What follows belongs to an exercise in optimizing a design on an open flow for small area and a short achievable clock period; a production flow would make more cautious choices.
RTL that was checked went through simulation tests only; none was proved equivalent to the original.
The series may have gaps, and a smaller design here may also do less where the tests do not look.
For run 2, only the layout was checked, not whether the RTL still works.
Power and IR drop assume default switching activity.

### flow/design.v
module ARMS2( clk, ibus, enable, dataFromMuxAfterCache, reset,  daddrbus, dataFromProcessorToArbiter, opcode3, iaddrbus);
	input clk; 
	input [31:0] ibus; 
	input reset; 
	input enable; 
	input [63:0] dataFromMuxAfterCache; 
	output [63:0] dataFromProcessorToArbiter; 
	output [63:0] iaddrbus; 
	output [10:0] opcode3;  		 
	output [63:0] daddrbus; 
	wire [31:0] ibus_hold2;
	wire [31:0] ibus_hold3;
	wire [31:0] ibus_hold4;
	wire [63:0] currentAddress; 
	wire [63:0] oldAddress1; 
	wire [63:0] oldAddress2; 
	wire [31:0] ibus_hold; 
	wire Cin_hold1; 
	wire Cin; 
	wire [2:0] S_hold1; 
    wire [2:0] S; 
	wire [63:0] sign_hold1; 
	wire [63:0] sign_hold2; 
	wire [63:0] signed_address; 
	wire [31:0] Aselect; 
	wire [63:0] abus_hold1; 
	wire [63:0] abus; 
	wire [63:0] abus_hold2; 
    wire [31:0] Bselect; 
	wire [63:0] bbus_hold1; 
	wire [63:0] bbus_hold2; 
    wire [63:0] bbus; 
	wire [63:0] databusBuff; 
    wire [63:0] databus_hold1; 
	wire [63:0] dbus_hold0; 
	wire [63:0] dbus_hold1; 
	wire [63:0] daddrbus_hold1; 
	wire [63:0] dbus_hold2; 
	wire [31:0] Dselect;	   
	wire [31:0] Dselect_hold1; 
	wire [31:0] Dselect_hold2; 
	wire [31:0] Dselect_hold3; 
	wire [31:0] Dselect_hold4; 
	wire [10:0] opcode1; 		 
	wire [10:0] opcode2;  		 
	wire [10:0] opcode4;  		 
    wire [63:0] movedOutput1;	 
    wire [63:0] movedOutput2;	 
	wire Imm_hold1; 
	wire Imm_hold2; 
	wire branchFlag; 
	wire V; 
	wire C; 
	wire [3:0] NZVC;  
	wire [5:0] shamt1; 
	wire [5:0] shamt2;
	wire [5:0] shamt3;
	wire [5:0] shamt4;
	wire [63:0] shiftedValue1; 
	wire [63:0] shiftedValue2;
	wire [63:0] shiftedValue3;
	wire [63:0] shiftedValue4;
	wire [8:0]  DT_address1; 
	wire [8:0]  DT_address2;
	wire [63:0] DT_address_hold2; 
	wire [63:0] DT_address_hold3_OR_bbus; 
	wire [63:0] BR_address1; 
	wire [63:0] COND_BR_address1; 
	wire [31:0] Tselect; 
	wire [63:0] tbus_hold1; 
	wire [63:0] tbus_hold2; 
	wire [63:0] tbus_hold3; 
	wire [63:0] tbus_hold4; 
    wire [31:0] instructionAddressBus;
    wire [31:0] ibus;
	pc programCounterOLD(.clk(clk), .reset(reset), .enable(enable), .iaddrbus_in(currentAddress), .iaddrbus_out(iaddrbus));
	branchALUs branchALUS(.iaddrbus(iaddrbus), .sign_hold1(signed_address),  .oldAddress_in(oldAddress2),  .branchFlag2(branchFlag), .reset(reset), .clk(clk),
	                                                            .oldAddress_out(oldAddress1), .currentAddress(currentAddress) );
	instFetchBus IF_ID(.clk(clk),  	.ibus(ibus),            .oldAddress1(oldAddress1), .reset(reset), .enable(enable),
	                        	   	.ibus_hold(ibus_hold),  .oldAddress2(oldAddress2) );
    ARMdecoder myARM_Decoder( .ibus_hold(ibus_hold), 		.reset(reset), 
    						  .Aselect(Aselect), 			.Bselect(Bselect),	 		.Dselect_hold1(Dselect_hold1), 
                                           .Imm(Imm_hold1),   			.S(S_hold1),       			.Cin(Cin_hold1), 
                                           .opcode(opcode1), 	 		.sign_hold1(sign_hold1),	.shamt(shamt1),		 			 
                                           .DT_address(DT_address1), 	.BR_address(BR_address1), 	.COND_BR_address(COND_BR_address1), 
                                           .Tselect(Tselect),			.movedOutput(movedOutput1) 
                                           );
	assign signed_address = (reset == 1'b1) ? 64'h0000000000000000 :
							(opcode1 == 11'h0A0) ? BR_address1 :
							((opcode1 == 11'h2A0) ||  
							 (opcode1 == 11'h2A8) ||  
							 (opcode1 == 11'h2B8) ||  
							 (opcode1 == 11'h2C0) ||  
							 (opcode1 == 11'h5A0) ||  
							 (opcode1 == 11'h5A8)	  
							 ) ? COND_BR_address1 : 
							 COND_BR_address1;
	regfile myRegFile(.clk(clk), .Aselect(Aselect), .Bselect(Bselect), .Dselect(Dselect), .Tselect(Tselect), .dbus(dbus_hold2),
	               .Aaddr(ibus_hold[9:5]), .Baddr(ibus_hold[20:16]), .Taddr(ibus_hold[4:0]),
	                .abus(abus_hold1), .bbus(bbus_hold1), .tbus(tbus_hold1));
	logicalShifter ARM_LS(.abus_hold1(abus_hold1), .shamt1(shamt1), .opcode1(opcode1), .shiftedValue(shiftedValue1));
	ARM_BranchDecisions ARM_BranchDecisions(.reset(reset), .abus_hold1(abus_hold1), .bbus_hold1(bbus_hold1), .opcode1(opcode1), .branchFlag(branchFlag), .NZVC(NZVC), .tbus_hold1(tbus_hold1));
	executionBus exBus(	.clk(clk), .reset(reset),
	                    .enable(enable),
	           			.Imm_in(Imm_hold1),                 .Imm(Imm_hold2),
	           			.Cin_in(Cin_hold1),                 .Cin(Cin),
	           			.S_in(S_hold1),                     .S(S),
	           			.abus_hold(abus_hold1),             .abus(abus),
	           			.bbus_hold1(bbus_hold1),            .bbus_hold2(bbus_hold2),
	           			.sign_hold1(sign_hold1),            .sign_hold2(sign_hold2),
	           			.Dselect_hold1(Dselect_hold1),      .Dselect_hold2(Dselect_hold2), 
	           			.opcode_in(opcode1),                .opcode_out(opcode2), 
		       			.movedOutput1(movedOutput1),		.movedOutput2(movedOutput2),
		       			.shiftedValue1(shiftedValue1),		.shiftedValue2(shiftedValue2),
		       			.tbus_hold1(tbus_hold1),			.tbus_hold2(tbus_hold2),
		       			.DT_address1(DT_address1),          .DT_address2(DT_address2),
		       			.ibus_hold(ibus_hold),              .ibus_hold2(ibus_hold2)
		         		);
	myMux mux2(.ifTrue(sign_hold2), .ifFalse(bbus_hold2), .Imm(Imm_hold2), .mux_out(bbus));
    assign abus_hold2 = abus; 
    assign DT_address_hold2 = (DT_address2[8]) ? {55'h7F_FFFF_FFFF_FFFF, DT_address2} : {55'b0, DT_address2} ;
    assign DT_address_hold3_OR_bbus = (opcode2 == 11'h7C0 || opcode2 == 11'h7C2) ? DT_address_hold2 : bbus;
    assign tbus_hold3 = (opcode2 == 11'h7C0) ? tbus_hold2 : abus_hold2;
	alu64 alu64(.a(abus), .b(DT_address_hold3_OR_bbus), .d(dbus_hold0), .Cin(Cin), .S(S), .Cout(C), .V(V)); 
	NZVC_Register NZVC_Flags(.opcode2(opcode2), .dbus_hold0(dbus_hold0), .V(V), .C(C), .NZVC(NZVC));
	assign dbus_hold1 = (opcode2 == 11'h694) ? movedOutput2 :	 
						(opcode2 == 11'h69B || opcode2 == 11'h69A) ? shiftedValue2 :  
						dbus_hold0;
	memoryBus memBus(	.clk(clk), .reset(reset),
	                    .enable(enable),
						.dbus_hold(dbus_hold1), 			.dbus(daddrbus),
						.Dselect_hold2(Dselect_hold2),  	.Dselect(Dselect_hold3),
						.opcode_in(opcode2),  				.opcode_out(opcode3),
						.C(C),  				 			.C_hold1(C_hold1),
						.shiftedValue2(shiftedValue2), 		.shiftedValue3(shiftedValue3),
						.tbus_hold3(tbus_hold3),			.tbus_hold4(tbus_hold4),
						.ibus_hold2(ibus_hold2),            .ibus_hold3(ibus_hold3)
	           			);
    assign dataFromProcessorToArbiter = tbus_hold4; 
	writeback	wb(	.clk(clk), .reset(reset),
	                .enable(enable),
					.databus_in(dataFromMuxAfterCache),			.databus_out(databus_hold1),
					.daddrbus_in(daddrbus),      				.daddrbus_out(daddrbus_hold1),
					.Dselect_hold3(Dselect_hold3),  			.Dselect(Dselect_hold4),
					.opcode_in(opcode3),    					.opcode_out(opcode4),
					.shiftedValue3(shiftedValue3),				.shiftedValue4(shiftedValue4),
					.ibus_hold3(ibus_hold3),                    .ibus_hold4(ibus_hold4)
	          		);
	assign dbus_hold2 = (opcode4 == 11'h7C0 || opcode4 == 11'h7C2) ? databus_hold1 : daddrbus_hold1;
	assign Dselect = ( 	(opcode4 == 11'h7C0) ||  
						(opcode4 == 11'h2A0) ||  
						(opcode4 == 11'h2A1) ||  
						(opcode4 == 11'h2B8) ||  
						(opcode4 == 11'h2C0) ||  
						(opcode4 == 11'h0A0) ||  
						(opcode4 == 11'h5A8) ||  
						(opcode4 == 11'h5A0)
					 ) ? 64'h8000000000000000 : Dselect_hold4;
endmodule
module pc(clk, reset, enable, iaddrbus_in, iaddrbus_out);
    input clk;
    input reset;
    input enable;
    input [63:0] iaddrbus_in;
    output reg [63:0] iaddrbus_out; 
    always @(posedge clk) begin        
        if(enable) iaddrbus_out <= (reset) ? 32'b0 : iaddrbus_in;
    end
endmodule
module branchALUs(iaddrbus, sign_hold1, oldAddress_in, branchFlag2, reset, currentAddress, oldAddress_out, clk);
    input clk;
    input [63:0] iaddrbus; 
    input [63:0] sign_hold1;
    input [63:0] oldAddress_in;
    input branchFlag2;
    input reset;
    output [63:0] currentAddress; 
    output [63:0] oldAddress_out; 
    wire [63:0] oldAddress_out2; 
    wire [63:0] newAddress, newAddress2; 
    wire [63:0] sign_shift, sign_shift2; 
    wire [63:0] test; 
    assign sign_shift      = (reset == 1'b1) ? 64'h0000000000000000 : sign_shift2; 
    assign newAddress      = (reset == 1'b1) ? 64'h0000000000000000 : newAddress2;
    assign oldAddress_out  = (reset == 1'b1) ? 64'h0000000000000000 : oldAddress_out2;
    assign test = (reset) ? 64'h0000000000000000 : 64'h0000000000000004;
    assign branchFlag = (reset == 1'b1) ? 1'b0 : branchFlag2;
    assign sign_shift2 = sign_hold1 << 2;
    alu64 SignALU( .d(newAddress2), .Cout(), .V(), .a(sign_shift2), .b(oldAddress_in), .Cin(1'b0), .S(3'b010)); 
    assign currentAddress = (reset == 1'b1) ? 64'b0 : ( (branchFlag) ? newAddress : oldAddress_out);  
    alu64 pcALU(.d(oldAddress_out2), .Cout(), .V(), .a(test), .b(iaddrbus), .Cin(1'b0), .S(3'b010)); 
endmodule
module instFetchBus(clk, ibus, ibus_hold, oldAddress1, oldAddress2, reset, enable);
	input clk;
	input reset;
	input [31:0] ibus;
	input [63:0] oldAddress1;
	input enable;
	output reg [31:0] ibus_hold;
	output reg [63:0] oldAddress2;
	always @(posedge clk) begin
	   if(enable)begin
           if(reset)begin
              ibus_hold <= 32'b0;
              oldAddress2 <= 64'b0; 
           end else begin
              ibus_hold <= ibus;
              oldAddress2 <= oldAddress1;
           end
	   end
	end
endmodule
module ARMdecoder(ibus_hold, reset, Aselect, Bselect, Dselect_hold1, Imm, S, Cin, opcode, sign_hold1, DT_address, BR_address, COND_BR_address, movedOutput, shamt, Tselect);
    input reset;
    input  [31:0] ibus_hold;
    output [31:0] Aselect, Bselect;
    output [31:0] Tselect; 
    output [31:0] Dselect_hold1;
    output [2:0] S;
    output Imm;
    output Cin;
    output [10:0] opcode; 
    output [63:0] sign_hold1; 
    output [8:0] DT_address; 
    output [63:0] BR_address; 
    output [63:0] COND_BR_address; 
    output [63:0] movedOutput; 
    output [5:0] shamt; 
    wire [15:0] MOVE_immediate; 
 	assign Tselect = Dselect_hold1;
    assign shamt = ibus_hold[15:10];
    assign DT_address = ibus_hold[20:12];
    assign MOVE_immediate = ibus_hold[20:5];
    ARMopcode ARMopcode_decoder(.ibus_hold(ibus_hold), .Imm(Imm), .S(S), .Cin(Cin), .gen_opcode(opcode) ); 
    ARM_rn_decoder rnDecoderA(.rnBits(ibus_hold[9:5]  ), .rn_out(Aselect)); 
    ARM_rm_decoder rmDecoderB(.rmBits(ibus_hold[20:16]), .rm_out(Bselect)); 
    ARM_rd_decoder rdDecoderD(.rdBits(ibus_hold[4:0]  ), .rd_out(Dselect_hold1)); 
    ARM_sign_extension ARM_Sign_Extend(.ibus_hold(ibus_hold), .sign_hold1(sign_hold1) ); 
    branchExtension BranchExtension(.ibus_hold(ibus_hold), .branchAddress(BR_address));
    CondBranchExtension CondBranchExtension(.ibus_hold(ibus_hold), .COND_BR_address(COND_BR_address));
    ARM_Moves ARM_MoveWide(.ibus_hold(ibus_hold), .MOVE_immediate(MOVE_immediate), .movedOutput(movedOutput));
endmodule
module ARMopcode(ibus_hold, Imm, S, Cin, gen_opcode);
    input [31:0] ibus_hold;
    output reg [2:0] S;
    output reg Imm;
    output reg Cin;
    output reg [10:0] gen_opcode; 
    reg [10:0] opcodeZ;
    always @(*) begin
    	opcodeZ = ibus_hold[31:21];
		Imm = 1'b0;
		S = 3'b000;
		Cin = 1'b0;
		gen_opcode = 11'b00000000000;
		if(opcodeZ[10:5] == 6'b000101)begin 
			Imm = 1'b0;
			S = 3'b010;
			Cin = 1'b0;
			gen_opcode = 11'b00010100000;
		end
		else if(opcodeZ[10:3] == 8'b01010101)begin 
			Imm = 1'b0;
			S = 3'b010;
			Cin = 1'b0;
			gen_opcode = 11'b01010101000;
		end
		else if(opcodeZ[10:3] == 8'b01010110)begin 
			Imm = 1'b0;
			S = 3'b010;
			Cin = 1'b0;	
			gen_opcode = 11'b01010110000;
		end
		else if(opcodeZ[10:3] == 8'b01010111)begin 
			Imm = 1'b0;
			S = 3'b010;
			Cin = 1'b0;
			gen_opcode = 11'b01010111000;	
		end
		else if(opcodeZ[10:3] == 8'b01011000)begin 
			Imm = 1'b0;
			S = 3'b010;
			Cin = 1'b0;
			gen_opcode = 11'b01011000000;	
		end
		else if(opcodeZ[10:3] == 8'b10110101)begin 
			Imm = 1'b0;
			S = 3'b010;
			Cin = 1'b0;
			gen_opcode = 11'b10110101000;
		end
		else if(opcodeZ[10:3] == 8'b10110100)begin 
			Imm = 1'b0;
			S = 3'b010;
			Cin = 1'b0;
			gen_opcode = 11'b10110100000;
		end
		else if((opcodeZ[4:1] == 4'b0100 || opcodeZ[4:1] == 4'b1000) && opcodeZ[7:5] == 3'b100)begin
			gen_opcode = opcodeZ[10:1] << 1; 
			case(opcodeZ[10:8])
				3'b100:	begin
							case(opcodeZ[4])
								1'b1:	begin 
											S = 3'b110;
											Cin = 1'b0;
											Imm = 1'b1;
										end
								1'b0:	begin 
											S = 3'b010;
											Cin = 1'b0;
											Imm = 1'b1;
										end
							endcase
						end
				3'b101:	begin
							case(opcodeZ[4])
								1'b1:	begin 
											S = 3'b100;
											Cin = 1'b0;
											Imm = 1'b1;
										end
								1'b0:	begin 
											S = 3'b010;
											Cin = 1'b0;
											Imm = 1'b1;
										end
							endcase
						end
				3'b110:	begin
							case(opcodeZ[4])
								1'b1:	begin 
											S = 3'b000;
											Cin = 1'b0;
											Imm = 1'b1;
										end
								1'b0:	begin 
								        	S = 3'b011;
											Cin = 1'b1;
											Imm = 1'b1;
										end
							endcase
						end
				3'b111:	begin
							case(opcodeZ[4])
								1'b1:	begin 
                   							S = 3'b110;
											Cin = 1'b0;
											Imm = 1'b1;
										end
								1'b0:	begin 
											S = 3'b011;
											Cin = 1'b1;
											Imm = 1'b1;
										end
							endcase
						end
			endcase
		end
		else if(opcodeZ == 11'b11111000010)begin 
			S = 3'b010; 
			Cin = 1'b0; 
			Imm = 1'b0;
			gen_opcode = opcodeZ;
		end
		else if(opcodeZ == 11'b11111000000)begin 
			S = 3'b010; 
			Cin = 1'b0; 
			Imm = 1'b0;
			gen_opcode = opcodeZ;
		end
		else if(opcodeZ[10:2] == 9'b110100101)begin 
			S = 3'b010;
			Cin = 1'b0;
			Imm = 1'b1;
			gen_opcode = 11'b11010010100;
		end
		else if(opcodeZ[2:0] == 3'b000 && opcodeZ[6:4] == 3'b101)begin
			gen_opcode = opcodeZ;
			case(opcodeZ[10:7])
				4'b1000:	begin
								case(opcodeZ[3])
									1'b1:	begin 
						                    	S = 3'b010;
												Cin = 1'b0;
												Imm = 1'b0;	
											end
									1'b0: 	begin 
								            	S = 3'b110;
												Cin = 1'b0;
												Imm = 1'b0;
											end
								endcase
							end
				4'b1010:	begin
								case(opcodeZ[3])
									1'b1:	begin 
												S = 3'b010;
												Cin = 1'b0;
												Imm = 1'b0;
											end
									1'b0: 	begin 
												S = 3'b100;
												Cin = 1'b0;
												Imm = 1'b0;
											end
								endcase
							end
				4'b1100:	begin
								case(opcodeZ[3])
									1'b1:	begin 
												S = 3'b011;
												Cin = 1'b1;
												Imm = 1'b0;
											end
									1'b0: 	begin 
												S = 3'b000;
												Cin = 1'b0;
												Imm = 1'b0;
											end
								endcase
							end
				4'b1110:	begin
								case(opcodeZ[3])
									1'b1:	begin 
												S = 3'b011;
												Cin = 1'b1;
												Imm = 1'b0;
											end
									1'b0: 	begin 
                   								S = 3'b110;
												Cin = 1'b0;
												Imm = 1'b0;
											end
								endcase
							end
			endcase
		end 
		else if(opcodeZ == 11'b11010011011)begin 
			S = 3'b010;
			Cin = 1'b0;
			Imm = 1'b0;
			gen_opcode = opcodeZ;
		end
		else if(opcodeZ == 11'b11010011010)begin 
			S = 3'b010;
			Cin = 1'b0;
			Imm = 1'b0;
			gen_opcode = opcodeZ;
		end
    end 
endmodule
module ARM_rn_decoder(rnBits, rn_out);
	input [4:0] rnBits;
	output [31:0] rn_out;
	wire [31:0] slider;
	assign slider = 32'h00000001;
	assign rn_out = slider << rnBits;
endmodule
module ARM_rm_decoder(rmBits, rm_out);
	input [4:0] rmBits;
	output [31:0] rm_out;
	wire [31:0] slider;
	assign slider = 32'h00000001;
	assign rm_out = slider << rmBits;
endmodule
module ARM_rd_decoder(rdBits, rd_out);
	input [4:0] rdBits;
	output [31:0] rd_out;
	wire [31:0] slider;
	assign slider = 32'h00000001;
	assign rd_out = slider << rdBits;
endmodule
module ARM_sign_extension(ibus_hold, sign_hold1);
    input [31:0] ibus_hold;
    output [63:0] sign_hold1;
    assign sign_hold1[63:12] = 52'h0000000000000;
    assign sign_hold1[11:0]  = ibus_hold[21:10]; 
endmodule
module branchExtension(ibus_hold, branchAddress);
	input [31:0] ibus_hold;
	output reg [63:0] branchAddress;
	always @(*)begin
		case(ibus_hold[25])
			1'b1:	branchAddress[63:26] = 38'h3FFFFFFFFF;
			1'b0:	branchAddress[63:26] = 38'h0000000000;
			default: branchAddress = 64'h0000000000000000;
		endcase
		branchAddress[25:0] = ibus_hold[25:0];
	end
endmodule
module CondBranchExtension(ibus_hold, COND_BR_address);
	input [31:0] ibus_hold;
	output reg [63:0] COND_BR_address;
	always @(*)begin
		case(ibus_hold[23])
			1'b1:	COND_BR_address[63:19] = 45'h1FFFFFFFFFFF;
			1'b0:	COND_BR_address[63:19] = 45'h000000000000;
			default:	COND_BR_address = 64'h0000000000000000;
		endcase
		COND_BR_address[18:0] = ibus_hold[23:5];
	end
endmodule
module ARM_Moves(ibus_hold, MOVE_immediate, movedOutput);
	input [31:0] ibus_hold;
	input [15:0] MOVE_immediate;
	output reg [63:0] movedOutput;
	always @(*)begin
		movedOutput = 64'h0000000000000000;
		case(ibus_hold[31:23]) 
			11'b110100101:	begin 
								case(ibus_hold[22:21]) 
									2'b00:	movedOutput = MOVE_immediate << 0; 
									2'b01:	movedOutput = MOVE_immediate << 16; 
									2'b10:	movedOutput = MOVE_immediate << 32; 
									2'b11:  movedOutput = MOVE_immediate << 48; 
								endcase
							end
		endcase
	end
endmodule
module regfile(clk, Aselect, Bselect, Dselect, Tselect, Aaddr, Baddr, Taddr, dbus, abus, bbus, tbus);
	input clk;
	input [31:0] Aselect, Bselect, Dselect, Tselect; 
	input [4:0] Aaddr, Baddr, Taddr; 
	input [63:0] dbus; 
	output [63:0] abus, bbus, tbus;
	reg [63:0] registerVal [0:30];
	reg [4:0] Daddr; 
	integer k;
	always @(*) begin
		Daddr = 5'd0;
		for(k = 0; k < 31; k = k + 1)
			if(Dselect[k]) Daddr = Daddr | k[4:0];
	end
	always @(negedge clk)begin
		if(|Dselect[30:0]) registerVal[Daddr] <= dbus;
	end
	assign abus = (Aaddr == 5'd31) ? 64'b0 : registerVal[Aaddr];
	assign bbus = (Baddr == 5'd31) ? 64'b0 : registerVal[Baddr];
	assign tbus = (Taddr == 5'd31) ? 64'b0 : registerVal[Taddr];
endmodule
module logicalShifter(abus_hold1, shamt1, opcode1, shiftedValue);
	input [63:0] abus_hold1;
	input [5:0] shamt1; 
	input [10:0] opcode1; 
	output [63:0] shiftedValue;
	assign shiftedValue = 	(opcode1 == 11'h69B) ? abus_hold1 << shamt1 :
						  	(opcode1 == 11'h69A) ? abus_hold1 >> shamt1 : 
						  	64'b0;
endmodule
module ARM_BranchDecisions(reset, abus_hold1, bbus_hold1, ibus_hold, opcode1, branchFlag, NZVC, tbus_hold1);
    input reset;
    input [3:0] NZVC;
    input [31:0] ibus_hold;
    input [63:0] abus_hold1;
    input [63:0] bbus_hold1;
    input [63:0] tbus_hold1;
    input [10:0] opcode1;
    output reg branchFlag;
	always @(*)begin
		if(reset)begin
			branchFlag = 1'b0;
		end 
		else begin
			branchFlag =( opcode1 == 11'h0A0) ? 1'b1 :  
						((opcode1 == 11'h5A0) && (tbus_hold1 == 64'b0)) ? 1'b1 :  
						((opcode1 == 11'h5A8) && (tbus_hold1 != 64'b0)) ? 1'b1 :  
						((opcode1 == 11'h2A8) && (NZVC[2] == 1'b1)) ? 1'b1 :  
						((opcode1 == 11'h2B0) && (NZVC[2] == 1'b0)) ? 1'b1 :  
						((opcode1 == 11'h2B8) && (NZVC[3] != NZVC[1])) ? 1'b1 :  
						((opcode1 == 11'h2C0) && (NZVC[3] == NZVC[1])) ? 1'b1 :  
						1'b0;
		end
	end
endmodule
module executionBus(clk, 
					reset,
					enable, 
					Imm_in, 			Imm, 
					Cin_in, 			Cin, 
					S_in, 				S, 
					abus_hold, 			abus, 
					bbus_hold1, 		bbus_hold2, 
					sign_hold1, 		sign_hold2, 
					Dselect_hold1, 		Dselect_hold2, 
					opcode_in, 			opcode_out, 
					movedOutput1, 		movedOutput2, 
					shiftedValue1, 		shiftedValue2,  
					tbus_hold1, 		tbus_hold2,
					DT_address1,        DT_address2,
					ibus_hold,          ibus_hold2
					);
	input clk;							
	input reset;
	input enable;                    	
	input Imm_in;                   	output reg Imm;                                 
	input Cin_in;                   	output reg Cin;                 
	input [2:0] S_in;               	output reg [2:0] S;             
	input [63:0] abus_hold;         	output reg [63:0] abus;         
	input [63:0] bbus_hold1;        	output reg [63:0] bbus_hold2;   
	input [63:0] sign_hold1;	    	output reg [63:0] sign_hold2;   
	input [31:0] Dselect_hold1;     	output reg [31:0] Dselect_hold2;
	input [10:0] opcode_in;         	output reg [10:0] opcode_out;      
	input [63:0] movedOutput1;      	output reg [63:0] movedOutput2; 
	input [63:0] shiftedValue1;     	output reg [63:0] shiftedValue2;
	input [63:0] tbus_hold1;        	output reg [63:0] tbus_hold2;   
	input [8:0] DT_address1;            output reg [8:0] DT_address2;
	input [31:0] ibus_hold;             output reg [31:0]ibus_hold2;
	always @(posedge clk) begin
	   if(enable)begin
           if(reset)begin
                Imm <= 1'b0;
                Cin <= 1'b0;
                S <= 3'b0;
                abus <= 64'b0;
                bbus_hold2 <= 64'b0;
                sign_hold2 <= 64'b0;
                Dselect_hold2 <= 32'b0;
                opcode_out <= 12'b0;
                movedOutput2 <= 64'b0;
                shiftedValue2 <= 64'b0;
                tbus_hold2 <= 64'b0;
                DT_address2 <= 9'b0;
                ibus_hold2 <= 32'b0;
           end else begin
                Imm <= Imm_in;
                Cin <= Cin_in;
                S <= S_in;
                abus <= abus_hold;
                bbus_hold2 <= bbus_hold1;
                sign_hold2 <= sign_hold1;
                Dselect_hold2 <= Dselect_hold1;
                opcode_out <= opcode_in;
                movedOutput2 <= movedOutput1;
                shiftedValue2 <= shiftedValue1;
                tbus_hold2 <= tbus_hold1;
                DT_address2 <= DT_address1;
                ibus_hold2 <= ibus_hold;
           end
       end
	end
endmodule
module myMux(ifTrue, ifFalse, Imm, mux_out);
	input [63:0] ifTrue;
	input [63:0] ifFalse;
	input Imm;
	output [63:0] mux_out;
	assign mux_out = Imm ? ifTrue : ifFalse;
endmodule
module alu64 (d, Cout, V, a, b, Cin, S);
   output[63:0] d;
   output Cout, V;
   input [63:0] a, b;
   input Cin;
   input [2:0] S;
   wire [63:0] c, g, p;
   wire gout, pout;
   alu_cell mycell[63:0] (.d(d), .g(g), .p(p), .a(a), .b(b), .c(c), .S(S));
   lac6 lac(.c(c), .gout(gout), .pout(pout), .Cin(Cin), .g(g), .p(p));
   overflow ov(.Cout(Cout), .V(V), .g(gout), .p(pout), .c31(c[63]), .Cin(Cin));   
endmodule
module alu_cell (d, g, p, a, b, c, S);
   output d, g, p;
   input a, b, c;
   input [2:0] S;      
   reg g,p,d,cint,bint;
   always @(*) begin 
     bint = S[0] ^ b;
     g = a & bint;
     p = a ^ bint;
     cint = S[1] & c;
      if(S[2]==0)
         begin
            d = p ^ cint;
         end
       else
          begin
             if((S[1]==0) & (S[0]==0)) begin
                d = a | b;
                end
             else if ((S[1]==0) & (S[0]==1)) begin
                d = ~(a | b);
                end
             else if ((S[1]==1) & (S[0]==0)) begin
                d = (a & b);
                end   
             else
                d = 0;
                end
       end             
endmodule
module overflow (Cout, V, g, p, c31, Cin);
   output Cout, V;
   input g, p, c31, Cin;
   assign Cout = g|(p&Cin);
   assign V = Cout^c31;   
endmodule
module lac(c, gout, pout, Cin, g, p);
   output [1:0] c;
   output gout;
   output pout;
   input Cin;
   input [1:0] g;
   input [1:0] p;
   assign c[0] = Cin;
   assign c[1] = g[0] | ( p[0] & Cin );
   assign gout = g[1] | ( p[1] & g[0] );
   assign pout = p[1] & p[0];
endmodule
module lac2 (c, gout, pout, Cin, g, p);
   output [3:0] c;
   output gout, pout;
   input Cin;
   input [3:0] g, p;
   wire [1:0] cint, gint, pint;
   lac leaf0(.c(c[1:0]), .gout(gint[0]), .pout(pint[0]), .Cin(cint[0]), .g(g[1:0]), .p(p[1:0]));
   lac leaf1(.c(c[3:2]), .gout(gint[1]), .pout(pint[1]), .Cin(cint[1]), .g(g[3:2]), .p(p[3:2]));
   lac root(.c(cint), .gout(gout), .pout(pout), .Cin(Cin), .g(gint), .p(pint) );
endmodule   
module lac3 (c, gout, pout, Cin, g, p);
   output [7:0] c;
   output gout, pout;
   input Cin;
   input [7:0] g, p;
   wire [1:0] cint, gint, pint;
   lac2 leaf0( .c(c[3:0]), .gout(gint[0]), .pout(pint[0]), .Cin(cint[0]), .g(g[3:0]), .p(p[3:0]));
   lac2 leaf1(.c(c[7:4]), .gout(gint[1]), .pout(pint[1]), .Cin(cint[1]), .g(g[7:4]), .p(p[7:4]));
   lac root(.c(cint), .gout(gout), .pout(pout), .Cin(Cin), .g(gint), .p(pint));
endmodule
module lac4 (c, gout, pout, Cin, g, p);
   output [15:0] c;
   output gout, pout;
   input Cin;
   input [15:0] g, p;
   wire [1:0] cint, gint, pint;
   lac3 leaf0(.c(c[7:0]), .gout(gint[0]), .pout(pint[0]), .Cin(cint[0]), .g(g[7:0]), .p(p[7:0]));
   lac3 leaf1(.c(c[15:8]), .gout(gint[1]), .pout(pint[1]), .Cin(cint[1]), .g(g[15:8]), .p(p[15:8]));
   lac root(.c(cint), .gout(gout), .pout(pout), .Cin(Cin), .g(gint), .p(pint));
endmodule
module lac5 (c, gout, pout, Cin, g, p);
   output [31:0] c;
   output gout, pout;
   input Cin;
   input [31:0] g, p;
   wire [1:0] cint, gint, pint;
   lac4 leaf0(.c(c[15:0]), .gout(gint[0]), .pout(pint[0]), .Cin(cint[0]), .g(g[15:0]), .p(p[15:0]));
   lac4 leaf1(.c(c[31:16]), .gout(gint[1]), .pout(pint[1]), .Cin(cint[1]), .g(g[31:16]), .p(p[31:16]));
   lac root(.c(cint), .gout(gout), .pout(pout), .Cin(Cin), .g(gint), .p(pint));
endmodule
module lac6(c, gout, pout, Cin, g, p);
	output [63:0] c;
   output gout, pout;
   input Cin;
   input [63:0] g, p;
	wire [1:0] cint, gint, pint;
	lac5 leaf0( .c(c[31:0]), .gout(gint[0]), .pout(pint[0]), .Cin(cint[0]), .g(g[31:0]), .p(p[31:0]) );
	lac5 leaf1( .c(c[63:32]), .gout(gint[1]), .pout(pint[1]), .Cin(cint[1]), .g(g[63:32]), .p(p[63:32]) );
	lac root(.c(cint), .gout(gout), .pout(pout), .Cin(Cin), .g(gint), .p(pint));
endmodule
module NZVC_Register(opcode2, dbus_hold0, V, C, NZVC);
	input [10:0] opcode2; 
	input [63:0] dbus_hold0; 
	input V; 
	input C; 
	output reg [3:0] NZVC; 
	always @(*)begin
		NZVC[3] = (dbus_hold0[63] == 1'b1) ? 1'b1 : 1'b0; 
		NZVC[2] = (dbus_hold0 == 64'b0) ? 1'b1 : 1'b0; 
		NZVC[1] = V; 
		NZVC[0] = C; 
	end
endmodule
module memoryBus(	clk, 
					reset,
					enable, 
					dbus_hold, 		dbus, 
					Dselect_hold2, 	Dselect, 
					opcode_in, 		opcode_out, 
					C, 				C_hold1, 
					shiftedValue2, 	shiftedValue3, 
					tbus_hold3, 	tbus_hold4,
					ibus_hold2,     ibus_hold3 
					);
	input clk;
	input reset;
	input enable;
	input [63:0] dbus_hold;				output reg [63:0] dbus;
	input [31:0] Dselect_hold2;			output reg [31:0] Dselect;
	input C;							output reg C_hold1;
	input [10:0] opcode_in;				output reg [10:0] opcode_out;
	input [63:0] shiftedValue2;			output reg [63:0] shiftedValue3;
	input [63:0] tbus_hold3;			output reg [63:0] tbus_hold4;
	input [31:0] ibus_hold2;            output reg [31:0] ibus_hold3;
	always @(posedge clk) begin
           if(enable)begin
           if(reset) begin
                dbus <= 64'b0;
                Dselect <= 32'b0;
                C_hold1 <= 1'b0;
                opcode_out <= 12'b0;
                shiftedValue3 <= 64'b0;
                tbus_hold4 <= 64'b0;
                ibus_hold3 <= 32'b0;
           end else begin
                dbus <= dbus_hold;
                Dselect <= Dselect_hold2;
                C_hold1 <= C;
                opcode_out <= opcode_in;
                shiftedValue3 <= shiftedValue2;
                tbus_hold4 <= tbus_hold3;
                ibus_hold3 <= ibus_hold2;
           end
        end
	end
endmodule
module ARM_databus_driver(databus, reset, tbus_hold4_buff, opcode3, databus_out);
	inout [63:0] databus;
	input reset;
	input [63:0] tbus_hold4_buff;
	input [10:0] opcode3;
	output [63:0] databus_out;
	assign databus 		= (reset == 1'b1) ? 64'h0000000000000000 : (opcode3 == 11'h7C0) ? tbus_hold4_buff : 64'bzzzzzzzzzzzzzzzzzzzzzzzzzzzzzzzzzzzzzzzzzzzzzzzzzzzzzzzzzzzzzzzz; 
    assign databus_out	= (reset == 1'b1) ? 64'h0000000000000000 : databus ;   
endmodule
module writeback(	clk, 
					reset,
					enable,
					databus_in, 	databus_out,
					daddrbus_in,  	daddrbus_out, 
					Dselect_hold3, 	Dselect, 
					opcode_in, 		opcode_out,  
					shiftedValue3, 	shiftedValue4,
					ibus_hold3,     ibus_hold4
					);
    input clk;
    input reset;
    input enable;    
    input [63:0] databus_in;		    output reg [63:0] databus_out;
    input [63:0] daddrbus_in;		    output reg [63:0] daddrbus_out;
    input [10:0] opcode_in;			    output reg [10:0] opcode_out;
    input [31:0] Dselect_hold3;		    output reg [31:0] Dselect;
    input [63:0] shiftedValue3;		    output reg [63:0] shiftedValue4;
    input [31:0] ibus_hold3;            output reg [31:0] ibus_hold4;
    always @(posedge clk)begin
        if(enable)begin
            if(reset) begin
                databus_out <= 64'b0;  
                daddrbus_out <= 64'b0;
                Dselect <= 32'b0;
                opcode_out <= 12'b0;
                shiftedValue4 <= 64'b0;
                ibus_hold4 <= 32'b0;
            end else begin
                databus_out <= databus_in;
                daddrbus_out <= daddrbus_in;
                Dselect <= Dselect_hold3;
                opcode_out <= opcode_in;
                shiftedValue4 <= shiftedValue3;
                ibus_hold4 <= ibus_hold3;
            end
        end
    end
endmodule
### flow/run.sh
#!/bin/bash
# synth_recipe.tcl (not shown) runs the flow's synth.tcl, then flattens the netlist and writes it again
# the make line also repeats each setting of config.mk as NAME=value (left out here)
make -C /OpenROAD-flow-scripts/flow DESIGN_CONFIG=/design/flow/config.mk WORK_HOME=/design/flow/orfs CLKGATE_MAP_FILE= SYNTH_SCRIPT=/design/flow/synth_recipe.tcl finish
### flow/config.mk
export PLATFORM = sky130hd
export DESIGN_NAME = ARMS2
export DESIGN_NICKNAME = ARMS2
export VERILOG_FILES = /design/flow/design.v
export SDC_FILE = /design/flow/constraint.sdc
export NUM_CORES = 4
export LEC_CHECK = 0
export CAP_MARGIN = 20
export CORE_MARGIN = 2
export CORE_UTILIZATION = 40
export SLEW_MARGIN = 20
### flow/constraint.sdc
create_clock -name core_clock -period 15.0 [get_ports {clk}]
set_input_delay 3.0000 -clock core_clock [delete_from_list [all_inputs] [get_ports {clk}]]
set_output_delay 3.0000 -clock core_clock [all_outputs]
set_load 0.01 [all_outputs]
Figure 1. Clock wires, drivers and flops (run 1).
(1 px per micron)
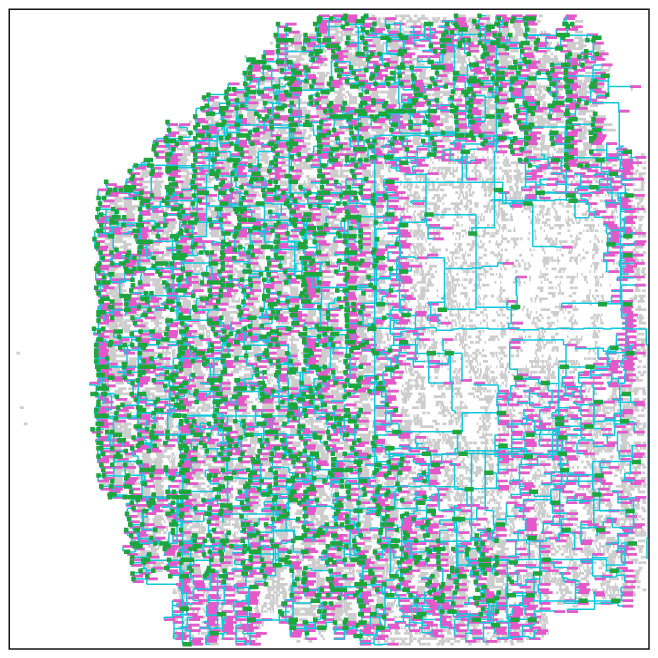
[flip-flops] magenta | count: 2863
[clock wires] cyan | length: 48.6 mm
[clock-net drivers] green | count: 2310
flops lie: all over the die

Figure 2. Placed standard cells (run 1).
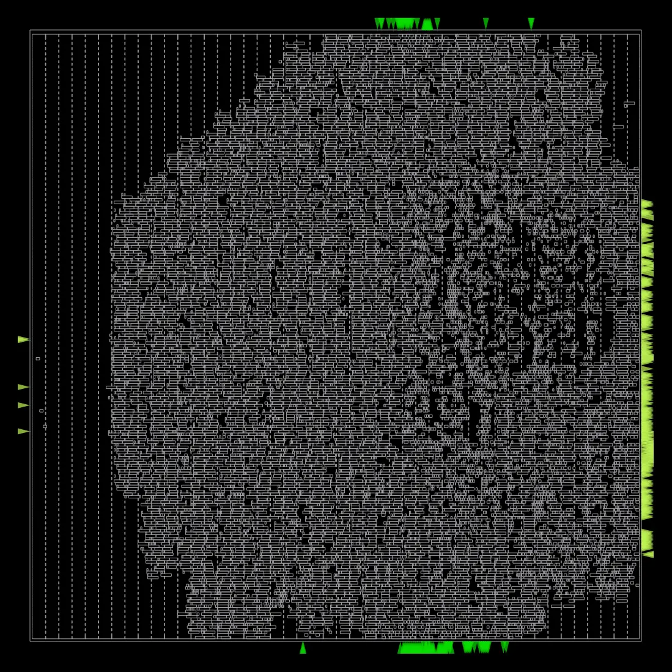
row count: 232
sequential cell area share: 45.6%

==> flow_summary.json, run 1 <==
{
  "status": "timing/DRC/antenna clean",
  "drive_gt1_share_pct": 22.1,
  "r2r.worst_path.cells": 13,
  "setup_tns_ps": 0,
  "syn-cell-area_sq_um": 161000,
  "synth-main-ff-cell": "edfxtp_1",
  "port_buffers": 301,
  "end_kind": "flop",
  "maxCapViolCount": 0,
  "setup_viol": 0,
  "grt_antenna_before_repair": 49,
  "drcViolationCount": 0,
  "grt_max_degree": 171,
  "yosysUniqueCellTypes": 96,
  "cts_setup_buffers": 0,
  "yosysTopAreaCell": "edfxtp_1",
  "wl_microns": 617000,
  "area_delta_synth_final_pct": 17.3,
  "core_sq_um": 400000,
  "min_path_cells": 1,
  "drt-wirelength-per-cell_microns": 34.2,
  "netlist_instances": 10500,
  "grt_pass1_wl_microns": 855000,
  "cpLargestDelayFamily": "simple AND/OR/NAND/NOR gates",
  "numCtsBuffers": 326,
  "synthTopCellsByArea": "edfxtp_1, mux4_2, mux2i_1",
  "rsz0062_at_grt": "false"
}
Figure 3. Wires after detailed routing (run 1).
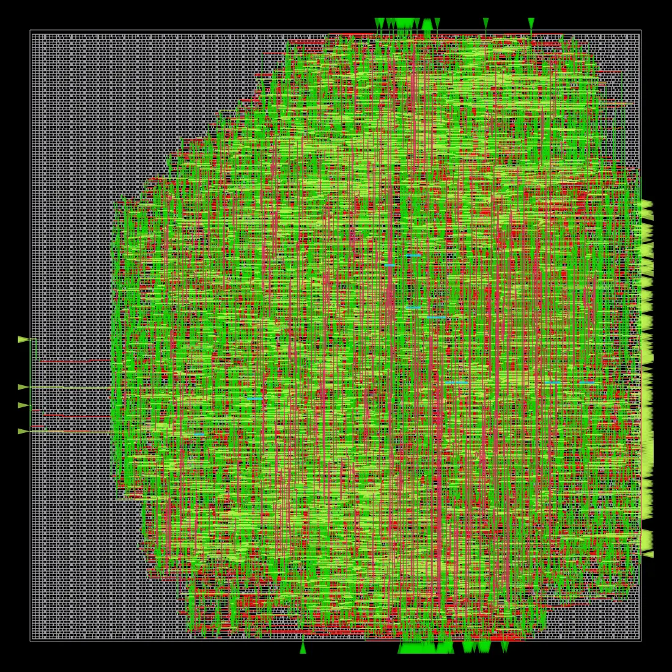
Tot GR Track Use: 29.7%
met3 WL: 71300 microns

Figure 4. Placed cells, one color a class (run 1).
(1 px per micron) Fill, decap, tap and diode cells in gray.
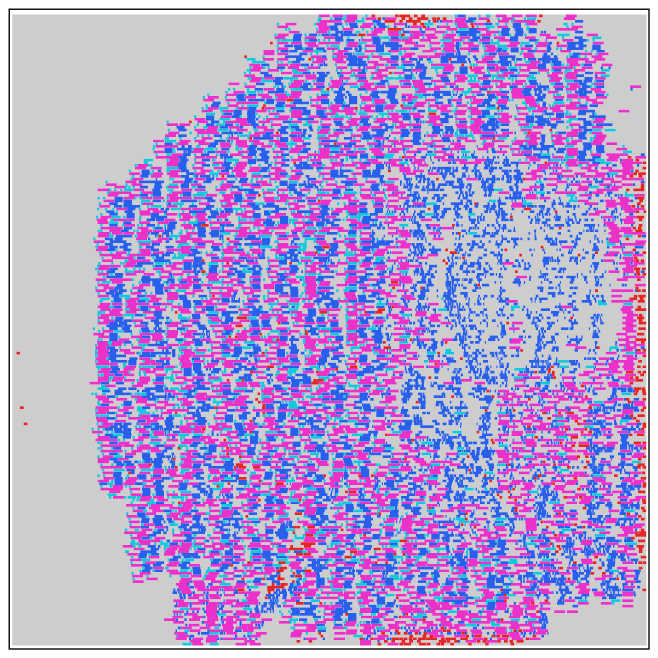
| class | color | cells | share of their area |
|---|---|---|---|
| remaining buffers and delay cells | red | 573 | 3.2% |
| remaining logic cells | blue | 6712 | 39% |
| registers | magenta | 2863 | 47% |
| clock drivers and dummy loads | cyan | 2584 | 10% |

run 1: path summary, 6_finish.rpt:
kind | startpoint | end | slack (ps)
worst max-delay path | myRegFile.registerVal[10][9]$_DFFE_NP_ | programCounterOLD.iaddrbus_out[1]$_SDFFCE_PP0P_ | 1080
worst min register to register | exBus.Dselect_hold2[2]$_SDFFCE_PP0P_ | memBus.Dselect[2]$_SDFFCE_PP0P_ | 530
worst max register to register | myRegFile.registerVal[10][9]$_DFFE_NP_ | programCounterOLD.iaddrbus_out[1]$_SDFFCE_PP0P_ | 1080
worst min-delay path | exBus.Dselect_hold2[2]$_SDFFCE_PP0P_ | memBus.Dselect[2]$_SDFFCE_PP0P_ | 530
run 1: worst register-to-register path, stage by stage (launching register included):
cell and delay (ps):
edfxtp_1 390, mux4_2 500, mux4_2 470, nor2b_1 160, a21oi_1 970, nand4_1 480
nor4_1 700, nand4_1 610, mux2i_1 260, o21ai_0 240, a221oi_2 80, o21ai_4 400
buf_12 410, mux2_2 480
run 1: Yosys cell counts (33+ instances only):
cell type and number:
ha_1 154, edfxtp_1 2863, nor2b_1 483, xnor2_1 117, a211oi_1 93, maj3_1 40
nand3_1 35, nand4_1 73, mux4_2 1731, nor3_1 163, clkbuf_1 566, mux2_2 103
a21oi_1 481, mux2_4 60, nor2_1 771, o21ai_0 330, a21o_1 59, xor2_1 50
inv_1 128, buf_1 222, o211ai_1 46, mux2i_1 541, buf_4 76, nand2_1 598
o22ai_1 55, and2_1 155, buf_2 33
run 1: layout make-up:
| cell class | instances | area [sq um] | area share [%] |
|---|---|---|---|
| tap | 5265 | 6590 | 3.49 |
| timing repair buffer | 573 | 5780 | 3.06 |
| sequential | 2863 | 86000 | 45.6 |
| clock inverter | 2200 | 9950 | 5.27 |
| inverter | 131 | 497 | 0.263 |
| clock buffer | 384 | 8750 | 4.64 |
| multi-input combinational | 6581 | 71100 | 37.7 |
| antenna | 31 | 77.6 | 0.0411 |
run 1: sequential cells by signal (all words and copies together) (netlist names), 32 cells and up:
signal	count
memBus.dbus	64
IF_ID.oldAddress2	64
memBus.tbus_hold4	64
wb.databus_out	64
exBus.abus	64
wb.daddrbus_out	64
exBus.shiftedValue2	64
exBus.bbus_hold2	64
myRegFile.registerVal	1984
exBus.movedOutput2	64
programCounterOLD.iaddrbus_out	64
IF_ID.ibus_hold	32
exBus.tbus_hold2	64
run 1: power breakdown:
part           leakage (nW)  switching (W)  internal (W)
Sequential             26.9       0.000177       0.00912
Combinational          27.6        0.00245       0.00154
Clock                  16.1        0.00498       0.00568
run 1: cell usage in the layout, fill, tap and decap left out, types with 38 or more instances in the layout:
cell	Yosys	final
a211oi_1	93	92
a21o_1	59	59
a21oi_1	481	479
and2_1	155	155
buf_12	0	57
buf_4	76	214
bufinv_16	0	43
clkbuf_16	0	336
clkdlybuf4s50_1	0	299
clkinvlp_2	0	38
edfxtp_1	2863	2863
ha_1	154	154
inv_1	128	2140
maj3_1	40	40
mux2_2	103	103
mux2_4	60	60
mux2i_1	541	535
mux4_2	1731	1731
nand2_1	598	597
nand4_1	73	73
nor2_1	771	735
nor2b_1	483	482
nor3_1	163	159
o211ai_1	46	46
o21ai_0	330	328
o22ai_1	55	55
xnor2_1	117	117
xor2_1	50	50
run 1: cells by family (layout without fill, tap and decap cells):
family,Yosys count,in the layout,synth area share [%]
buffers and inverters,1040,3288,2.67
xor gates and xnor gates,167,167,0.909
DFF,2863,2863,53.4
and+or+nand+nor,2452,2452,7.38
other,0,31,0
AOI/OAI and AO/OA,1302,1302,4.91
adders and majority gates,225,225,1.83
muxes,2435,2435,28.9
run 1: per-layer routing:
metal | global-route usage, % | share of wire (%) | wire, microns
met2 | 45.1 | 45 | 280000
met4 | 16.9 | 6.0 | 37300
met3 | 8.19 | 12 | 71300
met1 | 38.5 | 37 | 228000
met5 | 0 | 0.019 | 120
run 1: metrics by stage:
| step | setup WS (ps) | power, W | cells | hold WS (ps) | area (sq um) |
|---|---|---|---|---|---|
| 6_report | 1080 | 0.0239 | 18000 | 530 | 189000 |
| 5_1_grt | 1110 | 0.0249 | 18000 | 550 | 189000 |
| 4_1_cts | 1280 | 0.0240 | 18000 | 533 | 189000 |
| 3_5_place_dp | 1260 | 0.0141 | 15400 | 518 | 170000 |
| 3_3_place_gp | 973 | 0.0141 | 15400 | 513 | 170000 |
| 2_1_floorplan | 831 | 0.0125 | 10500 | 509 | 161000 |
--- run 2 (changed files replaced; the others as in run 1) ---
==> flow/design.v <==
module ARMS2( clk, ibus, enable, dataFromMuxAfterCache, reset, daddrbus, dataFromProcessorToArbiter, opcode3, iaddrbus);
	input clk;
	input [31:0] ibus;
	input reset;
	input enable;
	input [63:0] dataFromMuxAfterCache;
	output [63:0] dataFromProcessorToArbiter;
	output [63:0] iaddrbus;
	output [10:0] opcode3;
	output [63:0] daddrbus;
	reg [63:2] pc;           
	reg [31:0] ir;           
	reg [63:2] npc;          
	reg [63:0] ex_a;         
	reg [63:0] ex_b;         
	reg [11:0] ex_imm;       
	reg        ex_fill;      
	reg        ex_useimm;    
	reg [1:0]  ex_op;        
	reg        ex_cin;
	reg        ex_sh;        
	reg        ex_lsr;
	reg        ex_movz;
	reg [5:0]  ex_shamt;
	reg [15:0] ex_imm16;
	reg        ex_we;
	reg [4:0]  ex_rd;
	reg        ex_ld, ex_st;
	reg [63:0] mem_d;        
	reg [63:0] mem_sd;       
	reg        mem_we;
	reg [4:0]  mem_rd;
	reg        mem_ld, mem_st;
	reg        wb_we;        
	reg [4:0]  wb_rd;
	reg [15:0] wb_zp;        
	wire [64*32-1:0] rfv;    
	wire [31:0] zf;          
	assign iaddrbus = {pc, 2'b00};
	assign daddrbus = mem_d;
	assign dataFromProcessorToArbiter = mem_sd;
	assign opcode3 = {{5{mem_ld | mem_st}}, 4'b0000, mem_ld, 1'b0};
	wire [10:0] opZ = ir[31:21];
	reg [2:0] S;
	reg Imm, Cin;
	reg [10:0] gop;
	always @(*) begin
		Imm = 1'b0; S = 3'b000; Cin = 1'b0; gop = 11'b0;
		if (opZ[10:5] == 6'b000101) begin S = 3'b010; gop = 11'h0A0; end
		else if (opZ[10:3] == 8'b01010101) begin S = 3'b010; gop = 11'h2A8; end
		else if (opZ[10:3] == 8'b01010110) begin S = 3'b010; gop = 11'h2B0; end
		else if (opZ[10:3] == 8'b01010111) begin S = 3'b010; gop = 11'h2B8; end
		else if (opZ[10:3] == 8'b01011000) begin S = 3'b010; gop = 11'h2C0; end
		else if (opZ[10:3] == 8'b10110101) begin S = 3'b010; gop = 11'h5A8; end
		else if (opZ[10:3] == 8'b10110100) begin S = 3'b010; gop = 11'h5A0; end
		else if ((opZ[4:1] == 4'b0100 || opZ[4:1] == 4'b1000) && opZ[7:5] == 3'b100) begin
			gop = {opZ[10:1], 1'b0};
			case (opZ[10:8])
				3'b100: begin Imm = 1'b1; S = opZ[4] ? 3'b110 : 3'b010; end
				3'b101: begin Imm = 1'b1; S = opZ[4] ? 3'b100 : 3'b010; end
				3'b110: begin Imm = 1'b1; S = opZ[4] ? 3'b000 : 3'b011; Cin = ~opZ[4]; end
				3'b111: begin Imm = 1'b1; S = opZ[4] ? 3'b110 : 3'b011; Cin = ~opZ[4]; end
				default: ;
			endcase
		end
		else if (opZ == 11'h7C2) begin S = 3'b010; gop = opZ; end
		else if (opZ == 11'h7C0) begin S = 3'b010; gop = opZ; end
		else if (opZ[10:2] == 9'b110100101) begin S = 3'b010; Imm = 1'b1; gop = 11'h694; end
		else if (opZ[2:0] == 3'b000 && opZ[6:4] == 3'b101) begin
			gop = opZ;
			case (opZ[10:7])
				4'b1000: S = opZ[3] ? 3'b010 : 3'b110;
				4'b1010: S = opZ[3] ? 3'b010 : 3'b100;
				4'b1100: begin S = opZ[3] ? 3'b011 : 3'b000; Cin = opZ[3]; end
				4'b1110: begin S = opZ[3] ? 3'b011 : 3'b110; Cin = opZ[3]; end
				default: ;
			endcase
		end
		else if (opZ == 11'h69B) begin S = 3'b010; gop = opZ; end
		else if (opZ == 11'h69A) begin S = 3'b010; gop = opZ; end
	end
	wire d_B    = (gop == 11'h0A0);
	wire d_BEQ  = (gop == 11'h2A8);
	wire d_BNE  = (gop == 11'h2B0);
	wire d_BLT  = (gop == 11'h2B8);
	wire d_BGE  = (gop == 11'h2C0);
	wire d_CBZ  = (gop == 11'h5A0);
	wire d_CBNZ = (gop == 11'h5A8);
	wire d_LD   = (gop == 11'h7C2);
	wire d_ST   = (gop == 11'h7C0);
	wire d_MOVZ = (gop == 11'h694);
	wire d_LSL  = (gop == 11'h69B);
	wire d_LSR  = (gop == 11'h69A);
	wire d_we   = ~(d_ST | d_BLT | d_BGE | d_B | d_CBNZ | d_CBZ) & (ir[4:0] != 5'd31);
	wire st_raw = (ir[31:21] == 11'h7C0);
	wire [4:0] ra = ir[9:5];
	wire [4:0] rb = st_raw ? ir[4:0] : ir[20:16];
	wire [4:0] rt = ir[4:0];
	wire [63:0] rdA = rfv[64*ra +: 64];
	wire [63:0] rdB = rfv[64*rb +: 64];
	wire t_zero = (wb_we && wb_rd == rt) ? (&wb_zp) : zf[rt];
	wire [63:0] bop = {ex_useimm ? {52{ex_fill}} : ex_b[63:12], ex_useimm ? ex_imm : ex_b[11:0]};
	wire [63:0] p = ex_a ^ bop;
	wire [65:0] sum2 = {1'b0, ex_a, 1'b1} + {1'b0, bop, ex_cin};
	wire [64:0] sum = sum2[65:1];
	wire c64 = sum[64];
	wire c63 = p[63] ^ sum[63];
	reg  [63:0] alu;
	always @(*) begin
		case (ex_op)
			2'd0: alu = p;
			2'd1: alu = sum[63:0];
			2'd2: alu = ex_a | bop;
			default: alu = ex_a & bop;
		endcase
	end
	wire [63:0] zadd = ~(p ^ {ex_a[62:0] | bop[62:0], ex_cin});
	reg fZ;
	always @(*) begin
		case (ex_op)
			2'd0: fZ = ~|p;
			2'd1: fZ = &zadd;
			2'd2: fZ = ~|(ex_a | bop);
			default: fZ = ~|(ex_a & bop);
		endcase
	end
	wire fN = alu[63];
	wire fV = c64 ^ c63;
	function [63:0] rev64;
		input [63:0] x;
		integer k;
		begin
			for (k = 0; k < 64; k = k + 1) rev64[k] = x[63 - k];
		end
	endfunction
	wire [63:0] sh_in  = ex_movz ? {48'b0, ex_imm16} : (ex_lsr ? rev64(ex_a) : ex_a);
	wire [63:0] sh_l   = sh_in << ex_shamt;
	wire [63:0] sh_out = ex_lsr ? rev64(sh_l) : sh_l;
	wire [63:0] ex_res = ex_sh ? sh_out : alu;
	wire taken = d_B | (d_CBZ & t_zero) | (d_CBNZ & ~t_zero) |
	             (d_BEQ & fZ) | (d_BNE & ~fZ) |
	             (d_BLT & (fN ^ fV)) | (d_BGE & ~(fN ^ fV));
	wire [63:2] boff   = d_B ? {{38{ir[25]}}, ir[25:0]} : {{45{ir[23]}}, ir[23:5]};
	wire [63:2] target = npc + boff;
	wire [63:2] pc4    = pc + 62'd1;
	wire [63:0] wdata = mem_ld ? dataFromMuxAfterCache : mem_d;
	wire        wen   = enable & ~reset & mem_we;
	wire [15:0] wzp;
	assign rfv[64*31 +: 64] = 64'b0;
	assign zf[31] = 1'b1;
	genvar gi;
	generate
		for (gi = 0; gi < 16; gi = gi + 1) begin : g_zp
			assign wzp[gi] = ~|wdata[4*gi+3:4*gi];
		end
		for (gi = 0; gi < 31; gi = gi + 1) begin : g_rf
			reg [63:0] x;
			reg z;
			always @(posedge clk) begin
				if (wen && mem_rd == gi) x <= wdata;
				if (wb_we && wb_rd == gi) z <= &wb_zp;
			end
			assign rfv[64*gi +: 64] = x;
			assign zf[gi] = z;
		end
	endgenerate
	always @(posedge clk) begin
		wb_we <= wen;
		wb_rd <= mem_rd;
		wb_zp <= wzp;
	end
	always @(posedge clk) begin
		if (enable) begin
			pc  <= reset ? 62'b0 : (taken ? target : pc4);
			ir  <= reset ? 32'b0 : ibus;
			npc <= pc4;
			ex_a      <= rdA;
			ex_b      <= rdB ^ {64{S[0] & ~Imm}};
			ex_imm    <= ((d_LD | d_ST) ? {{3{ir[20]}}, ir[20:12]} : ir[21:10]) ^ {12{S[0]}};
			ex_fill   <= ((d_LD | d_ST) & ir[20]) ^ S[0];
			ex_useimm <= Imm | d_LD | d_ST;
			ex_op     <= (S[2:1] == 2'b00) ? 2'd0 : (S[2:1] == 2'b01) ? 2'd1 : (S[2:1] == 2'b10) ? 2'd2 : 2'd3;
			ex_cin    <= Cin;
			ex_sh     <= d_LSL | d_LSR | d_MOVZ;
			ex_lsr    <= d_LSR;
			ex_movz   <= d_MOVZ;
			ex_shamt  <= d_MOVZ ? {ir[22:21], 4'b0} : ir[15:10];
			ex_imm16  <= ir[20:5];
			ex_rd     <= ir[4:0];
			ex_we     <= reset ? 1'b0 : d_we;
			ex_ld     <= reset ? 1'b0 : d_LD;
			ex_st     <= reset ? 1'b0 : d_ST;
			mem_d  <= ex_res;
			mem_sd <= ex_b;
			mem_rd <= ex_rd;
			mem_we <= reset ? 1'b0 : ex_we;
			mem_ld <= reset ? 1'b0 : ex_ld;
			mem_st <= reset ? 1'b0 : ex_st;
		end
	end
endmodule
Figure 5. Wires after detailed routing (run 2).
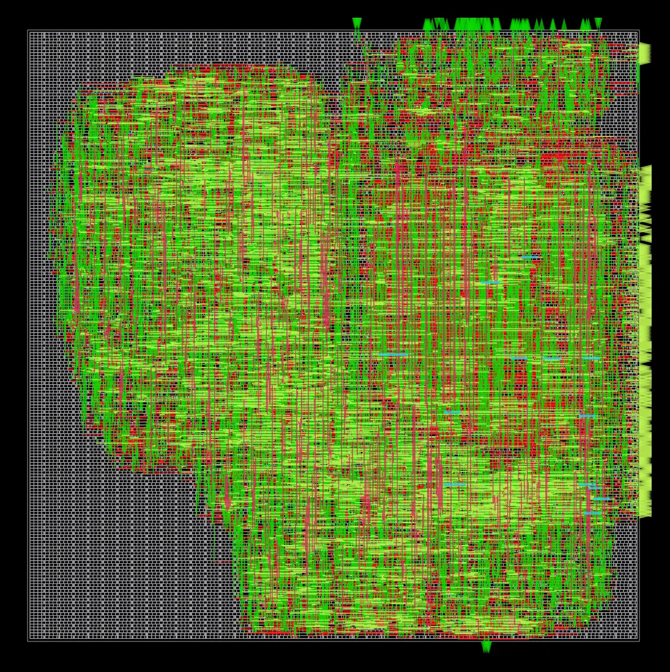
wire length on met1: 209000 microns
met3 WL: 68300 microns
Tot GR Track Use: 31.5%
drt wl/cell: 35.1 microns
Post-Route WL: 537000 microns

Figure 6. Signal wires on met2 (run 2).
(1 px per micron)
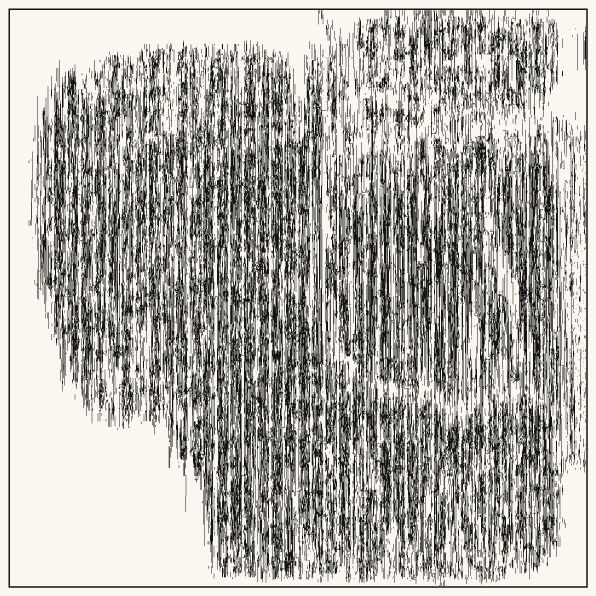
wire length on this layer: 232 mm
main direction: vertical
nets with wire on the layer: 9117

==> flow_summary.json, run 2 <==
{
  "min_path_type": "reg -> reg",
  "sw_frac_of_total_pct": 30.1,
  "top_register": "g_rf.x",
  "cts_setup_buffers": 0,
  "p_comb_share_pct": 19.2,
  "synthXorXnorAreaFrac_pct": 2.12,
  "status": "timing/DRC/antenna clean",
  "fp.dieW_microns": 576,
  "power_leakage_nw": 50.8,
  "cts_resized": 0,
  "synth.most_common_cell": "edfxtp_1",
  "seq_power_share_pct": 44.0,
  "final_common_cell": "edfxtp_1",
  "numCtsBuffers": 282,
  "synth_common_cells": "edfxtp_1, nand2_1, a21oi_1",
  "area_delta_synth_final_pct": 12.7,
  "grt_antenna_before_repair": 56,
  "largest_register_ffs": 1984,
  "rsz0062_at_grt": "false",
  "grt_pass1_wl_microns": 737000,
  "crit_required_ps": 15740,
  "r2r_slack_ps": 7590,
  "mostFrequentLayoutCells": "edfxtp_1, nand2_1, a21oi_1",
  "hold_slack_ps": 418,
  "internal_power_w": 0.0134,
  "syn-cell-area_sq_um": 131000,
  "yosysTopAreaCell": "edfxtp_1",
  "num_rows": 210,
  "switchingPower_w": 0.00576,
  "startpoint": "ex_useimm$_DFFE_PP_",
  "critical_path_buf_inv_count": 2,
  "yosys.area_share.adder_pct": 1.87,
  "end_kind": "flop",
  "clkPwrFrac_pct": 36.9,
  "synthMuxAreaShare_pct": 14.6,
  "pin_count": 302,
  "synth-compound-area-share_pct": 9.22,
  "grt_max_degree": 140,
  "drt.antenna.violating_nets": 0,
  "first_pass_iters": 6,
  "core_sq_um": 327000,
  "die_h_microns": 576,
  "port_buffers": 294,
  "drcViolationCount": 0,
  "setup_tns_ps": 0,
  "cpLargestDelayFamily": "simple AND/OR/NAND/NOR gates",
  "min-delay-start": "ex_rd[0]$_DFFE_PP_",
  "synth_top_family_by_area": "multiplexers",
  "yosys.area_share.simple_pct": 11.7,
  "synth-main-ff-cell": "edfxtp_1",
  "maxCapViolCount": 0,
  "drive_gt1_share_pct": 14.1,
  "yosysUniqueCellTypes": 95,
  "async_flop_share_pct": 0,
  "setup_viol": 0,
  "synthTopCellsByArea": "edfxtp_1, mux4_2, nand2_1",
  "reg2reg_from": "ex_useimm$_DFFE_PP_",
  "netlist_instances": 10700
}
[run 2: changes by cell type after synthesis, moves of 144 or more]
cell,change
nand3_1,+243
mux2i_1,-246
xor2_1,+144
edfxtp_1,-378
mux4_2,-1103
nor4_1,+160
nor2b_1,-426
a21oi_1,+591
nor2_1,-283
nand2_1,+1416
[run 2: cell type report]
type | count | area [sq um]
fill | 29000 | 179000
sequential | 2507 | 75100
multi-input combinational | 7222 | 52200
clock buffer | 347 | 7600
tap | 4346 | 5440
timing repair buffer | 520 | 4800
clock inverter | 155 | 1710
inverter | 196 | 737
antenna | 11 | 27.5
[run 2: path summary, 6_finish.rpt]
| kind | to | cells past startpoint |
|---|---|---|
| setup / recovery | pc[7]$_SDFFCE_PP0P_ | 17 |
| hold / removal | mem_rd[0]$_DFFE_PP_ | 0 |
| setup reg to reg | pc[7]$_SDFFCE_PP0P_ | 17 |
| hold reg to reg | mem_rd[0]$_DFFE_PP_ | 0 |
[run 2: logic make-up (layout without fill, tap and decap cells)]
kind of cell	after synthesis	in the layout
other cells	1	18
mux	1104	1104
buf+inv	1004	1218
simple gates	3501	3501
flops	2507	2507
fa+ha+maj	195	195
compound gates	2098	2098
xor+xnor	317	317
[run 2: power groups by stage]
stage / Sequential, W / Combinational [W] / Clock, W
after floorplan: 0.00834 / 0.00214 / 0
after detailed placement: 0.00855 / 0.00356 / 0
after global routing: 0.00842 / 0.00384 / 0.00739
after CTS: 0.00840 / 0.00357 / 0.00711
final: 0.00842 / 0.00367 / 0.00706
after global placement: 0.00854 / 0.00356 / 0
[run 2: stage by stage]
step	cells	setup slack (ps)	instance area [sq um]	total power (W)
floorplan	10700	6470	131000	0.0105
global placement	14800	7940	138000	0.0121
detailed placement	14800	7850	138000	0.0121
CTS	15300	7840	148000	0.0191
global route	15300	7480	148000	0.0196
finish	15300	7590	148000	0.0192
[run 2: per-layer routing]
layer	vias to the layer above	wire length [microns]	global-route usage (%)
met3	1199	68300	7.67
li1	40600	-	-
met2	7199	232000	46.7
met5	-	194	0
met1	49900	209000	43.8
met4	26	27300	13.8
--- run 3 (changed files replaced; the others as in run 2) ---
removed: flow/run.sh
==> flow/design.v <==
module ARMS2( clk, ibus, enable, dataFromMuxAfterCache, reset, daddrbus, dataFromProcessorToArbiter, opcode3, iaddrbus);
	input clk;
	input [31:0] ibus;
	input reset;
	input enable;
	input [63:0] dataFromMuxAfterCache;
	output [63:0] dataFromProcessorToArbiter;
	output [63:0] iaddrbus;
	output [10:0] opcode3;
	output [63:0] daddrbus;
	reg [63:2] pc;           
	reg [31:0] ir;           
	reg [63:2] npc;          
	reg [25:0] boff;         
	reg [63:0] ex_a;         
	reg [63:0] ex_b;         
	reg [63:0] ex_sd;        
	reg [1:0]  ex_op;        
	reg        ex_cin;
	reg        ex_sh;        
	reg        ex_lsr;
	reg        ex_movz;
	reg [5:0]  ex_shamt;
	reg [15:0] ex_imm16;
	reg        ex_we;
	reg [4:0]  ex_rd;
	reg        ex_ld, ex_st;
	reg [63:0] mem_d;        
	reg [63:0] mem_sd;       
	reg        mem_we;
	reg [4:0]  mem_rd;
	reg        mem_ld, mem_ls;   
	reg        wb_we;        
	reg [4:0]  wb_rd;
	reg [15:0] wb_zp;        
	wire [64*32-1:0] rfv;    
	wire [31:0] zf;          
	assign iaddrbus = {pc, 2'b00};
	assign daddrbus = mem_d;
	assign dataFromProcessorToArbiter = mem_sd;
	assign opcode3 = {{5{mem_ls}}, 4'b0000, mem_ld, 1'b0};
	wire [10:0] opZ = ir[31:21];
	reg [2:0] S;
	reg Imm, Cin;
	reg [10:0] gop;
	always @(*) begin
		Imm = 1'b0; S = 3'b000; Cin = 1'b0; gop = 11'b0;
		if (opZ[10:5] == 6'b000101) begin S = 3'b010; gop = 11'h0A0; end
		else if (opZ[10:3] == 8'b01010101) begin S = 3'b010; gop = 11'h2A8; end
		else if (opZ[10:3] == 8'b01010110) begin S = 3'b010; gop = 11'h2B0; end
		else if (opZ[10:3] == 8'b01010111) begin S = 3'b010; gop = 11'h2B8; end
		else if (opZ[10:3] == 8'b01011000) begin S = 3'b010; gop = 11'h2C0; end
		else if (opZ[10:3] == 8'b10110101) begin S = 3'b010; gop = 11'h5A8; end
		else if (opZ[10:3] == 8'b10110100) begin S = 3'b010; gop = 11'h5A0; end
		else if ((opZ[4:1] == 4'b0100 || opZ[4:1] == 4'b1000) && opZ[7:5] == 3'b100) begin
			gop = {opZ[10:1], 1'b0};
			case (opZ[10:8])
				3'b100: begin Imm = 1'b1; S = opZ[4] ? 3'b110 : 3'b010; end
				3'b101: begin Imm = 1'b1; S = opZ[4] ? 3'b100 : 3'b010; end
				3'b110: begin Imm = 1'b1; S = opZ[4] ? 3'b000 : 3'b011; Cin = ~opZ[4]; end
				3'b111: begin Imm = 1'b1; S = opZ[4] ? 3'b110 : 3'b011; Cin = ~opZ[4]; end
				default: ;
			endcase
		end
		else if (opZ == 11'h7C2) begin S = 3'b010; gop = opZ; end
		else if (opZ == 11'h7C0) begin S = 3'b010; gop = opZ; end
		else if (opZ[10:2] == 9'b110100101) begin S = 3'b010; Imm = 1'b1; gop = 11'h694; end
		else if (opZ[2:0] == 3'b000 && opZ[6:4] == 3'b101) begin
			gop = opZ;
			case (opZ[10:7])
				4'b1000: S = opZ[3] ? 3'b010 : 3'b110;
				4'b1010: S = opZ[3] ? 3'b010 : 3'b100;
				4'b1100: begin S = opZ[3] ? 3'b011 : 3'b000; Cin = opZ[3]; end
				4'b1110: begin S = opZ[3] ? 3'b011 : 3'b110; Cin = opZ[3]; end
				default: ;
			endcase
		end
		else if (opZ == 11'h69B) begin S = 3'b010; gop = opZ; end
		else if (opZ == 11'h69A) begin S = 3'b010; gop = opZ; end
	end
	wire d_B    = (opZ[10:5] == 6'b000101);
	wire d_BEQ  = (opZ[10:3] == 8'b01010101);
	wire d_BNE  = (opZ[10:3] == 8'b01010110);
	wire d_BLT  = (opZ[10:3] == 8'b01010111);
	wire d_BGE  = (opZ[10:3] == 8'b01011000);
	wire d_CBZ  = (opZ[10:3] == 8'b10110100);
	wire d_CBNZ = (opZ[10:3] == 8'b10110101);
	wire d_LD   = (opZ == 11'h7C2);
	wire d_ST   = (opZ == 11'h7C0);
	wire d_MOVZ = (opZ[10:2] == 9'b110100101);
	wire d_LSL  = (opZ == 11'h69B);
	wire d_LSR  = (opZ == 11'h69A);
	wire d_we   = ~(d_ST | d_BLT | d_BGE | d_B | d_CBNZ | d_CBZ) & (ir[4:0] != 5'd31);
	wire [4:0] ra = ir[9:5];
	wire [4:0] rb = d_ST ? ir[4:0] : ir[20:16];
	wire [4:0] rt = ir[4:0];
	reg [63:0] rdA, rdB;
	integer k;
	always @(*) begin
		rdA = 64'b0;
		rdB = 64'b0;
		for (k = 0; k < 31; k = k + 1) begin
			rdA = rdA | ({64{ra == k}} & rfv[64*k +: 64]);
			rdB = rdB | ({64{rb == k}} & rfv[64*k +: 64]);
		end
	end
	wire t_zero = (wb_we && wb_rd == rt) ? (&wb_zp) : zf[rt];
	wire [63:0] bop = ex_b;
	wire [63:0] p = ex_a ^ bop;
	wire [65:0] sum2 = {1'b0, ex_a, 1'b1} + {1'b0, bop, ex_cin};
	wire [64:0] sum = sum2[65:1];
	wire c64 = sum[64];
	wire c63 = p[63] ^ sum[63];
	reg  [63:0] alu;
	always @(*) begin
		case (ex_op)
			2'd0: alu = p;
			2'd1: alu = sum[63:0];
			2'd2: alu = ex_a | bop;
			default: alu = ex_a & bop;
		endcase
	end
	wire [63:0] zadd = ~(p ^ {ex_a[62:0] | bop[62:0], ex_cin});
	reg fZ;
	always @(*) begin
		case (ex_op)
			2'd0: fZ = ~|p;
			2'd1: fZ = &zadd;
			2'd2: fZ = ~|(ex_a | bop);
			default: fZ = ~|(ex_a & bop);
		endcase
	end
	wire fLT = (ex_op == 2'd1) ? (p[63] ^ c64) : (alu[63] ^ c64 ^ c63);
	function [63:0] rev64;
		input [63:0] x;
		integer k;
		begin
			for (k = 0; k < 64; k = k + 1) rev64[k] = x[63 - k];
		end
	endfunction
	wire [63:0] sh_in  = ex_movz ? {48'b0, ex_imm16} : (ex_lsr ? rev64(ex_a) : ex_a);
	wire [63:0] sh_l   = sh_in << ex_shamt;
	wire [63:0] sh_out = ex_lsr ? rev64(sh_l) : sh_l;
	wire [63:0] ex_res = ex_sh ? sh_out : alu;
	wire taken = d_B | (d_CBZ & t_zero) | (d_CBNZ & ~t_zero) |
	             (d_BEQ & fZ) | (d_BNE & ~fZ) |
	             (d_BLT & fLT) | (d_BGE & ~fLT);
	wire [63:2] target = npc + {{36{boff[25]}}, boff};
	wire [63:2] pc4    = pc + 62'd1;
	wire [63:0] wdata = mem_ld ? dataFromMuxAfterCache : mem_d;
	wire        wen   = enable & ~reset & mem_we;
	wire [15:0] wzp;
	assign rfv[64*31 +: 64] = 64'b0;
	assign zf[31] = 1'b1;
	genvar gi;
	generate
		for (gi = 0; gi < 16; gi = gi + 1) begin : g_zp
			assign wzp[gi] = ~|wdata[4*gi+3:4*gi];
		end
		for (gi = 0; gi < 31; gi = gi + 1) begin : g_rf
			reg [63:0] x;
			reg z;
			always @(posedge clk) begin
				if (wen && mem_rd == gi) x <= wdata;
				if (wb_we && wb_rd == gi) z <= &wb_zp;
			end
			assign rfv[64*gi +: 64] = x;
			assign zf[gi] = z;
		end
	endgenerate
	always @(posedge clk) begin
		wb_we <= wen;
		wb_rd <= mem_rd;
		wb_zp <= wzp;
	end
	always @(posedge clk) begin
		if (enable) begin
			pc  <= reset ? 62'b0 : (taken ? target : pc4);
			ir  <= reset ? 32'b0 : ibus;
			npc <= pc4;
			boff <= (ibus[31:26] == 6'b000101) ? ibus[25:0] : {{7{ibus[23]}}, ibus[23:5]};
			ex_a      <= rdA;
			ex_b      <= ((d_LD | d_ST) ? {{55{ir[20]}}, ir[20:12]} : Imm ? {52'b0, ir[21:10]} : rdB) ^ {64{S[0]}};
			ex_sd     <= rdB;
			ex_op     <= (S[2:1] == 2'b00) ? 2'd0 : (S[2:1] == 2'b01) ? 2'd1 : (S[2:1] == 2'b10) ? 2'd2 : 2'd3;
			ex_cin    <= Cin;
			ex_sh     <= d_LSL | d_LSR | d_MOVZ;
			ex_lsr    <= d_LSR;
			ex_movz   <= d_MOVZ;
			ex_shamt  <= d_MOVZ ? {ir[22:21], 4'b0} : ir[15:10];
			ex_imm16  <= ir[20:5];
			ex_rd     <= ir[4:0];
			ex_we     <= reset ? 1'b0 : d_we;
			ex_ld     <= reset ? 1'b0 : d_LD;
			ex_st     <= reset ? 1'b0 : d_ST;
			mem_d  <= ex_res;
			mem_sd <= ex_sd;
			mem_rd <= ex_rd;
			mem_we <= reset ? 1'b0 : ex_we;
			mem_ld <= reset ? 1'b0 : ex_ld;
			mem_ls <= reset ? 1'b0 : (ex_ld | ex_st);
		end
	end
endmodule
==> flow/flow/run.sh <==
#!/bin/bash
# Standard layout, but with repair_timing asked for extra setup margin so that the
# optimiser works towards a shorter period than the 15 ns clock needs.
set -euo pipefail
bash standard.sh synth > synth.log 2>&1
bash standard.sh SETUP_SLACK_MARGIN=10.5 finish > layout.log 2>&1
==> flow/standard.sh <==
#!/bin/bash
# synth_recipe.tcl (not shown) runs the flow's synth.tcl, then flattens the netlist and writes it again
# the make line also repeats each setting of config.mk as NAME=value (left out here)
make -C /OpenROAD-flow-scripts/flow DESIGN_CONFIG=/design/flow/config.mk WORK_HOME=/design/flow/orfs CLKGATE_MAP_FILE= SYNTH_SCRIPT=/design/flow/synth_recipe.tcl "${@:-finish}"
Figure 7. Clock wires, drivers and flops (run 3).
(1 px per micron)
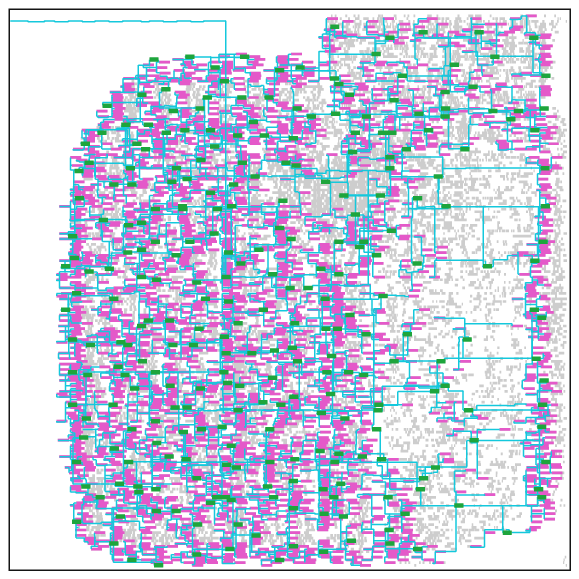
[clock wires] cyan | length: 33.6 mm
[clock-net drivers] green | count: 282
[flip-flops] magenta | count: 2583
flops lie: all over the die

Figure 8. Placed standard cells (run 3).
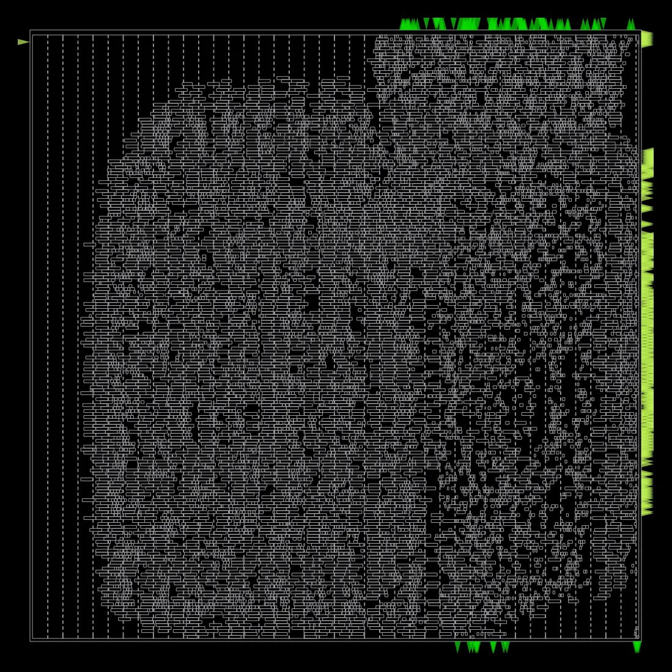
Layout Cells excl Fill: 14.1k
sequential cells: 2583
final core occ: 48.0%

==> flow_summary.json, run 3 <==
{
  "grt_usage_pct": 40.2,
  "netlist_instances": 9133,
  "yosysTopAreaCell": "edfxtp_1",
  "p_comb_share_pct": 21.8,
  "end_kind": "flop",
  "wl_microns": 678000,
  "min_path_cells": 0,
  "synth_common_cells": "edfxtp_1, a22oi_1, clkbuf_1",
  "hold_slack_ps": 410,
  "drive_gt1_share_pct": 19.5,
  "min_to": "mem_sd[31]$_DFFE_PP_",
  "drt-wirelength-per-cell_microns": 48.1,
  "area_delta_synth_final_pct": 19.2,
  "reg2reg_from": "ir[6]$_SDFFCE_PP0P_",
  "die_h_microns": 559,
  "cp_num_cells": 7,
  "grt_pass1_wl_microns": 861000,
  "maxCapViolCount": 0,
  "synthTopCellsByArea": "edfxtp_1, a22oi_1, a22o_1",
  "core_sq_um": 306000,
  "mostFrequentLayoutCells": "edfxtp_1, a22oi_1, buf_4",
  "crit_required_ps": 15570,
  "status": "timing/DRC/antenna clean",
  "drt.antenna.violating_nets": 0,
  "min-delay-start": "ex_sd[31]$_DFFE_PP_",
  "wl_met3_microns": 122000,
  "synth.most_common_cell": "edfxtp_1",
  "grt_max_degree": 165,
  "port_buffers": 294,
  "drt-met1-wl_microns": 220000,
  "fp.dieW_microns": 559,
  "switchingPower_w": 0.00623,
  "synth-main-ff-cell": "edfxtp_1",
  "async_flop_share_pct": 0,
  "setup_tns_ps": 0,
  "worst_r2r_endpoint": "ex_a[31]$_DFFE_PP_",
  "cpLargestDelayFamily": "simple AND/OR/NAND/NOR gates",
  "sw_frac_of_total_pct": 31.0,
  "largest_register_ffs": 1984,
  "yosysUniqueCellTypes": 97,
  "setup_viol": 0
}
## run 3: final cells by class
class                           count  area [sq um]  share of cell area (%)
Timing Repair Buffer              957         10000                    6.80
Clock inverter                    147          1490                    1.01
Antenna cell                      103           258                   0.175
Inverter                          191           722                   0.491
Tap cell                         4100          5130                    3.49
Multi-Input combinational cell   5685         44600                    30.3
Clock buffer                      347          7580                    5.15
Sequential cell                  2583         77300                    52.6
## run 3: kinds of logic after synthesis
family / after synthesis / share of synthesized area (%)
AO/OA/AOI/OAI: 2869 / 17.4
flip-flops: 2583 / 62.7
multiplexers: 413 / 4.35
other: 1 / 0.00304
buffers and inverters: 873 / 3.11
XOR/XNOR: 295 / 2.09
adder cells (fa/ha/maj): 192 / 1.96
AND/OR/NAND/NOR: 1907 / 8.38
## run 3: worst max path at each step
| stage | slack [ps] | from | endpoint |
|---|---|---|---|
| floorplan | 9270 | reset | g_rf[1].x[0]$_DFFE_PP_ |
| global placement | 8110 | ex_a[16]$_DFFE_PP_ | pc[2]$_SDFFCE_PP0P_ |
| detailed placement | 8330 | enable | g_rf[14].x[48]$_DFFE_PP_ |
| CTS | 10270 | mem_ls$_SDFFCE_PP0P_ | opcode3[9] |
| global route | 10320 | ex_cin$_SDFFCE_PP0P_ | pc[39]$_SDFFCE_PP0P_ |
| finish | 10180 | ir[6]$_SDFFCE_PP0P_ | ex_a[31]$_DFFE_PP_ |
## run 3: metal layers
metal	GRT usage (%)	vias to the layer above
li1	-	38800
met3	20.0	3959
met4	27.8	81
met5	0.991	-
met1	48.1	52500
met2	56.0	12800
## run 3: repair_timing
item / in CTS / in global routing
pin swaps: 54 / 113
buffers inserted: 163 / 185
hold endpoints to repair: 0 / 0
setup endpoints to repair: 1900 / 788
gates resized for setup: 1188 / 269
gates cloned: 25 / 39
## run 3: power groups by stage
stage	clock, W	sequential, W	combinational [W]
finish	0.00713	0.00859	0.00438
global route	0.00734	0.00860	0.00442
CTS	0.00708	0.00858	0.00389
detailed placement	0	0.00877	0.00364
global placement	0	0.00876	0.00364
floorplan	0	0.00871	0.00190
## run 3: metrics by stage
stage	setup slack [ps]	cell area, sq um
final	10180	147000
after global routing	10320	147000
after CTS	10270	143000
after detailed placement	8330	131000
after global placement	8110	131000
after floorplan	9270	124000
## run 3: worst register-to-register path, cell delays in order, from the launching register on
cell      delay, ps
edfxtp_1        510
nand2b_1        600
nor2_4          590
buf_4           920
buf_4           850
a22oi_1         230
nand3_1         150
or4_1           650
==> run 4: changes to the inputs <==
--- a/flow/design.v
+++ b/flow/design.v
@@ -38,7 +38,7 @@
 	assign iaddrbus = {pc, 2'b00};
 	assign daddrbus = mem_d;
 	assign dataFromProcessorToArbiter = mem_sd;
-	assign opcode3 = {{5{mem_ls}}, 4'b0000, mem_ld, 1'b0};
+	assign opcode3 = {mem_ls, 4'b1111, 4'b0000, mem_ld, 1'b0};   
 	wire [10:0] opZ = ir[31:21];
 	reg [2:0] S;
 	reg Imm, Cin;
Figure 9. Clock wires, drivers and flops (run 4).
(1 px per micron)
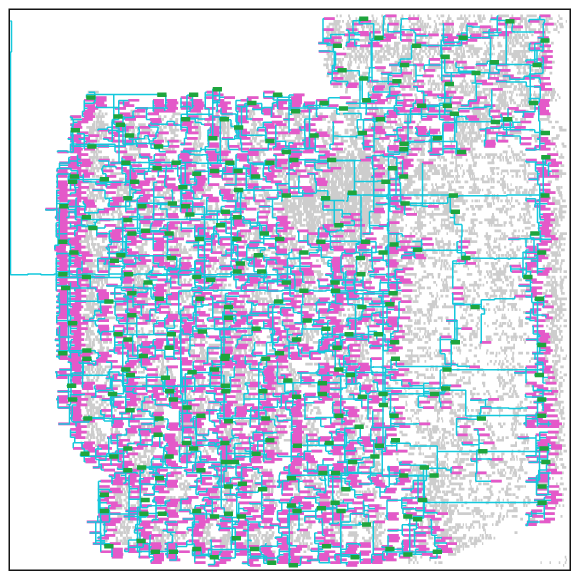
[clock-net drivers] green | count: 279
[flip-flops] magenta | count: 2583
[clock wires] cyan | length: 33.2 mm
routed clock nets: 280

Figure 10. Placed standard cells (run 4).
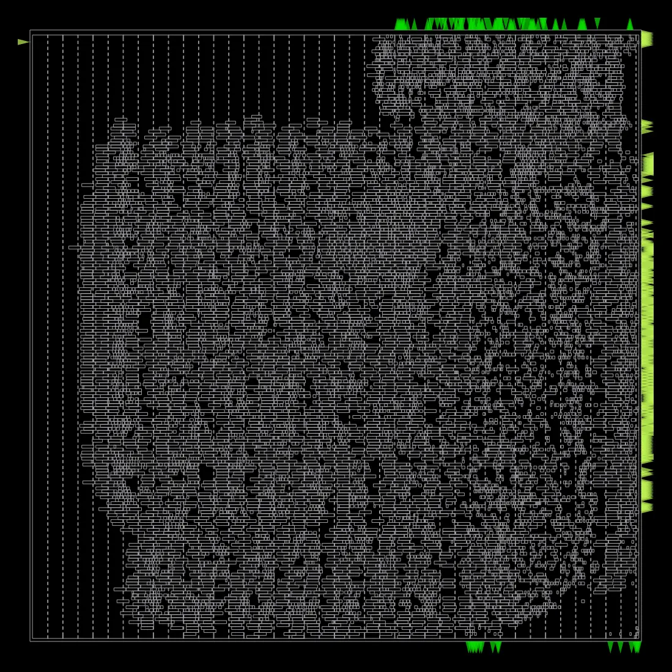
tap cells: 4100
Filler Cell Count: 26.3k
CORE AREA: 306000 sq um
final core occ: 48.3%

==> flow_summary.json, run 4 <==
{
  "status": "timing/DRC/antenna clean",
  "finClkSkew_ps": 92.9,
  "num_rows": 203,
  "synth_top_family_by_area": "compound AO/OA/AOI/OAI gates",
  "drt.antenna.violating_nets": 0,
  "min_path_type": "reg -> reg",
  "synth-compound-area-share_pct": 17.4,
  "drive_gt1_share_pct": 19.2,
  "placed_cells": 13100,
  "grt_max_degree": 118,
  "r2r.worst_path.cells": 15,
  "final_common_cell": "edfxtp_1",
  "synth.most_common_cell": "edfxtp_1",
  "yosys.area_share.simple_pct": 8.38,
  "multi_input_area_sq_um": 44800,
  "die_area_sq_um": 313000,
  "setup_tns_ps": 0,
  "yosysUniqueCellTypes": 97,
  "final-seq-area_sq_um": 77300,
  "grt_usage_pct": 39.7,
  "path_common_cell": "buf_12",
  "top_register": "g_rf.x",
  "drcViolationCount": 0,
  "power_leakage_nw": 49.5,
  "p_total_w": 0.0201,
  "setup_viol": 0,
  "area_delta_synth_final_pct": 19.8,
  "largest_register_ffs": 1984,
  "wl_microns": 675000,
  "synthMuxAreaShare_pct": 4.35,
  "yosysTopAreaCell": "edfxtp_1",
  "synth_common_cells": "edfxtp_1, a22oi_1, clkbuf_1",
  "netlist_instances": 9134,
  "synthXorXnorAreaFrac_pct": 2.09,
  "pin_count": 302,
  "min_path_cells": 0,
  "end_kind": "flop",
  "syn-cell-area_sq_um": 123000,
  "port_buffers": 290,
  "maxCapViolCount": 0,
  "fp.dieW_microns": 559,
  "crit_required_ps": 15660,
  "synthTopCellsByArea": "edfxtp_1, a22oi_1, a22o_1",
  "first_pass_iters": 14,
  "final_cells": 14100,
  "rsz0062_at_grt": "true",
  "synth-main-ff-cell": "edfxtp_1",
  "grt_antenna_before_repair": 95,
  "drt-wirelength-per-cell_microns": 47.8,
  "async_flop_share_pct": 0
}
## run 4: cell types whose count changed after synthesis
cell / previous run / this run
conb_1: 1 / 2
## run 4: worst max-delay path, delay by kind of cell, from the launching register on
kind / cells / cell delay (ps)
AO/OA/AOI/OAI: 2 / 340
AND/OR/NAND/NOR: 5 / 1460
multiplexers: 1 / 390
flip-flops: 1 / 440
buffers and inverters: 6 / 1480
XOR/XNOR: 1 / 420
## run 4: where the power goes
| part | internal, W | switching [W] |
|---|---|---|
| logic | 0.00143 | 0.00294 |
| clock network | 0.00404 | 0.00309 |
| registers | 0.00841 | 0.000187 |
## run 4: path summary, 6_finish.rpt
path | start | to | slack, ps
setup reg to reg | ir[26]$_SDFFCE_PP0P_ | ex_b[54]$_DFFE_PP_ | 10160
hold reg to reg | ex_sd[36]$_DFFE_PP_ | mem_sd[36]$_DFFE_PP_ | 410
setup / recovery | ir[26]$_SDFFCE_PP0P_ | ex_b[54]$_DFFE_PP_ | 10160
hold / removal | ex_sd[36]$_DFFE_PP_ | mem_sd[36]$_DFFE_PP_ | 410
## run 4: area by class of cell
class,count,share of cell area [%]
Timing Repair Buffer,939,7.07
Clock inverter,151,1.20
Tap cell,4100,3.47
Antenna cell,126,0.213
Inverter,191,0.488
Multi-Input combinational cell,5689,30.3
Clock buffer,339,4.92
Sequential cell,2583,52.3
## run 4: timing repair
action / in CTS / in global routing
pin swaps: 38 / 122
endpoints found under the hold margin: 0 / 0
setup buffers: 156 / 183
endpoints found under the setup margin: 2457 / 514
gates cloned: 22 / 39
gates resized for setup: 1136 / 345
## run 4: cells by family after synthesis
logic type                 count (synthesis)
adders and majority gates                192
AOI/OAI and AO/OA                       2869
xor gates and xnor gates                 295
other                                      2
muxes                                    413
DFF                                     2583
buffers and inverters                    873
and+or+nand+nor                         1907
## run 4: metal layers
layer	routed length (microns)	share of wire (%)	global-route usage, %	up-vias
met5	1530	0.23	0.838	-
met1	218000	32	48.1	52400
met3	123000	18	18.8	4156
met4	71900	11	29.1	54
li1	-	-	-	38800
met2	261000	39	54.6	13400
## run 4: metrics by stage
stage          instance area (sq um)  hold WS [ps]  utilization (%)  setup WS (ps)
2_1_floorplan                 124000           346                -           9270
3_3_place_gp                  131000           404             42.9           8200
3_5_place_dp                  131000           405             42.9           8140
4_1_cts                       144000           413             46.9          10390
5_1_grt                       148000           419             48.2          10270
6_report                      148000           412             48.3          10160
==> run 5: changes to the inputs <==
--- a/flow/design.v
+++ b/flow/design.v
@@ -11,6 +11,7 @@
 	reg [63:2] pc;           
 	reg [31:0] ir;           
 	reg [63:2] npc;          
+	reg [30:0] selA, selB;   
 	reg [25:0] boff;         
 	reg [63:0] ex_a;         
 	reg [63:0] ex_b;         
@@ -91,8 +92,8 @@
 	wire d_LSL  = (opZ == 11'h69B);
 	wire d_LSR  = (opZ == 11'h69A);
 	wire d_we   = ~(d_ST | d_BLT | d_BGE | d_B | d_CBNZ | d_CBZ) & (ir[4:0] != 5'd31);
-	wire [4:0] ra = ir[9:5];
-	wire [4:0] rb = d_ST ? ir[4:0] : ir[20:16];
+	wire [4:0] ra_if = ibus[9:5];
+	wire [4:0] rb_if = (ibus[31:21] == 11'h7C0) ? ibus[4:0] : ibus[20:16];
 	wire [4:0] rt = ir[4:0];
 	reg [63:0] rdA, rdB;
 	integer k;
@@ -100,8 +101,8 @@
 		rdA = 64'b0;
 		rdB = 64'b0;
 		for (k = 0; k < 31; k = k + 1) begin
-			rdA = rdA | ({64{ra == k}} & rfv[64*k +: 64]);
-			rdB = rdB | ({64{rb == k}} & rfv[64*k +: 64]);
+			rdA = rdA | ({64{selA[k]}} & rfv[64*k +: 64]);
+			rdB = rdB | ({64{selB[k]}} & rfv[64*k +: 64]);
 		end
 	end
 	wire t_zero = (wb_we && wb_rd == rt) ? (&wb_zp) : zf[rt];
@@ -156,6 +157,14 @@
 	generate
 		for (gi = 0; gi < 16; gi = gi + 1) begin : g_zp
 			assign wzp[gi] = ~|wdata[4*gi+3:4*gi];
+		end
+		for (gi = 0; gi < 31; gi = gi + 1) begin : g_sel
+			always @(posedge clk) begin
+				if (enable) begin
+					selA[gi] <= reset ? (gi == 0) : (ra_if == gi);
+					selB[gi] <= reset ? (gi == 0) : (rb_if == gi);
+				end
+			end
 		end
 		for (gi = 0; gi < 31; gi = gi + 1) begin : g_rf
 			reg [63:0] x;
Figure 11. Signal wires on met2 (run 5).
(1 px per micron)
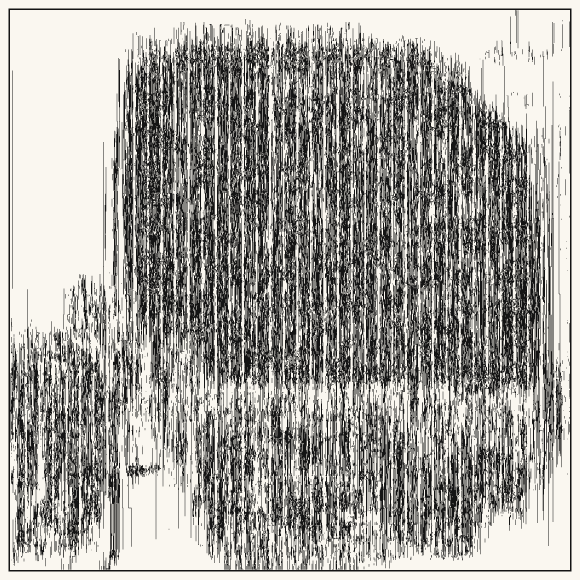
share of all routed wire: 40%
wire length on this layer: 254 mm
nets with wire on the layer: 8672
longest straight run: 218 microns
main direction: vertical

Figure 12. Sequential cells grouped by signal name (run 5).
(1 px per micron) Other sequential cells in the stronger gray, the rest of the logic in the fainter gray.
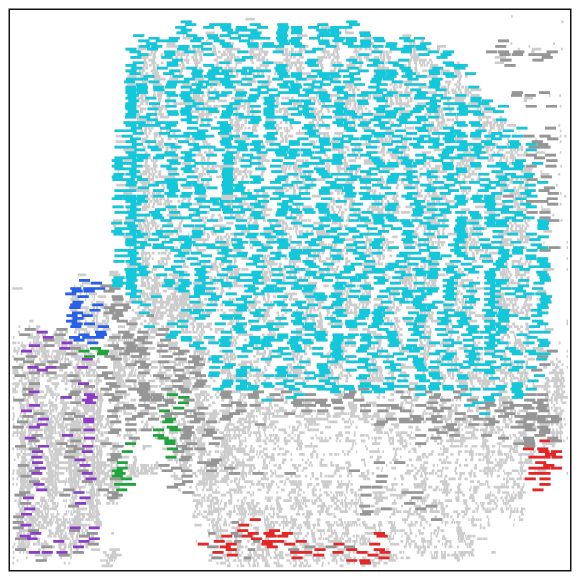
| name in the netlist | color | sequential cells |
|---|---|---|
| `ir` | green | 32 |
| `g_rf.x` | cyan | 1984 |
| `mem_d` | red | 64 |
| `g_rf.z` | blue | 31 |
| `npc` | purple | 62 |
not colored: 472

==> flow_summary.json, run 5 <==
{
  "num_rows": 204,
  "drcViolationCount": 0,
  "fp.dieW_microns": 560,
  "drt-wirelength-per-cell_microns": 45.3,
  "finish.utilization_pct": 47.3,
  "end_kind": "flop",
  "multi_input_area_sq_um": 43000,
  "grt_pass1_wl_microns": 840000,
  "wl_microns": 638000,
  "grt_max_degree": 100,
  "die_h_microns": 560,
  "synth_common_cells": "edfxtp_1, a22oi_1, clkbuf_1",
  "final_common_cell": "edfxtp_1",
  "mostFrequentLayoutCells": "edfxtp_1, a22oi_1, nand3_1",
  "core_sq_um": 308000,
  "async_flop_share_pct": 0,
  "die_area_sq_um": 314000,
  "final-seq-area_sq_um": 79200,
  "rsz0062_at_grt": "true",
  "placed_cell_area_sq_um": 132000,
  "crit_required_ps": 15590,
  "maxCapViolCount": 0,
  "first_pass_iters": 14,
  "busiest_layer": "met2",
  "netlist_instances": 9313,
  "synth-main-ff-cell": "edfxtp_1",
  "setup_tns_ps": 0,
  "numCtsBuffers": 289,
  "setup_viol": 0,
  "grt_use_met2_pct": 54.0,
  "yosysTopAreaCell": "edfxtp_1",
  "synthTopCellsByArea": "edfxtp_1, a22oi_1, nand3_1",
  "grt_use_met1_pct": 49.0,
  "status": "timing/DRC/antenna clean",
  "area_delta_synth_final_pct": 17.9,
  "port_buffers": 290,
  "drt.antenna.violating_nets": 0
}
-- run 5: power by group --
part / switching [W] / internal, W
clock network: 0.00316 / 0.00435
logic: 0.00163 / 0.000644
registers: 0.0000903 / 0.00832
total: 0.00488 / 0.0133
-- run 5: cells by family after synthesis --
family | share of synthesized area, %
xor+xnor | 2.16
other cells | 0.00607
fa+ha+maj | 1.95
mux | 3.39
compound gates | 17.6
simple gates | 7.95
buf+inv | 2.93
flops | 64.0
-- run 5: what timing repair did --
action / CTS / global route
gates cloned: 21 / 7
endpoints found under the setup margin: 2174 / 643
setup buffers: 173 / 49
gates resized for setup: 1186 / 155
pin swaps: 81 / 42
-- run 5: final timing paths --
check / startpoint / endpoint / slack (ps) / depth (start not counted)
worst min-delay path: ir[6]$_SDFFCE_PP0P_ / ex_imm16[1]$_DFFE_PP_ / 410 / 0
worst max-delay path: ex_a[22]$_DFFE_PP_ / pc[9]$_SDFFCE_PP0P_ / 10010 / 14
worst max register to register: ex_a[22]$_DFFE_PP_ / pc[9]$_SDFFCE_PP0P_ / 10010 / 14
worst min register to register: ir[6]$_SDFFCE_PP0P_ / ex_imm16[1]$_DFFE_PP_ / 410 / 0
-- run 5: cell type report --
class | count | share of cell area, %
Timing Repair Buffer | 765 | 5.24
Sequential cell | 2645 | 54.3
Clock inverter | 194 | 1.54
Clock buffer | 327 | 5.18
Antenna cell | 106 | 0.182
Multi-Input combinational cell | 5745 | 29.5
Tap cell | 4120 | 3.54
Inverter | 188 | 0.488
-- run 5: routing by layer --
metal / share of wire (%) / routed length (microns)
met1: 34 / 214000
met4: 9.1 / 57800
met5: 0.089 / 571
met2: 40 / 254000
met3: 17 / 111000
-- run 5: through the flow --
stage	setup slack, ps	cells	hold WS [ps]
after CTS	10340	13900	419
after global routing	10170	14000	427
after global placement	7990	13200	401
after floorplan	9310	9322	346
after detailed placement	7870	13200	405
final	10010	14100	413
-- run 5: critical path, stage by stage, from the launching register on --
cell and delay, ps:
edfxtp_1 480, ha_1 350, nor4_1 730, nand4_1 500
nor4_1 420, nor3_1 120, o41ai_2 60, buf_4 280
mux2i_2 280, o32ai_2 180, or4_4 720, buf_12 190
buf_16 150, nand3_2 70, a21oi_1 60

==> port drivers added, routing unchanged <==
In the flow no input, the clock included, has a driving cell. The finished layouts below were timed again as built, in two steps. Step 1 assumes that a clkbuf_16 drives the clock port and a buf_2 every other input. Step 2, shift: input delay + t, output delay - t, t = (earliest + latest rising clock arrival at the registers) / 2. This alone moves slack from input paths to output paths. Three values: ideal ports, drivers, drivers and shift; two values: the first two.
run	t (ns)	slack for setup (ns)	worst setup path at the end	latest minus earliest clock arrival (ns)	worst register clock-pin slew, ns
run 2	1.016	7.587 / 7.587 / 7.587	register to register	0.087 / 0.087	0.07 / 0.07
run 3	0.998	10.178 / 10.178 / 9.455	input to register	0.077 / 0.077	0.07 / 0.07
run 4	1.002	10.155 / 10.155 / 9.288	input to register	0.103 / 0.103	0.07 / 0.07
run 5	1.018	10.010 / 10.010 / 9.287	input to register	0.108 / 0.108	0.07 / 0.07
After both steps every run listed still meets setup and hold. The setup slack of run 4, which loses most, moves by 0.000 ns with the drivers and by -0.867 ns with both steps.
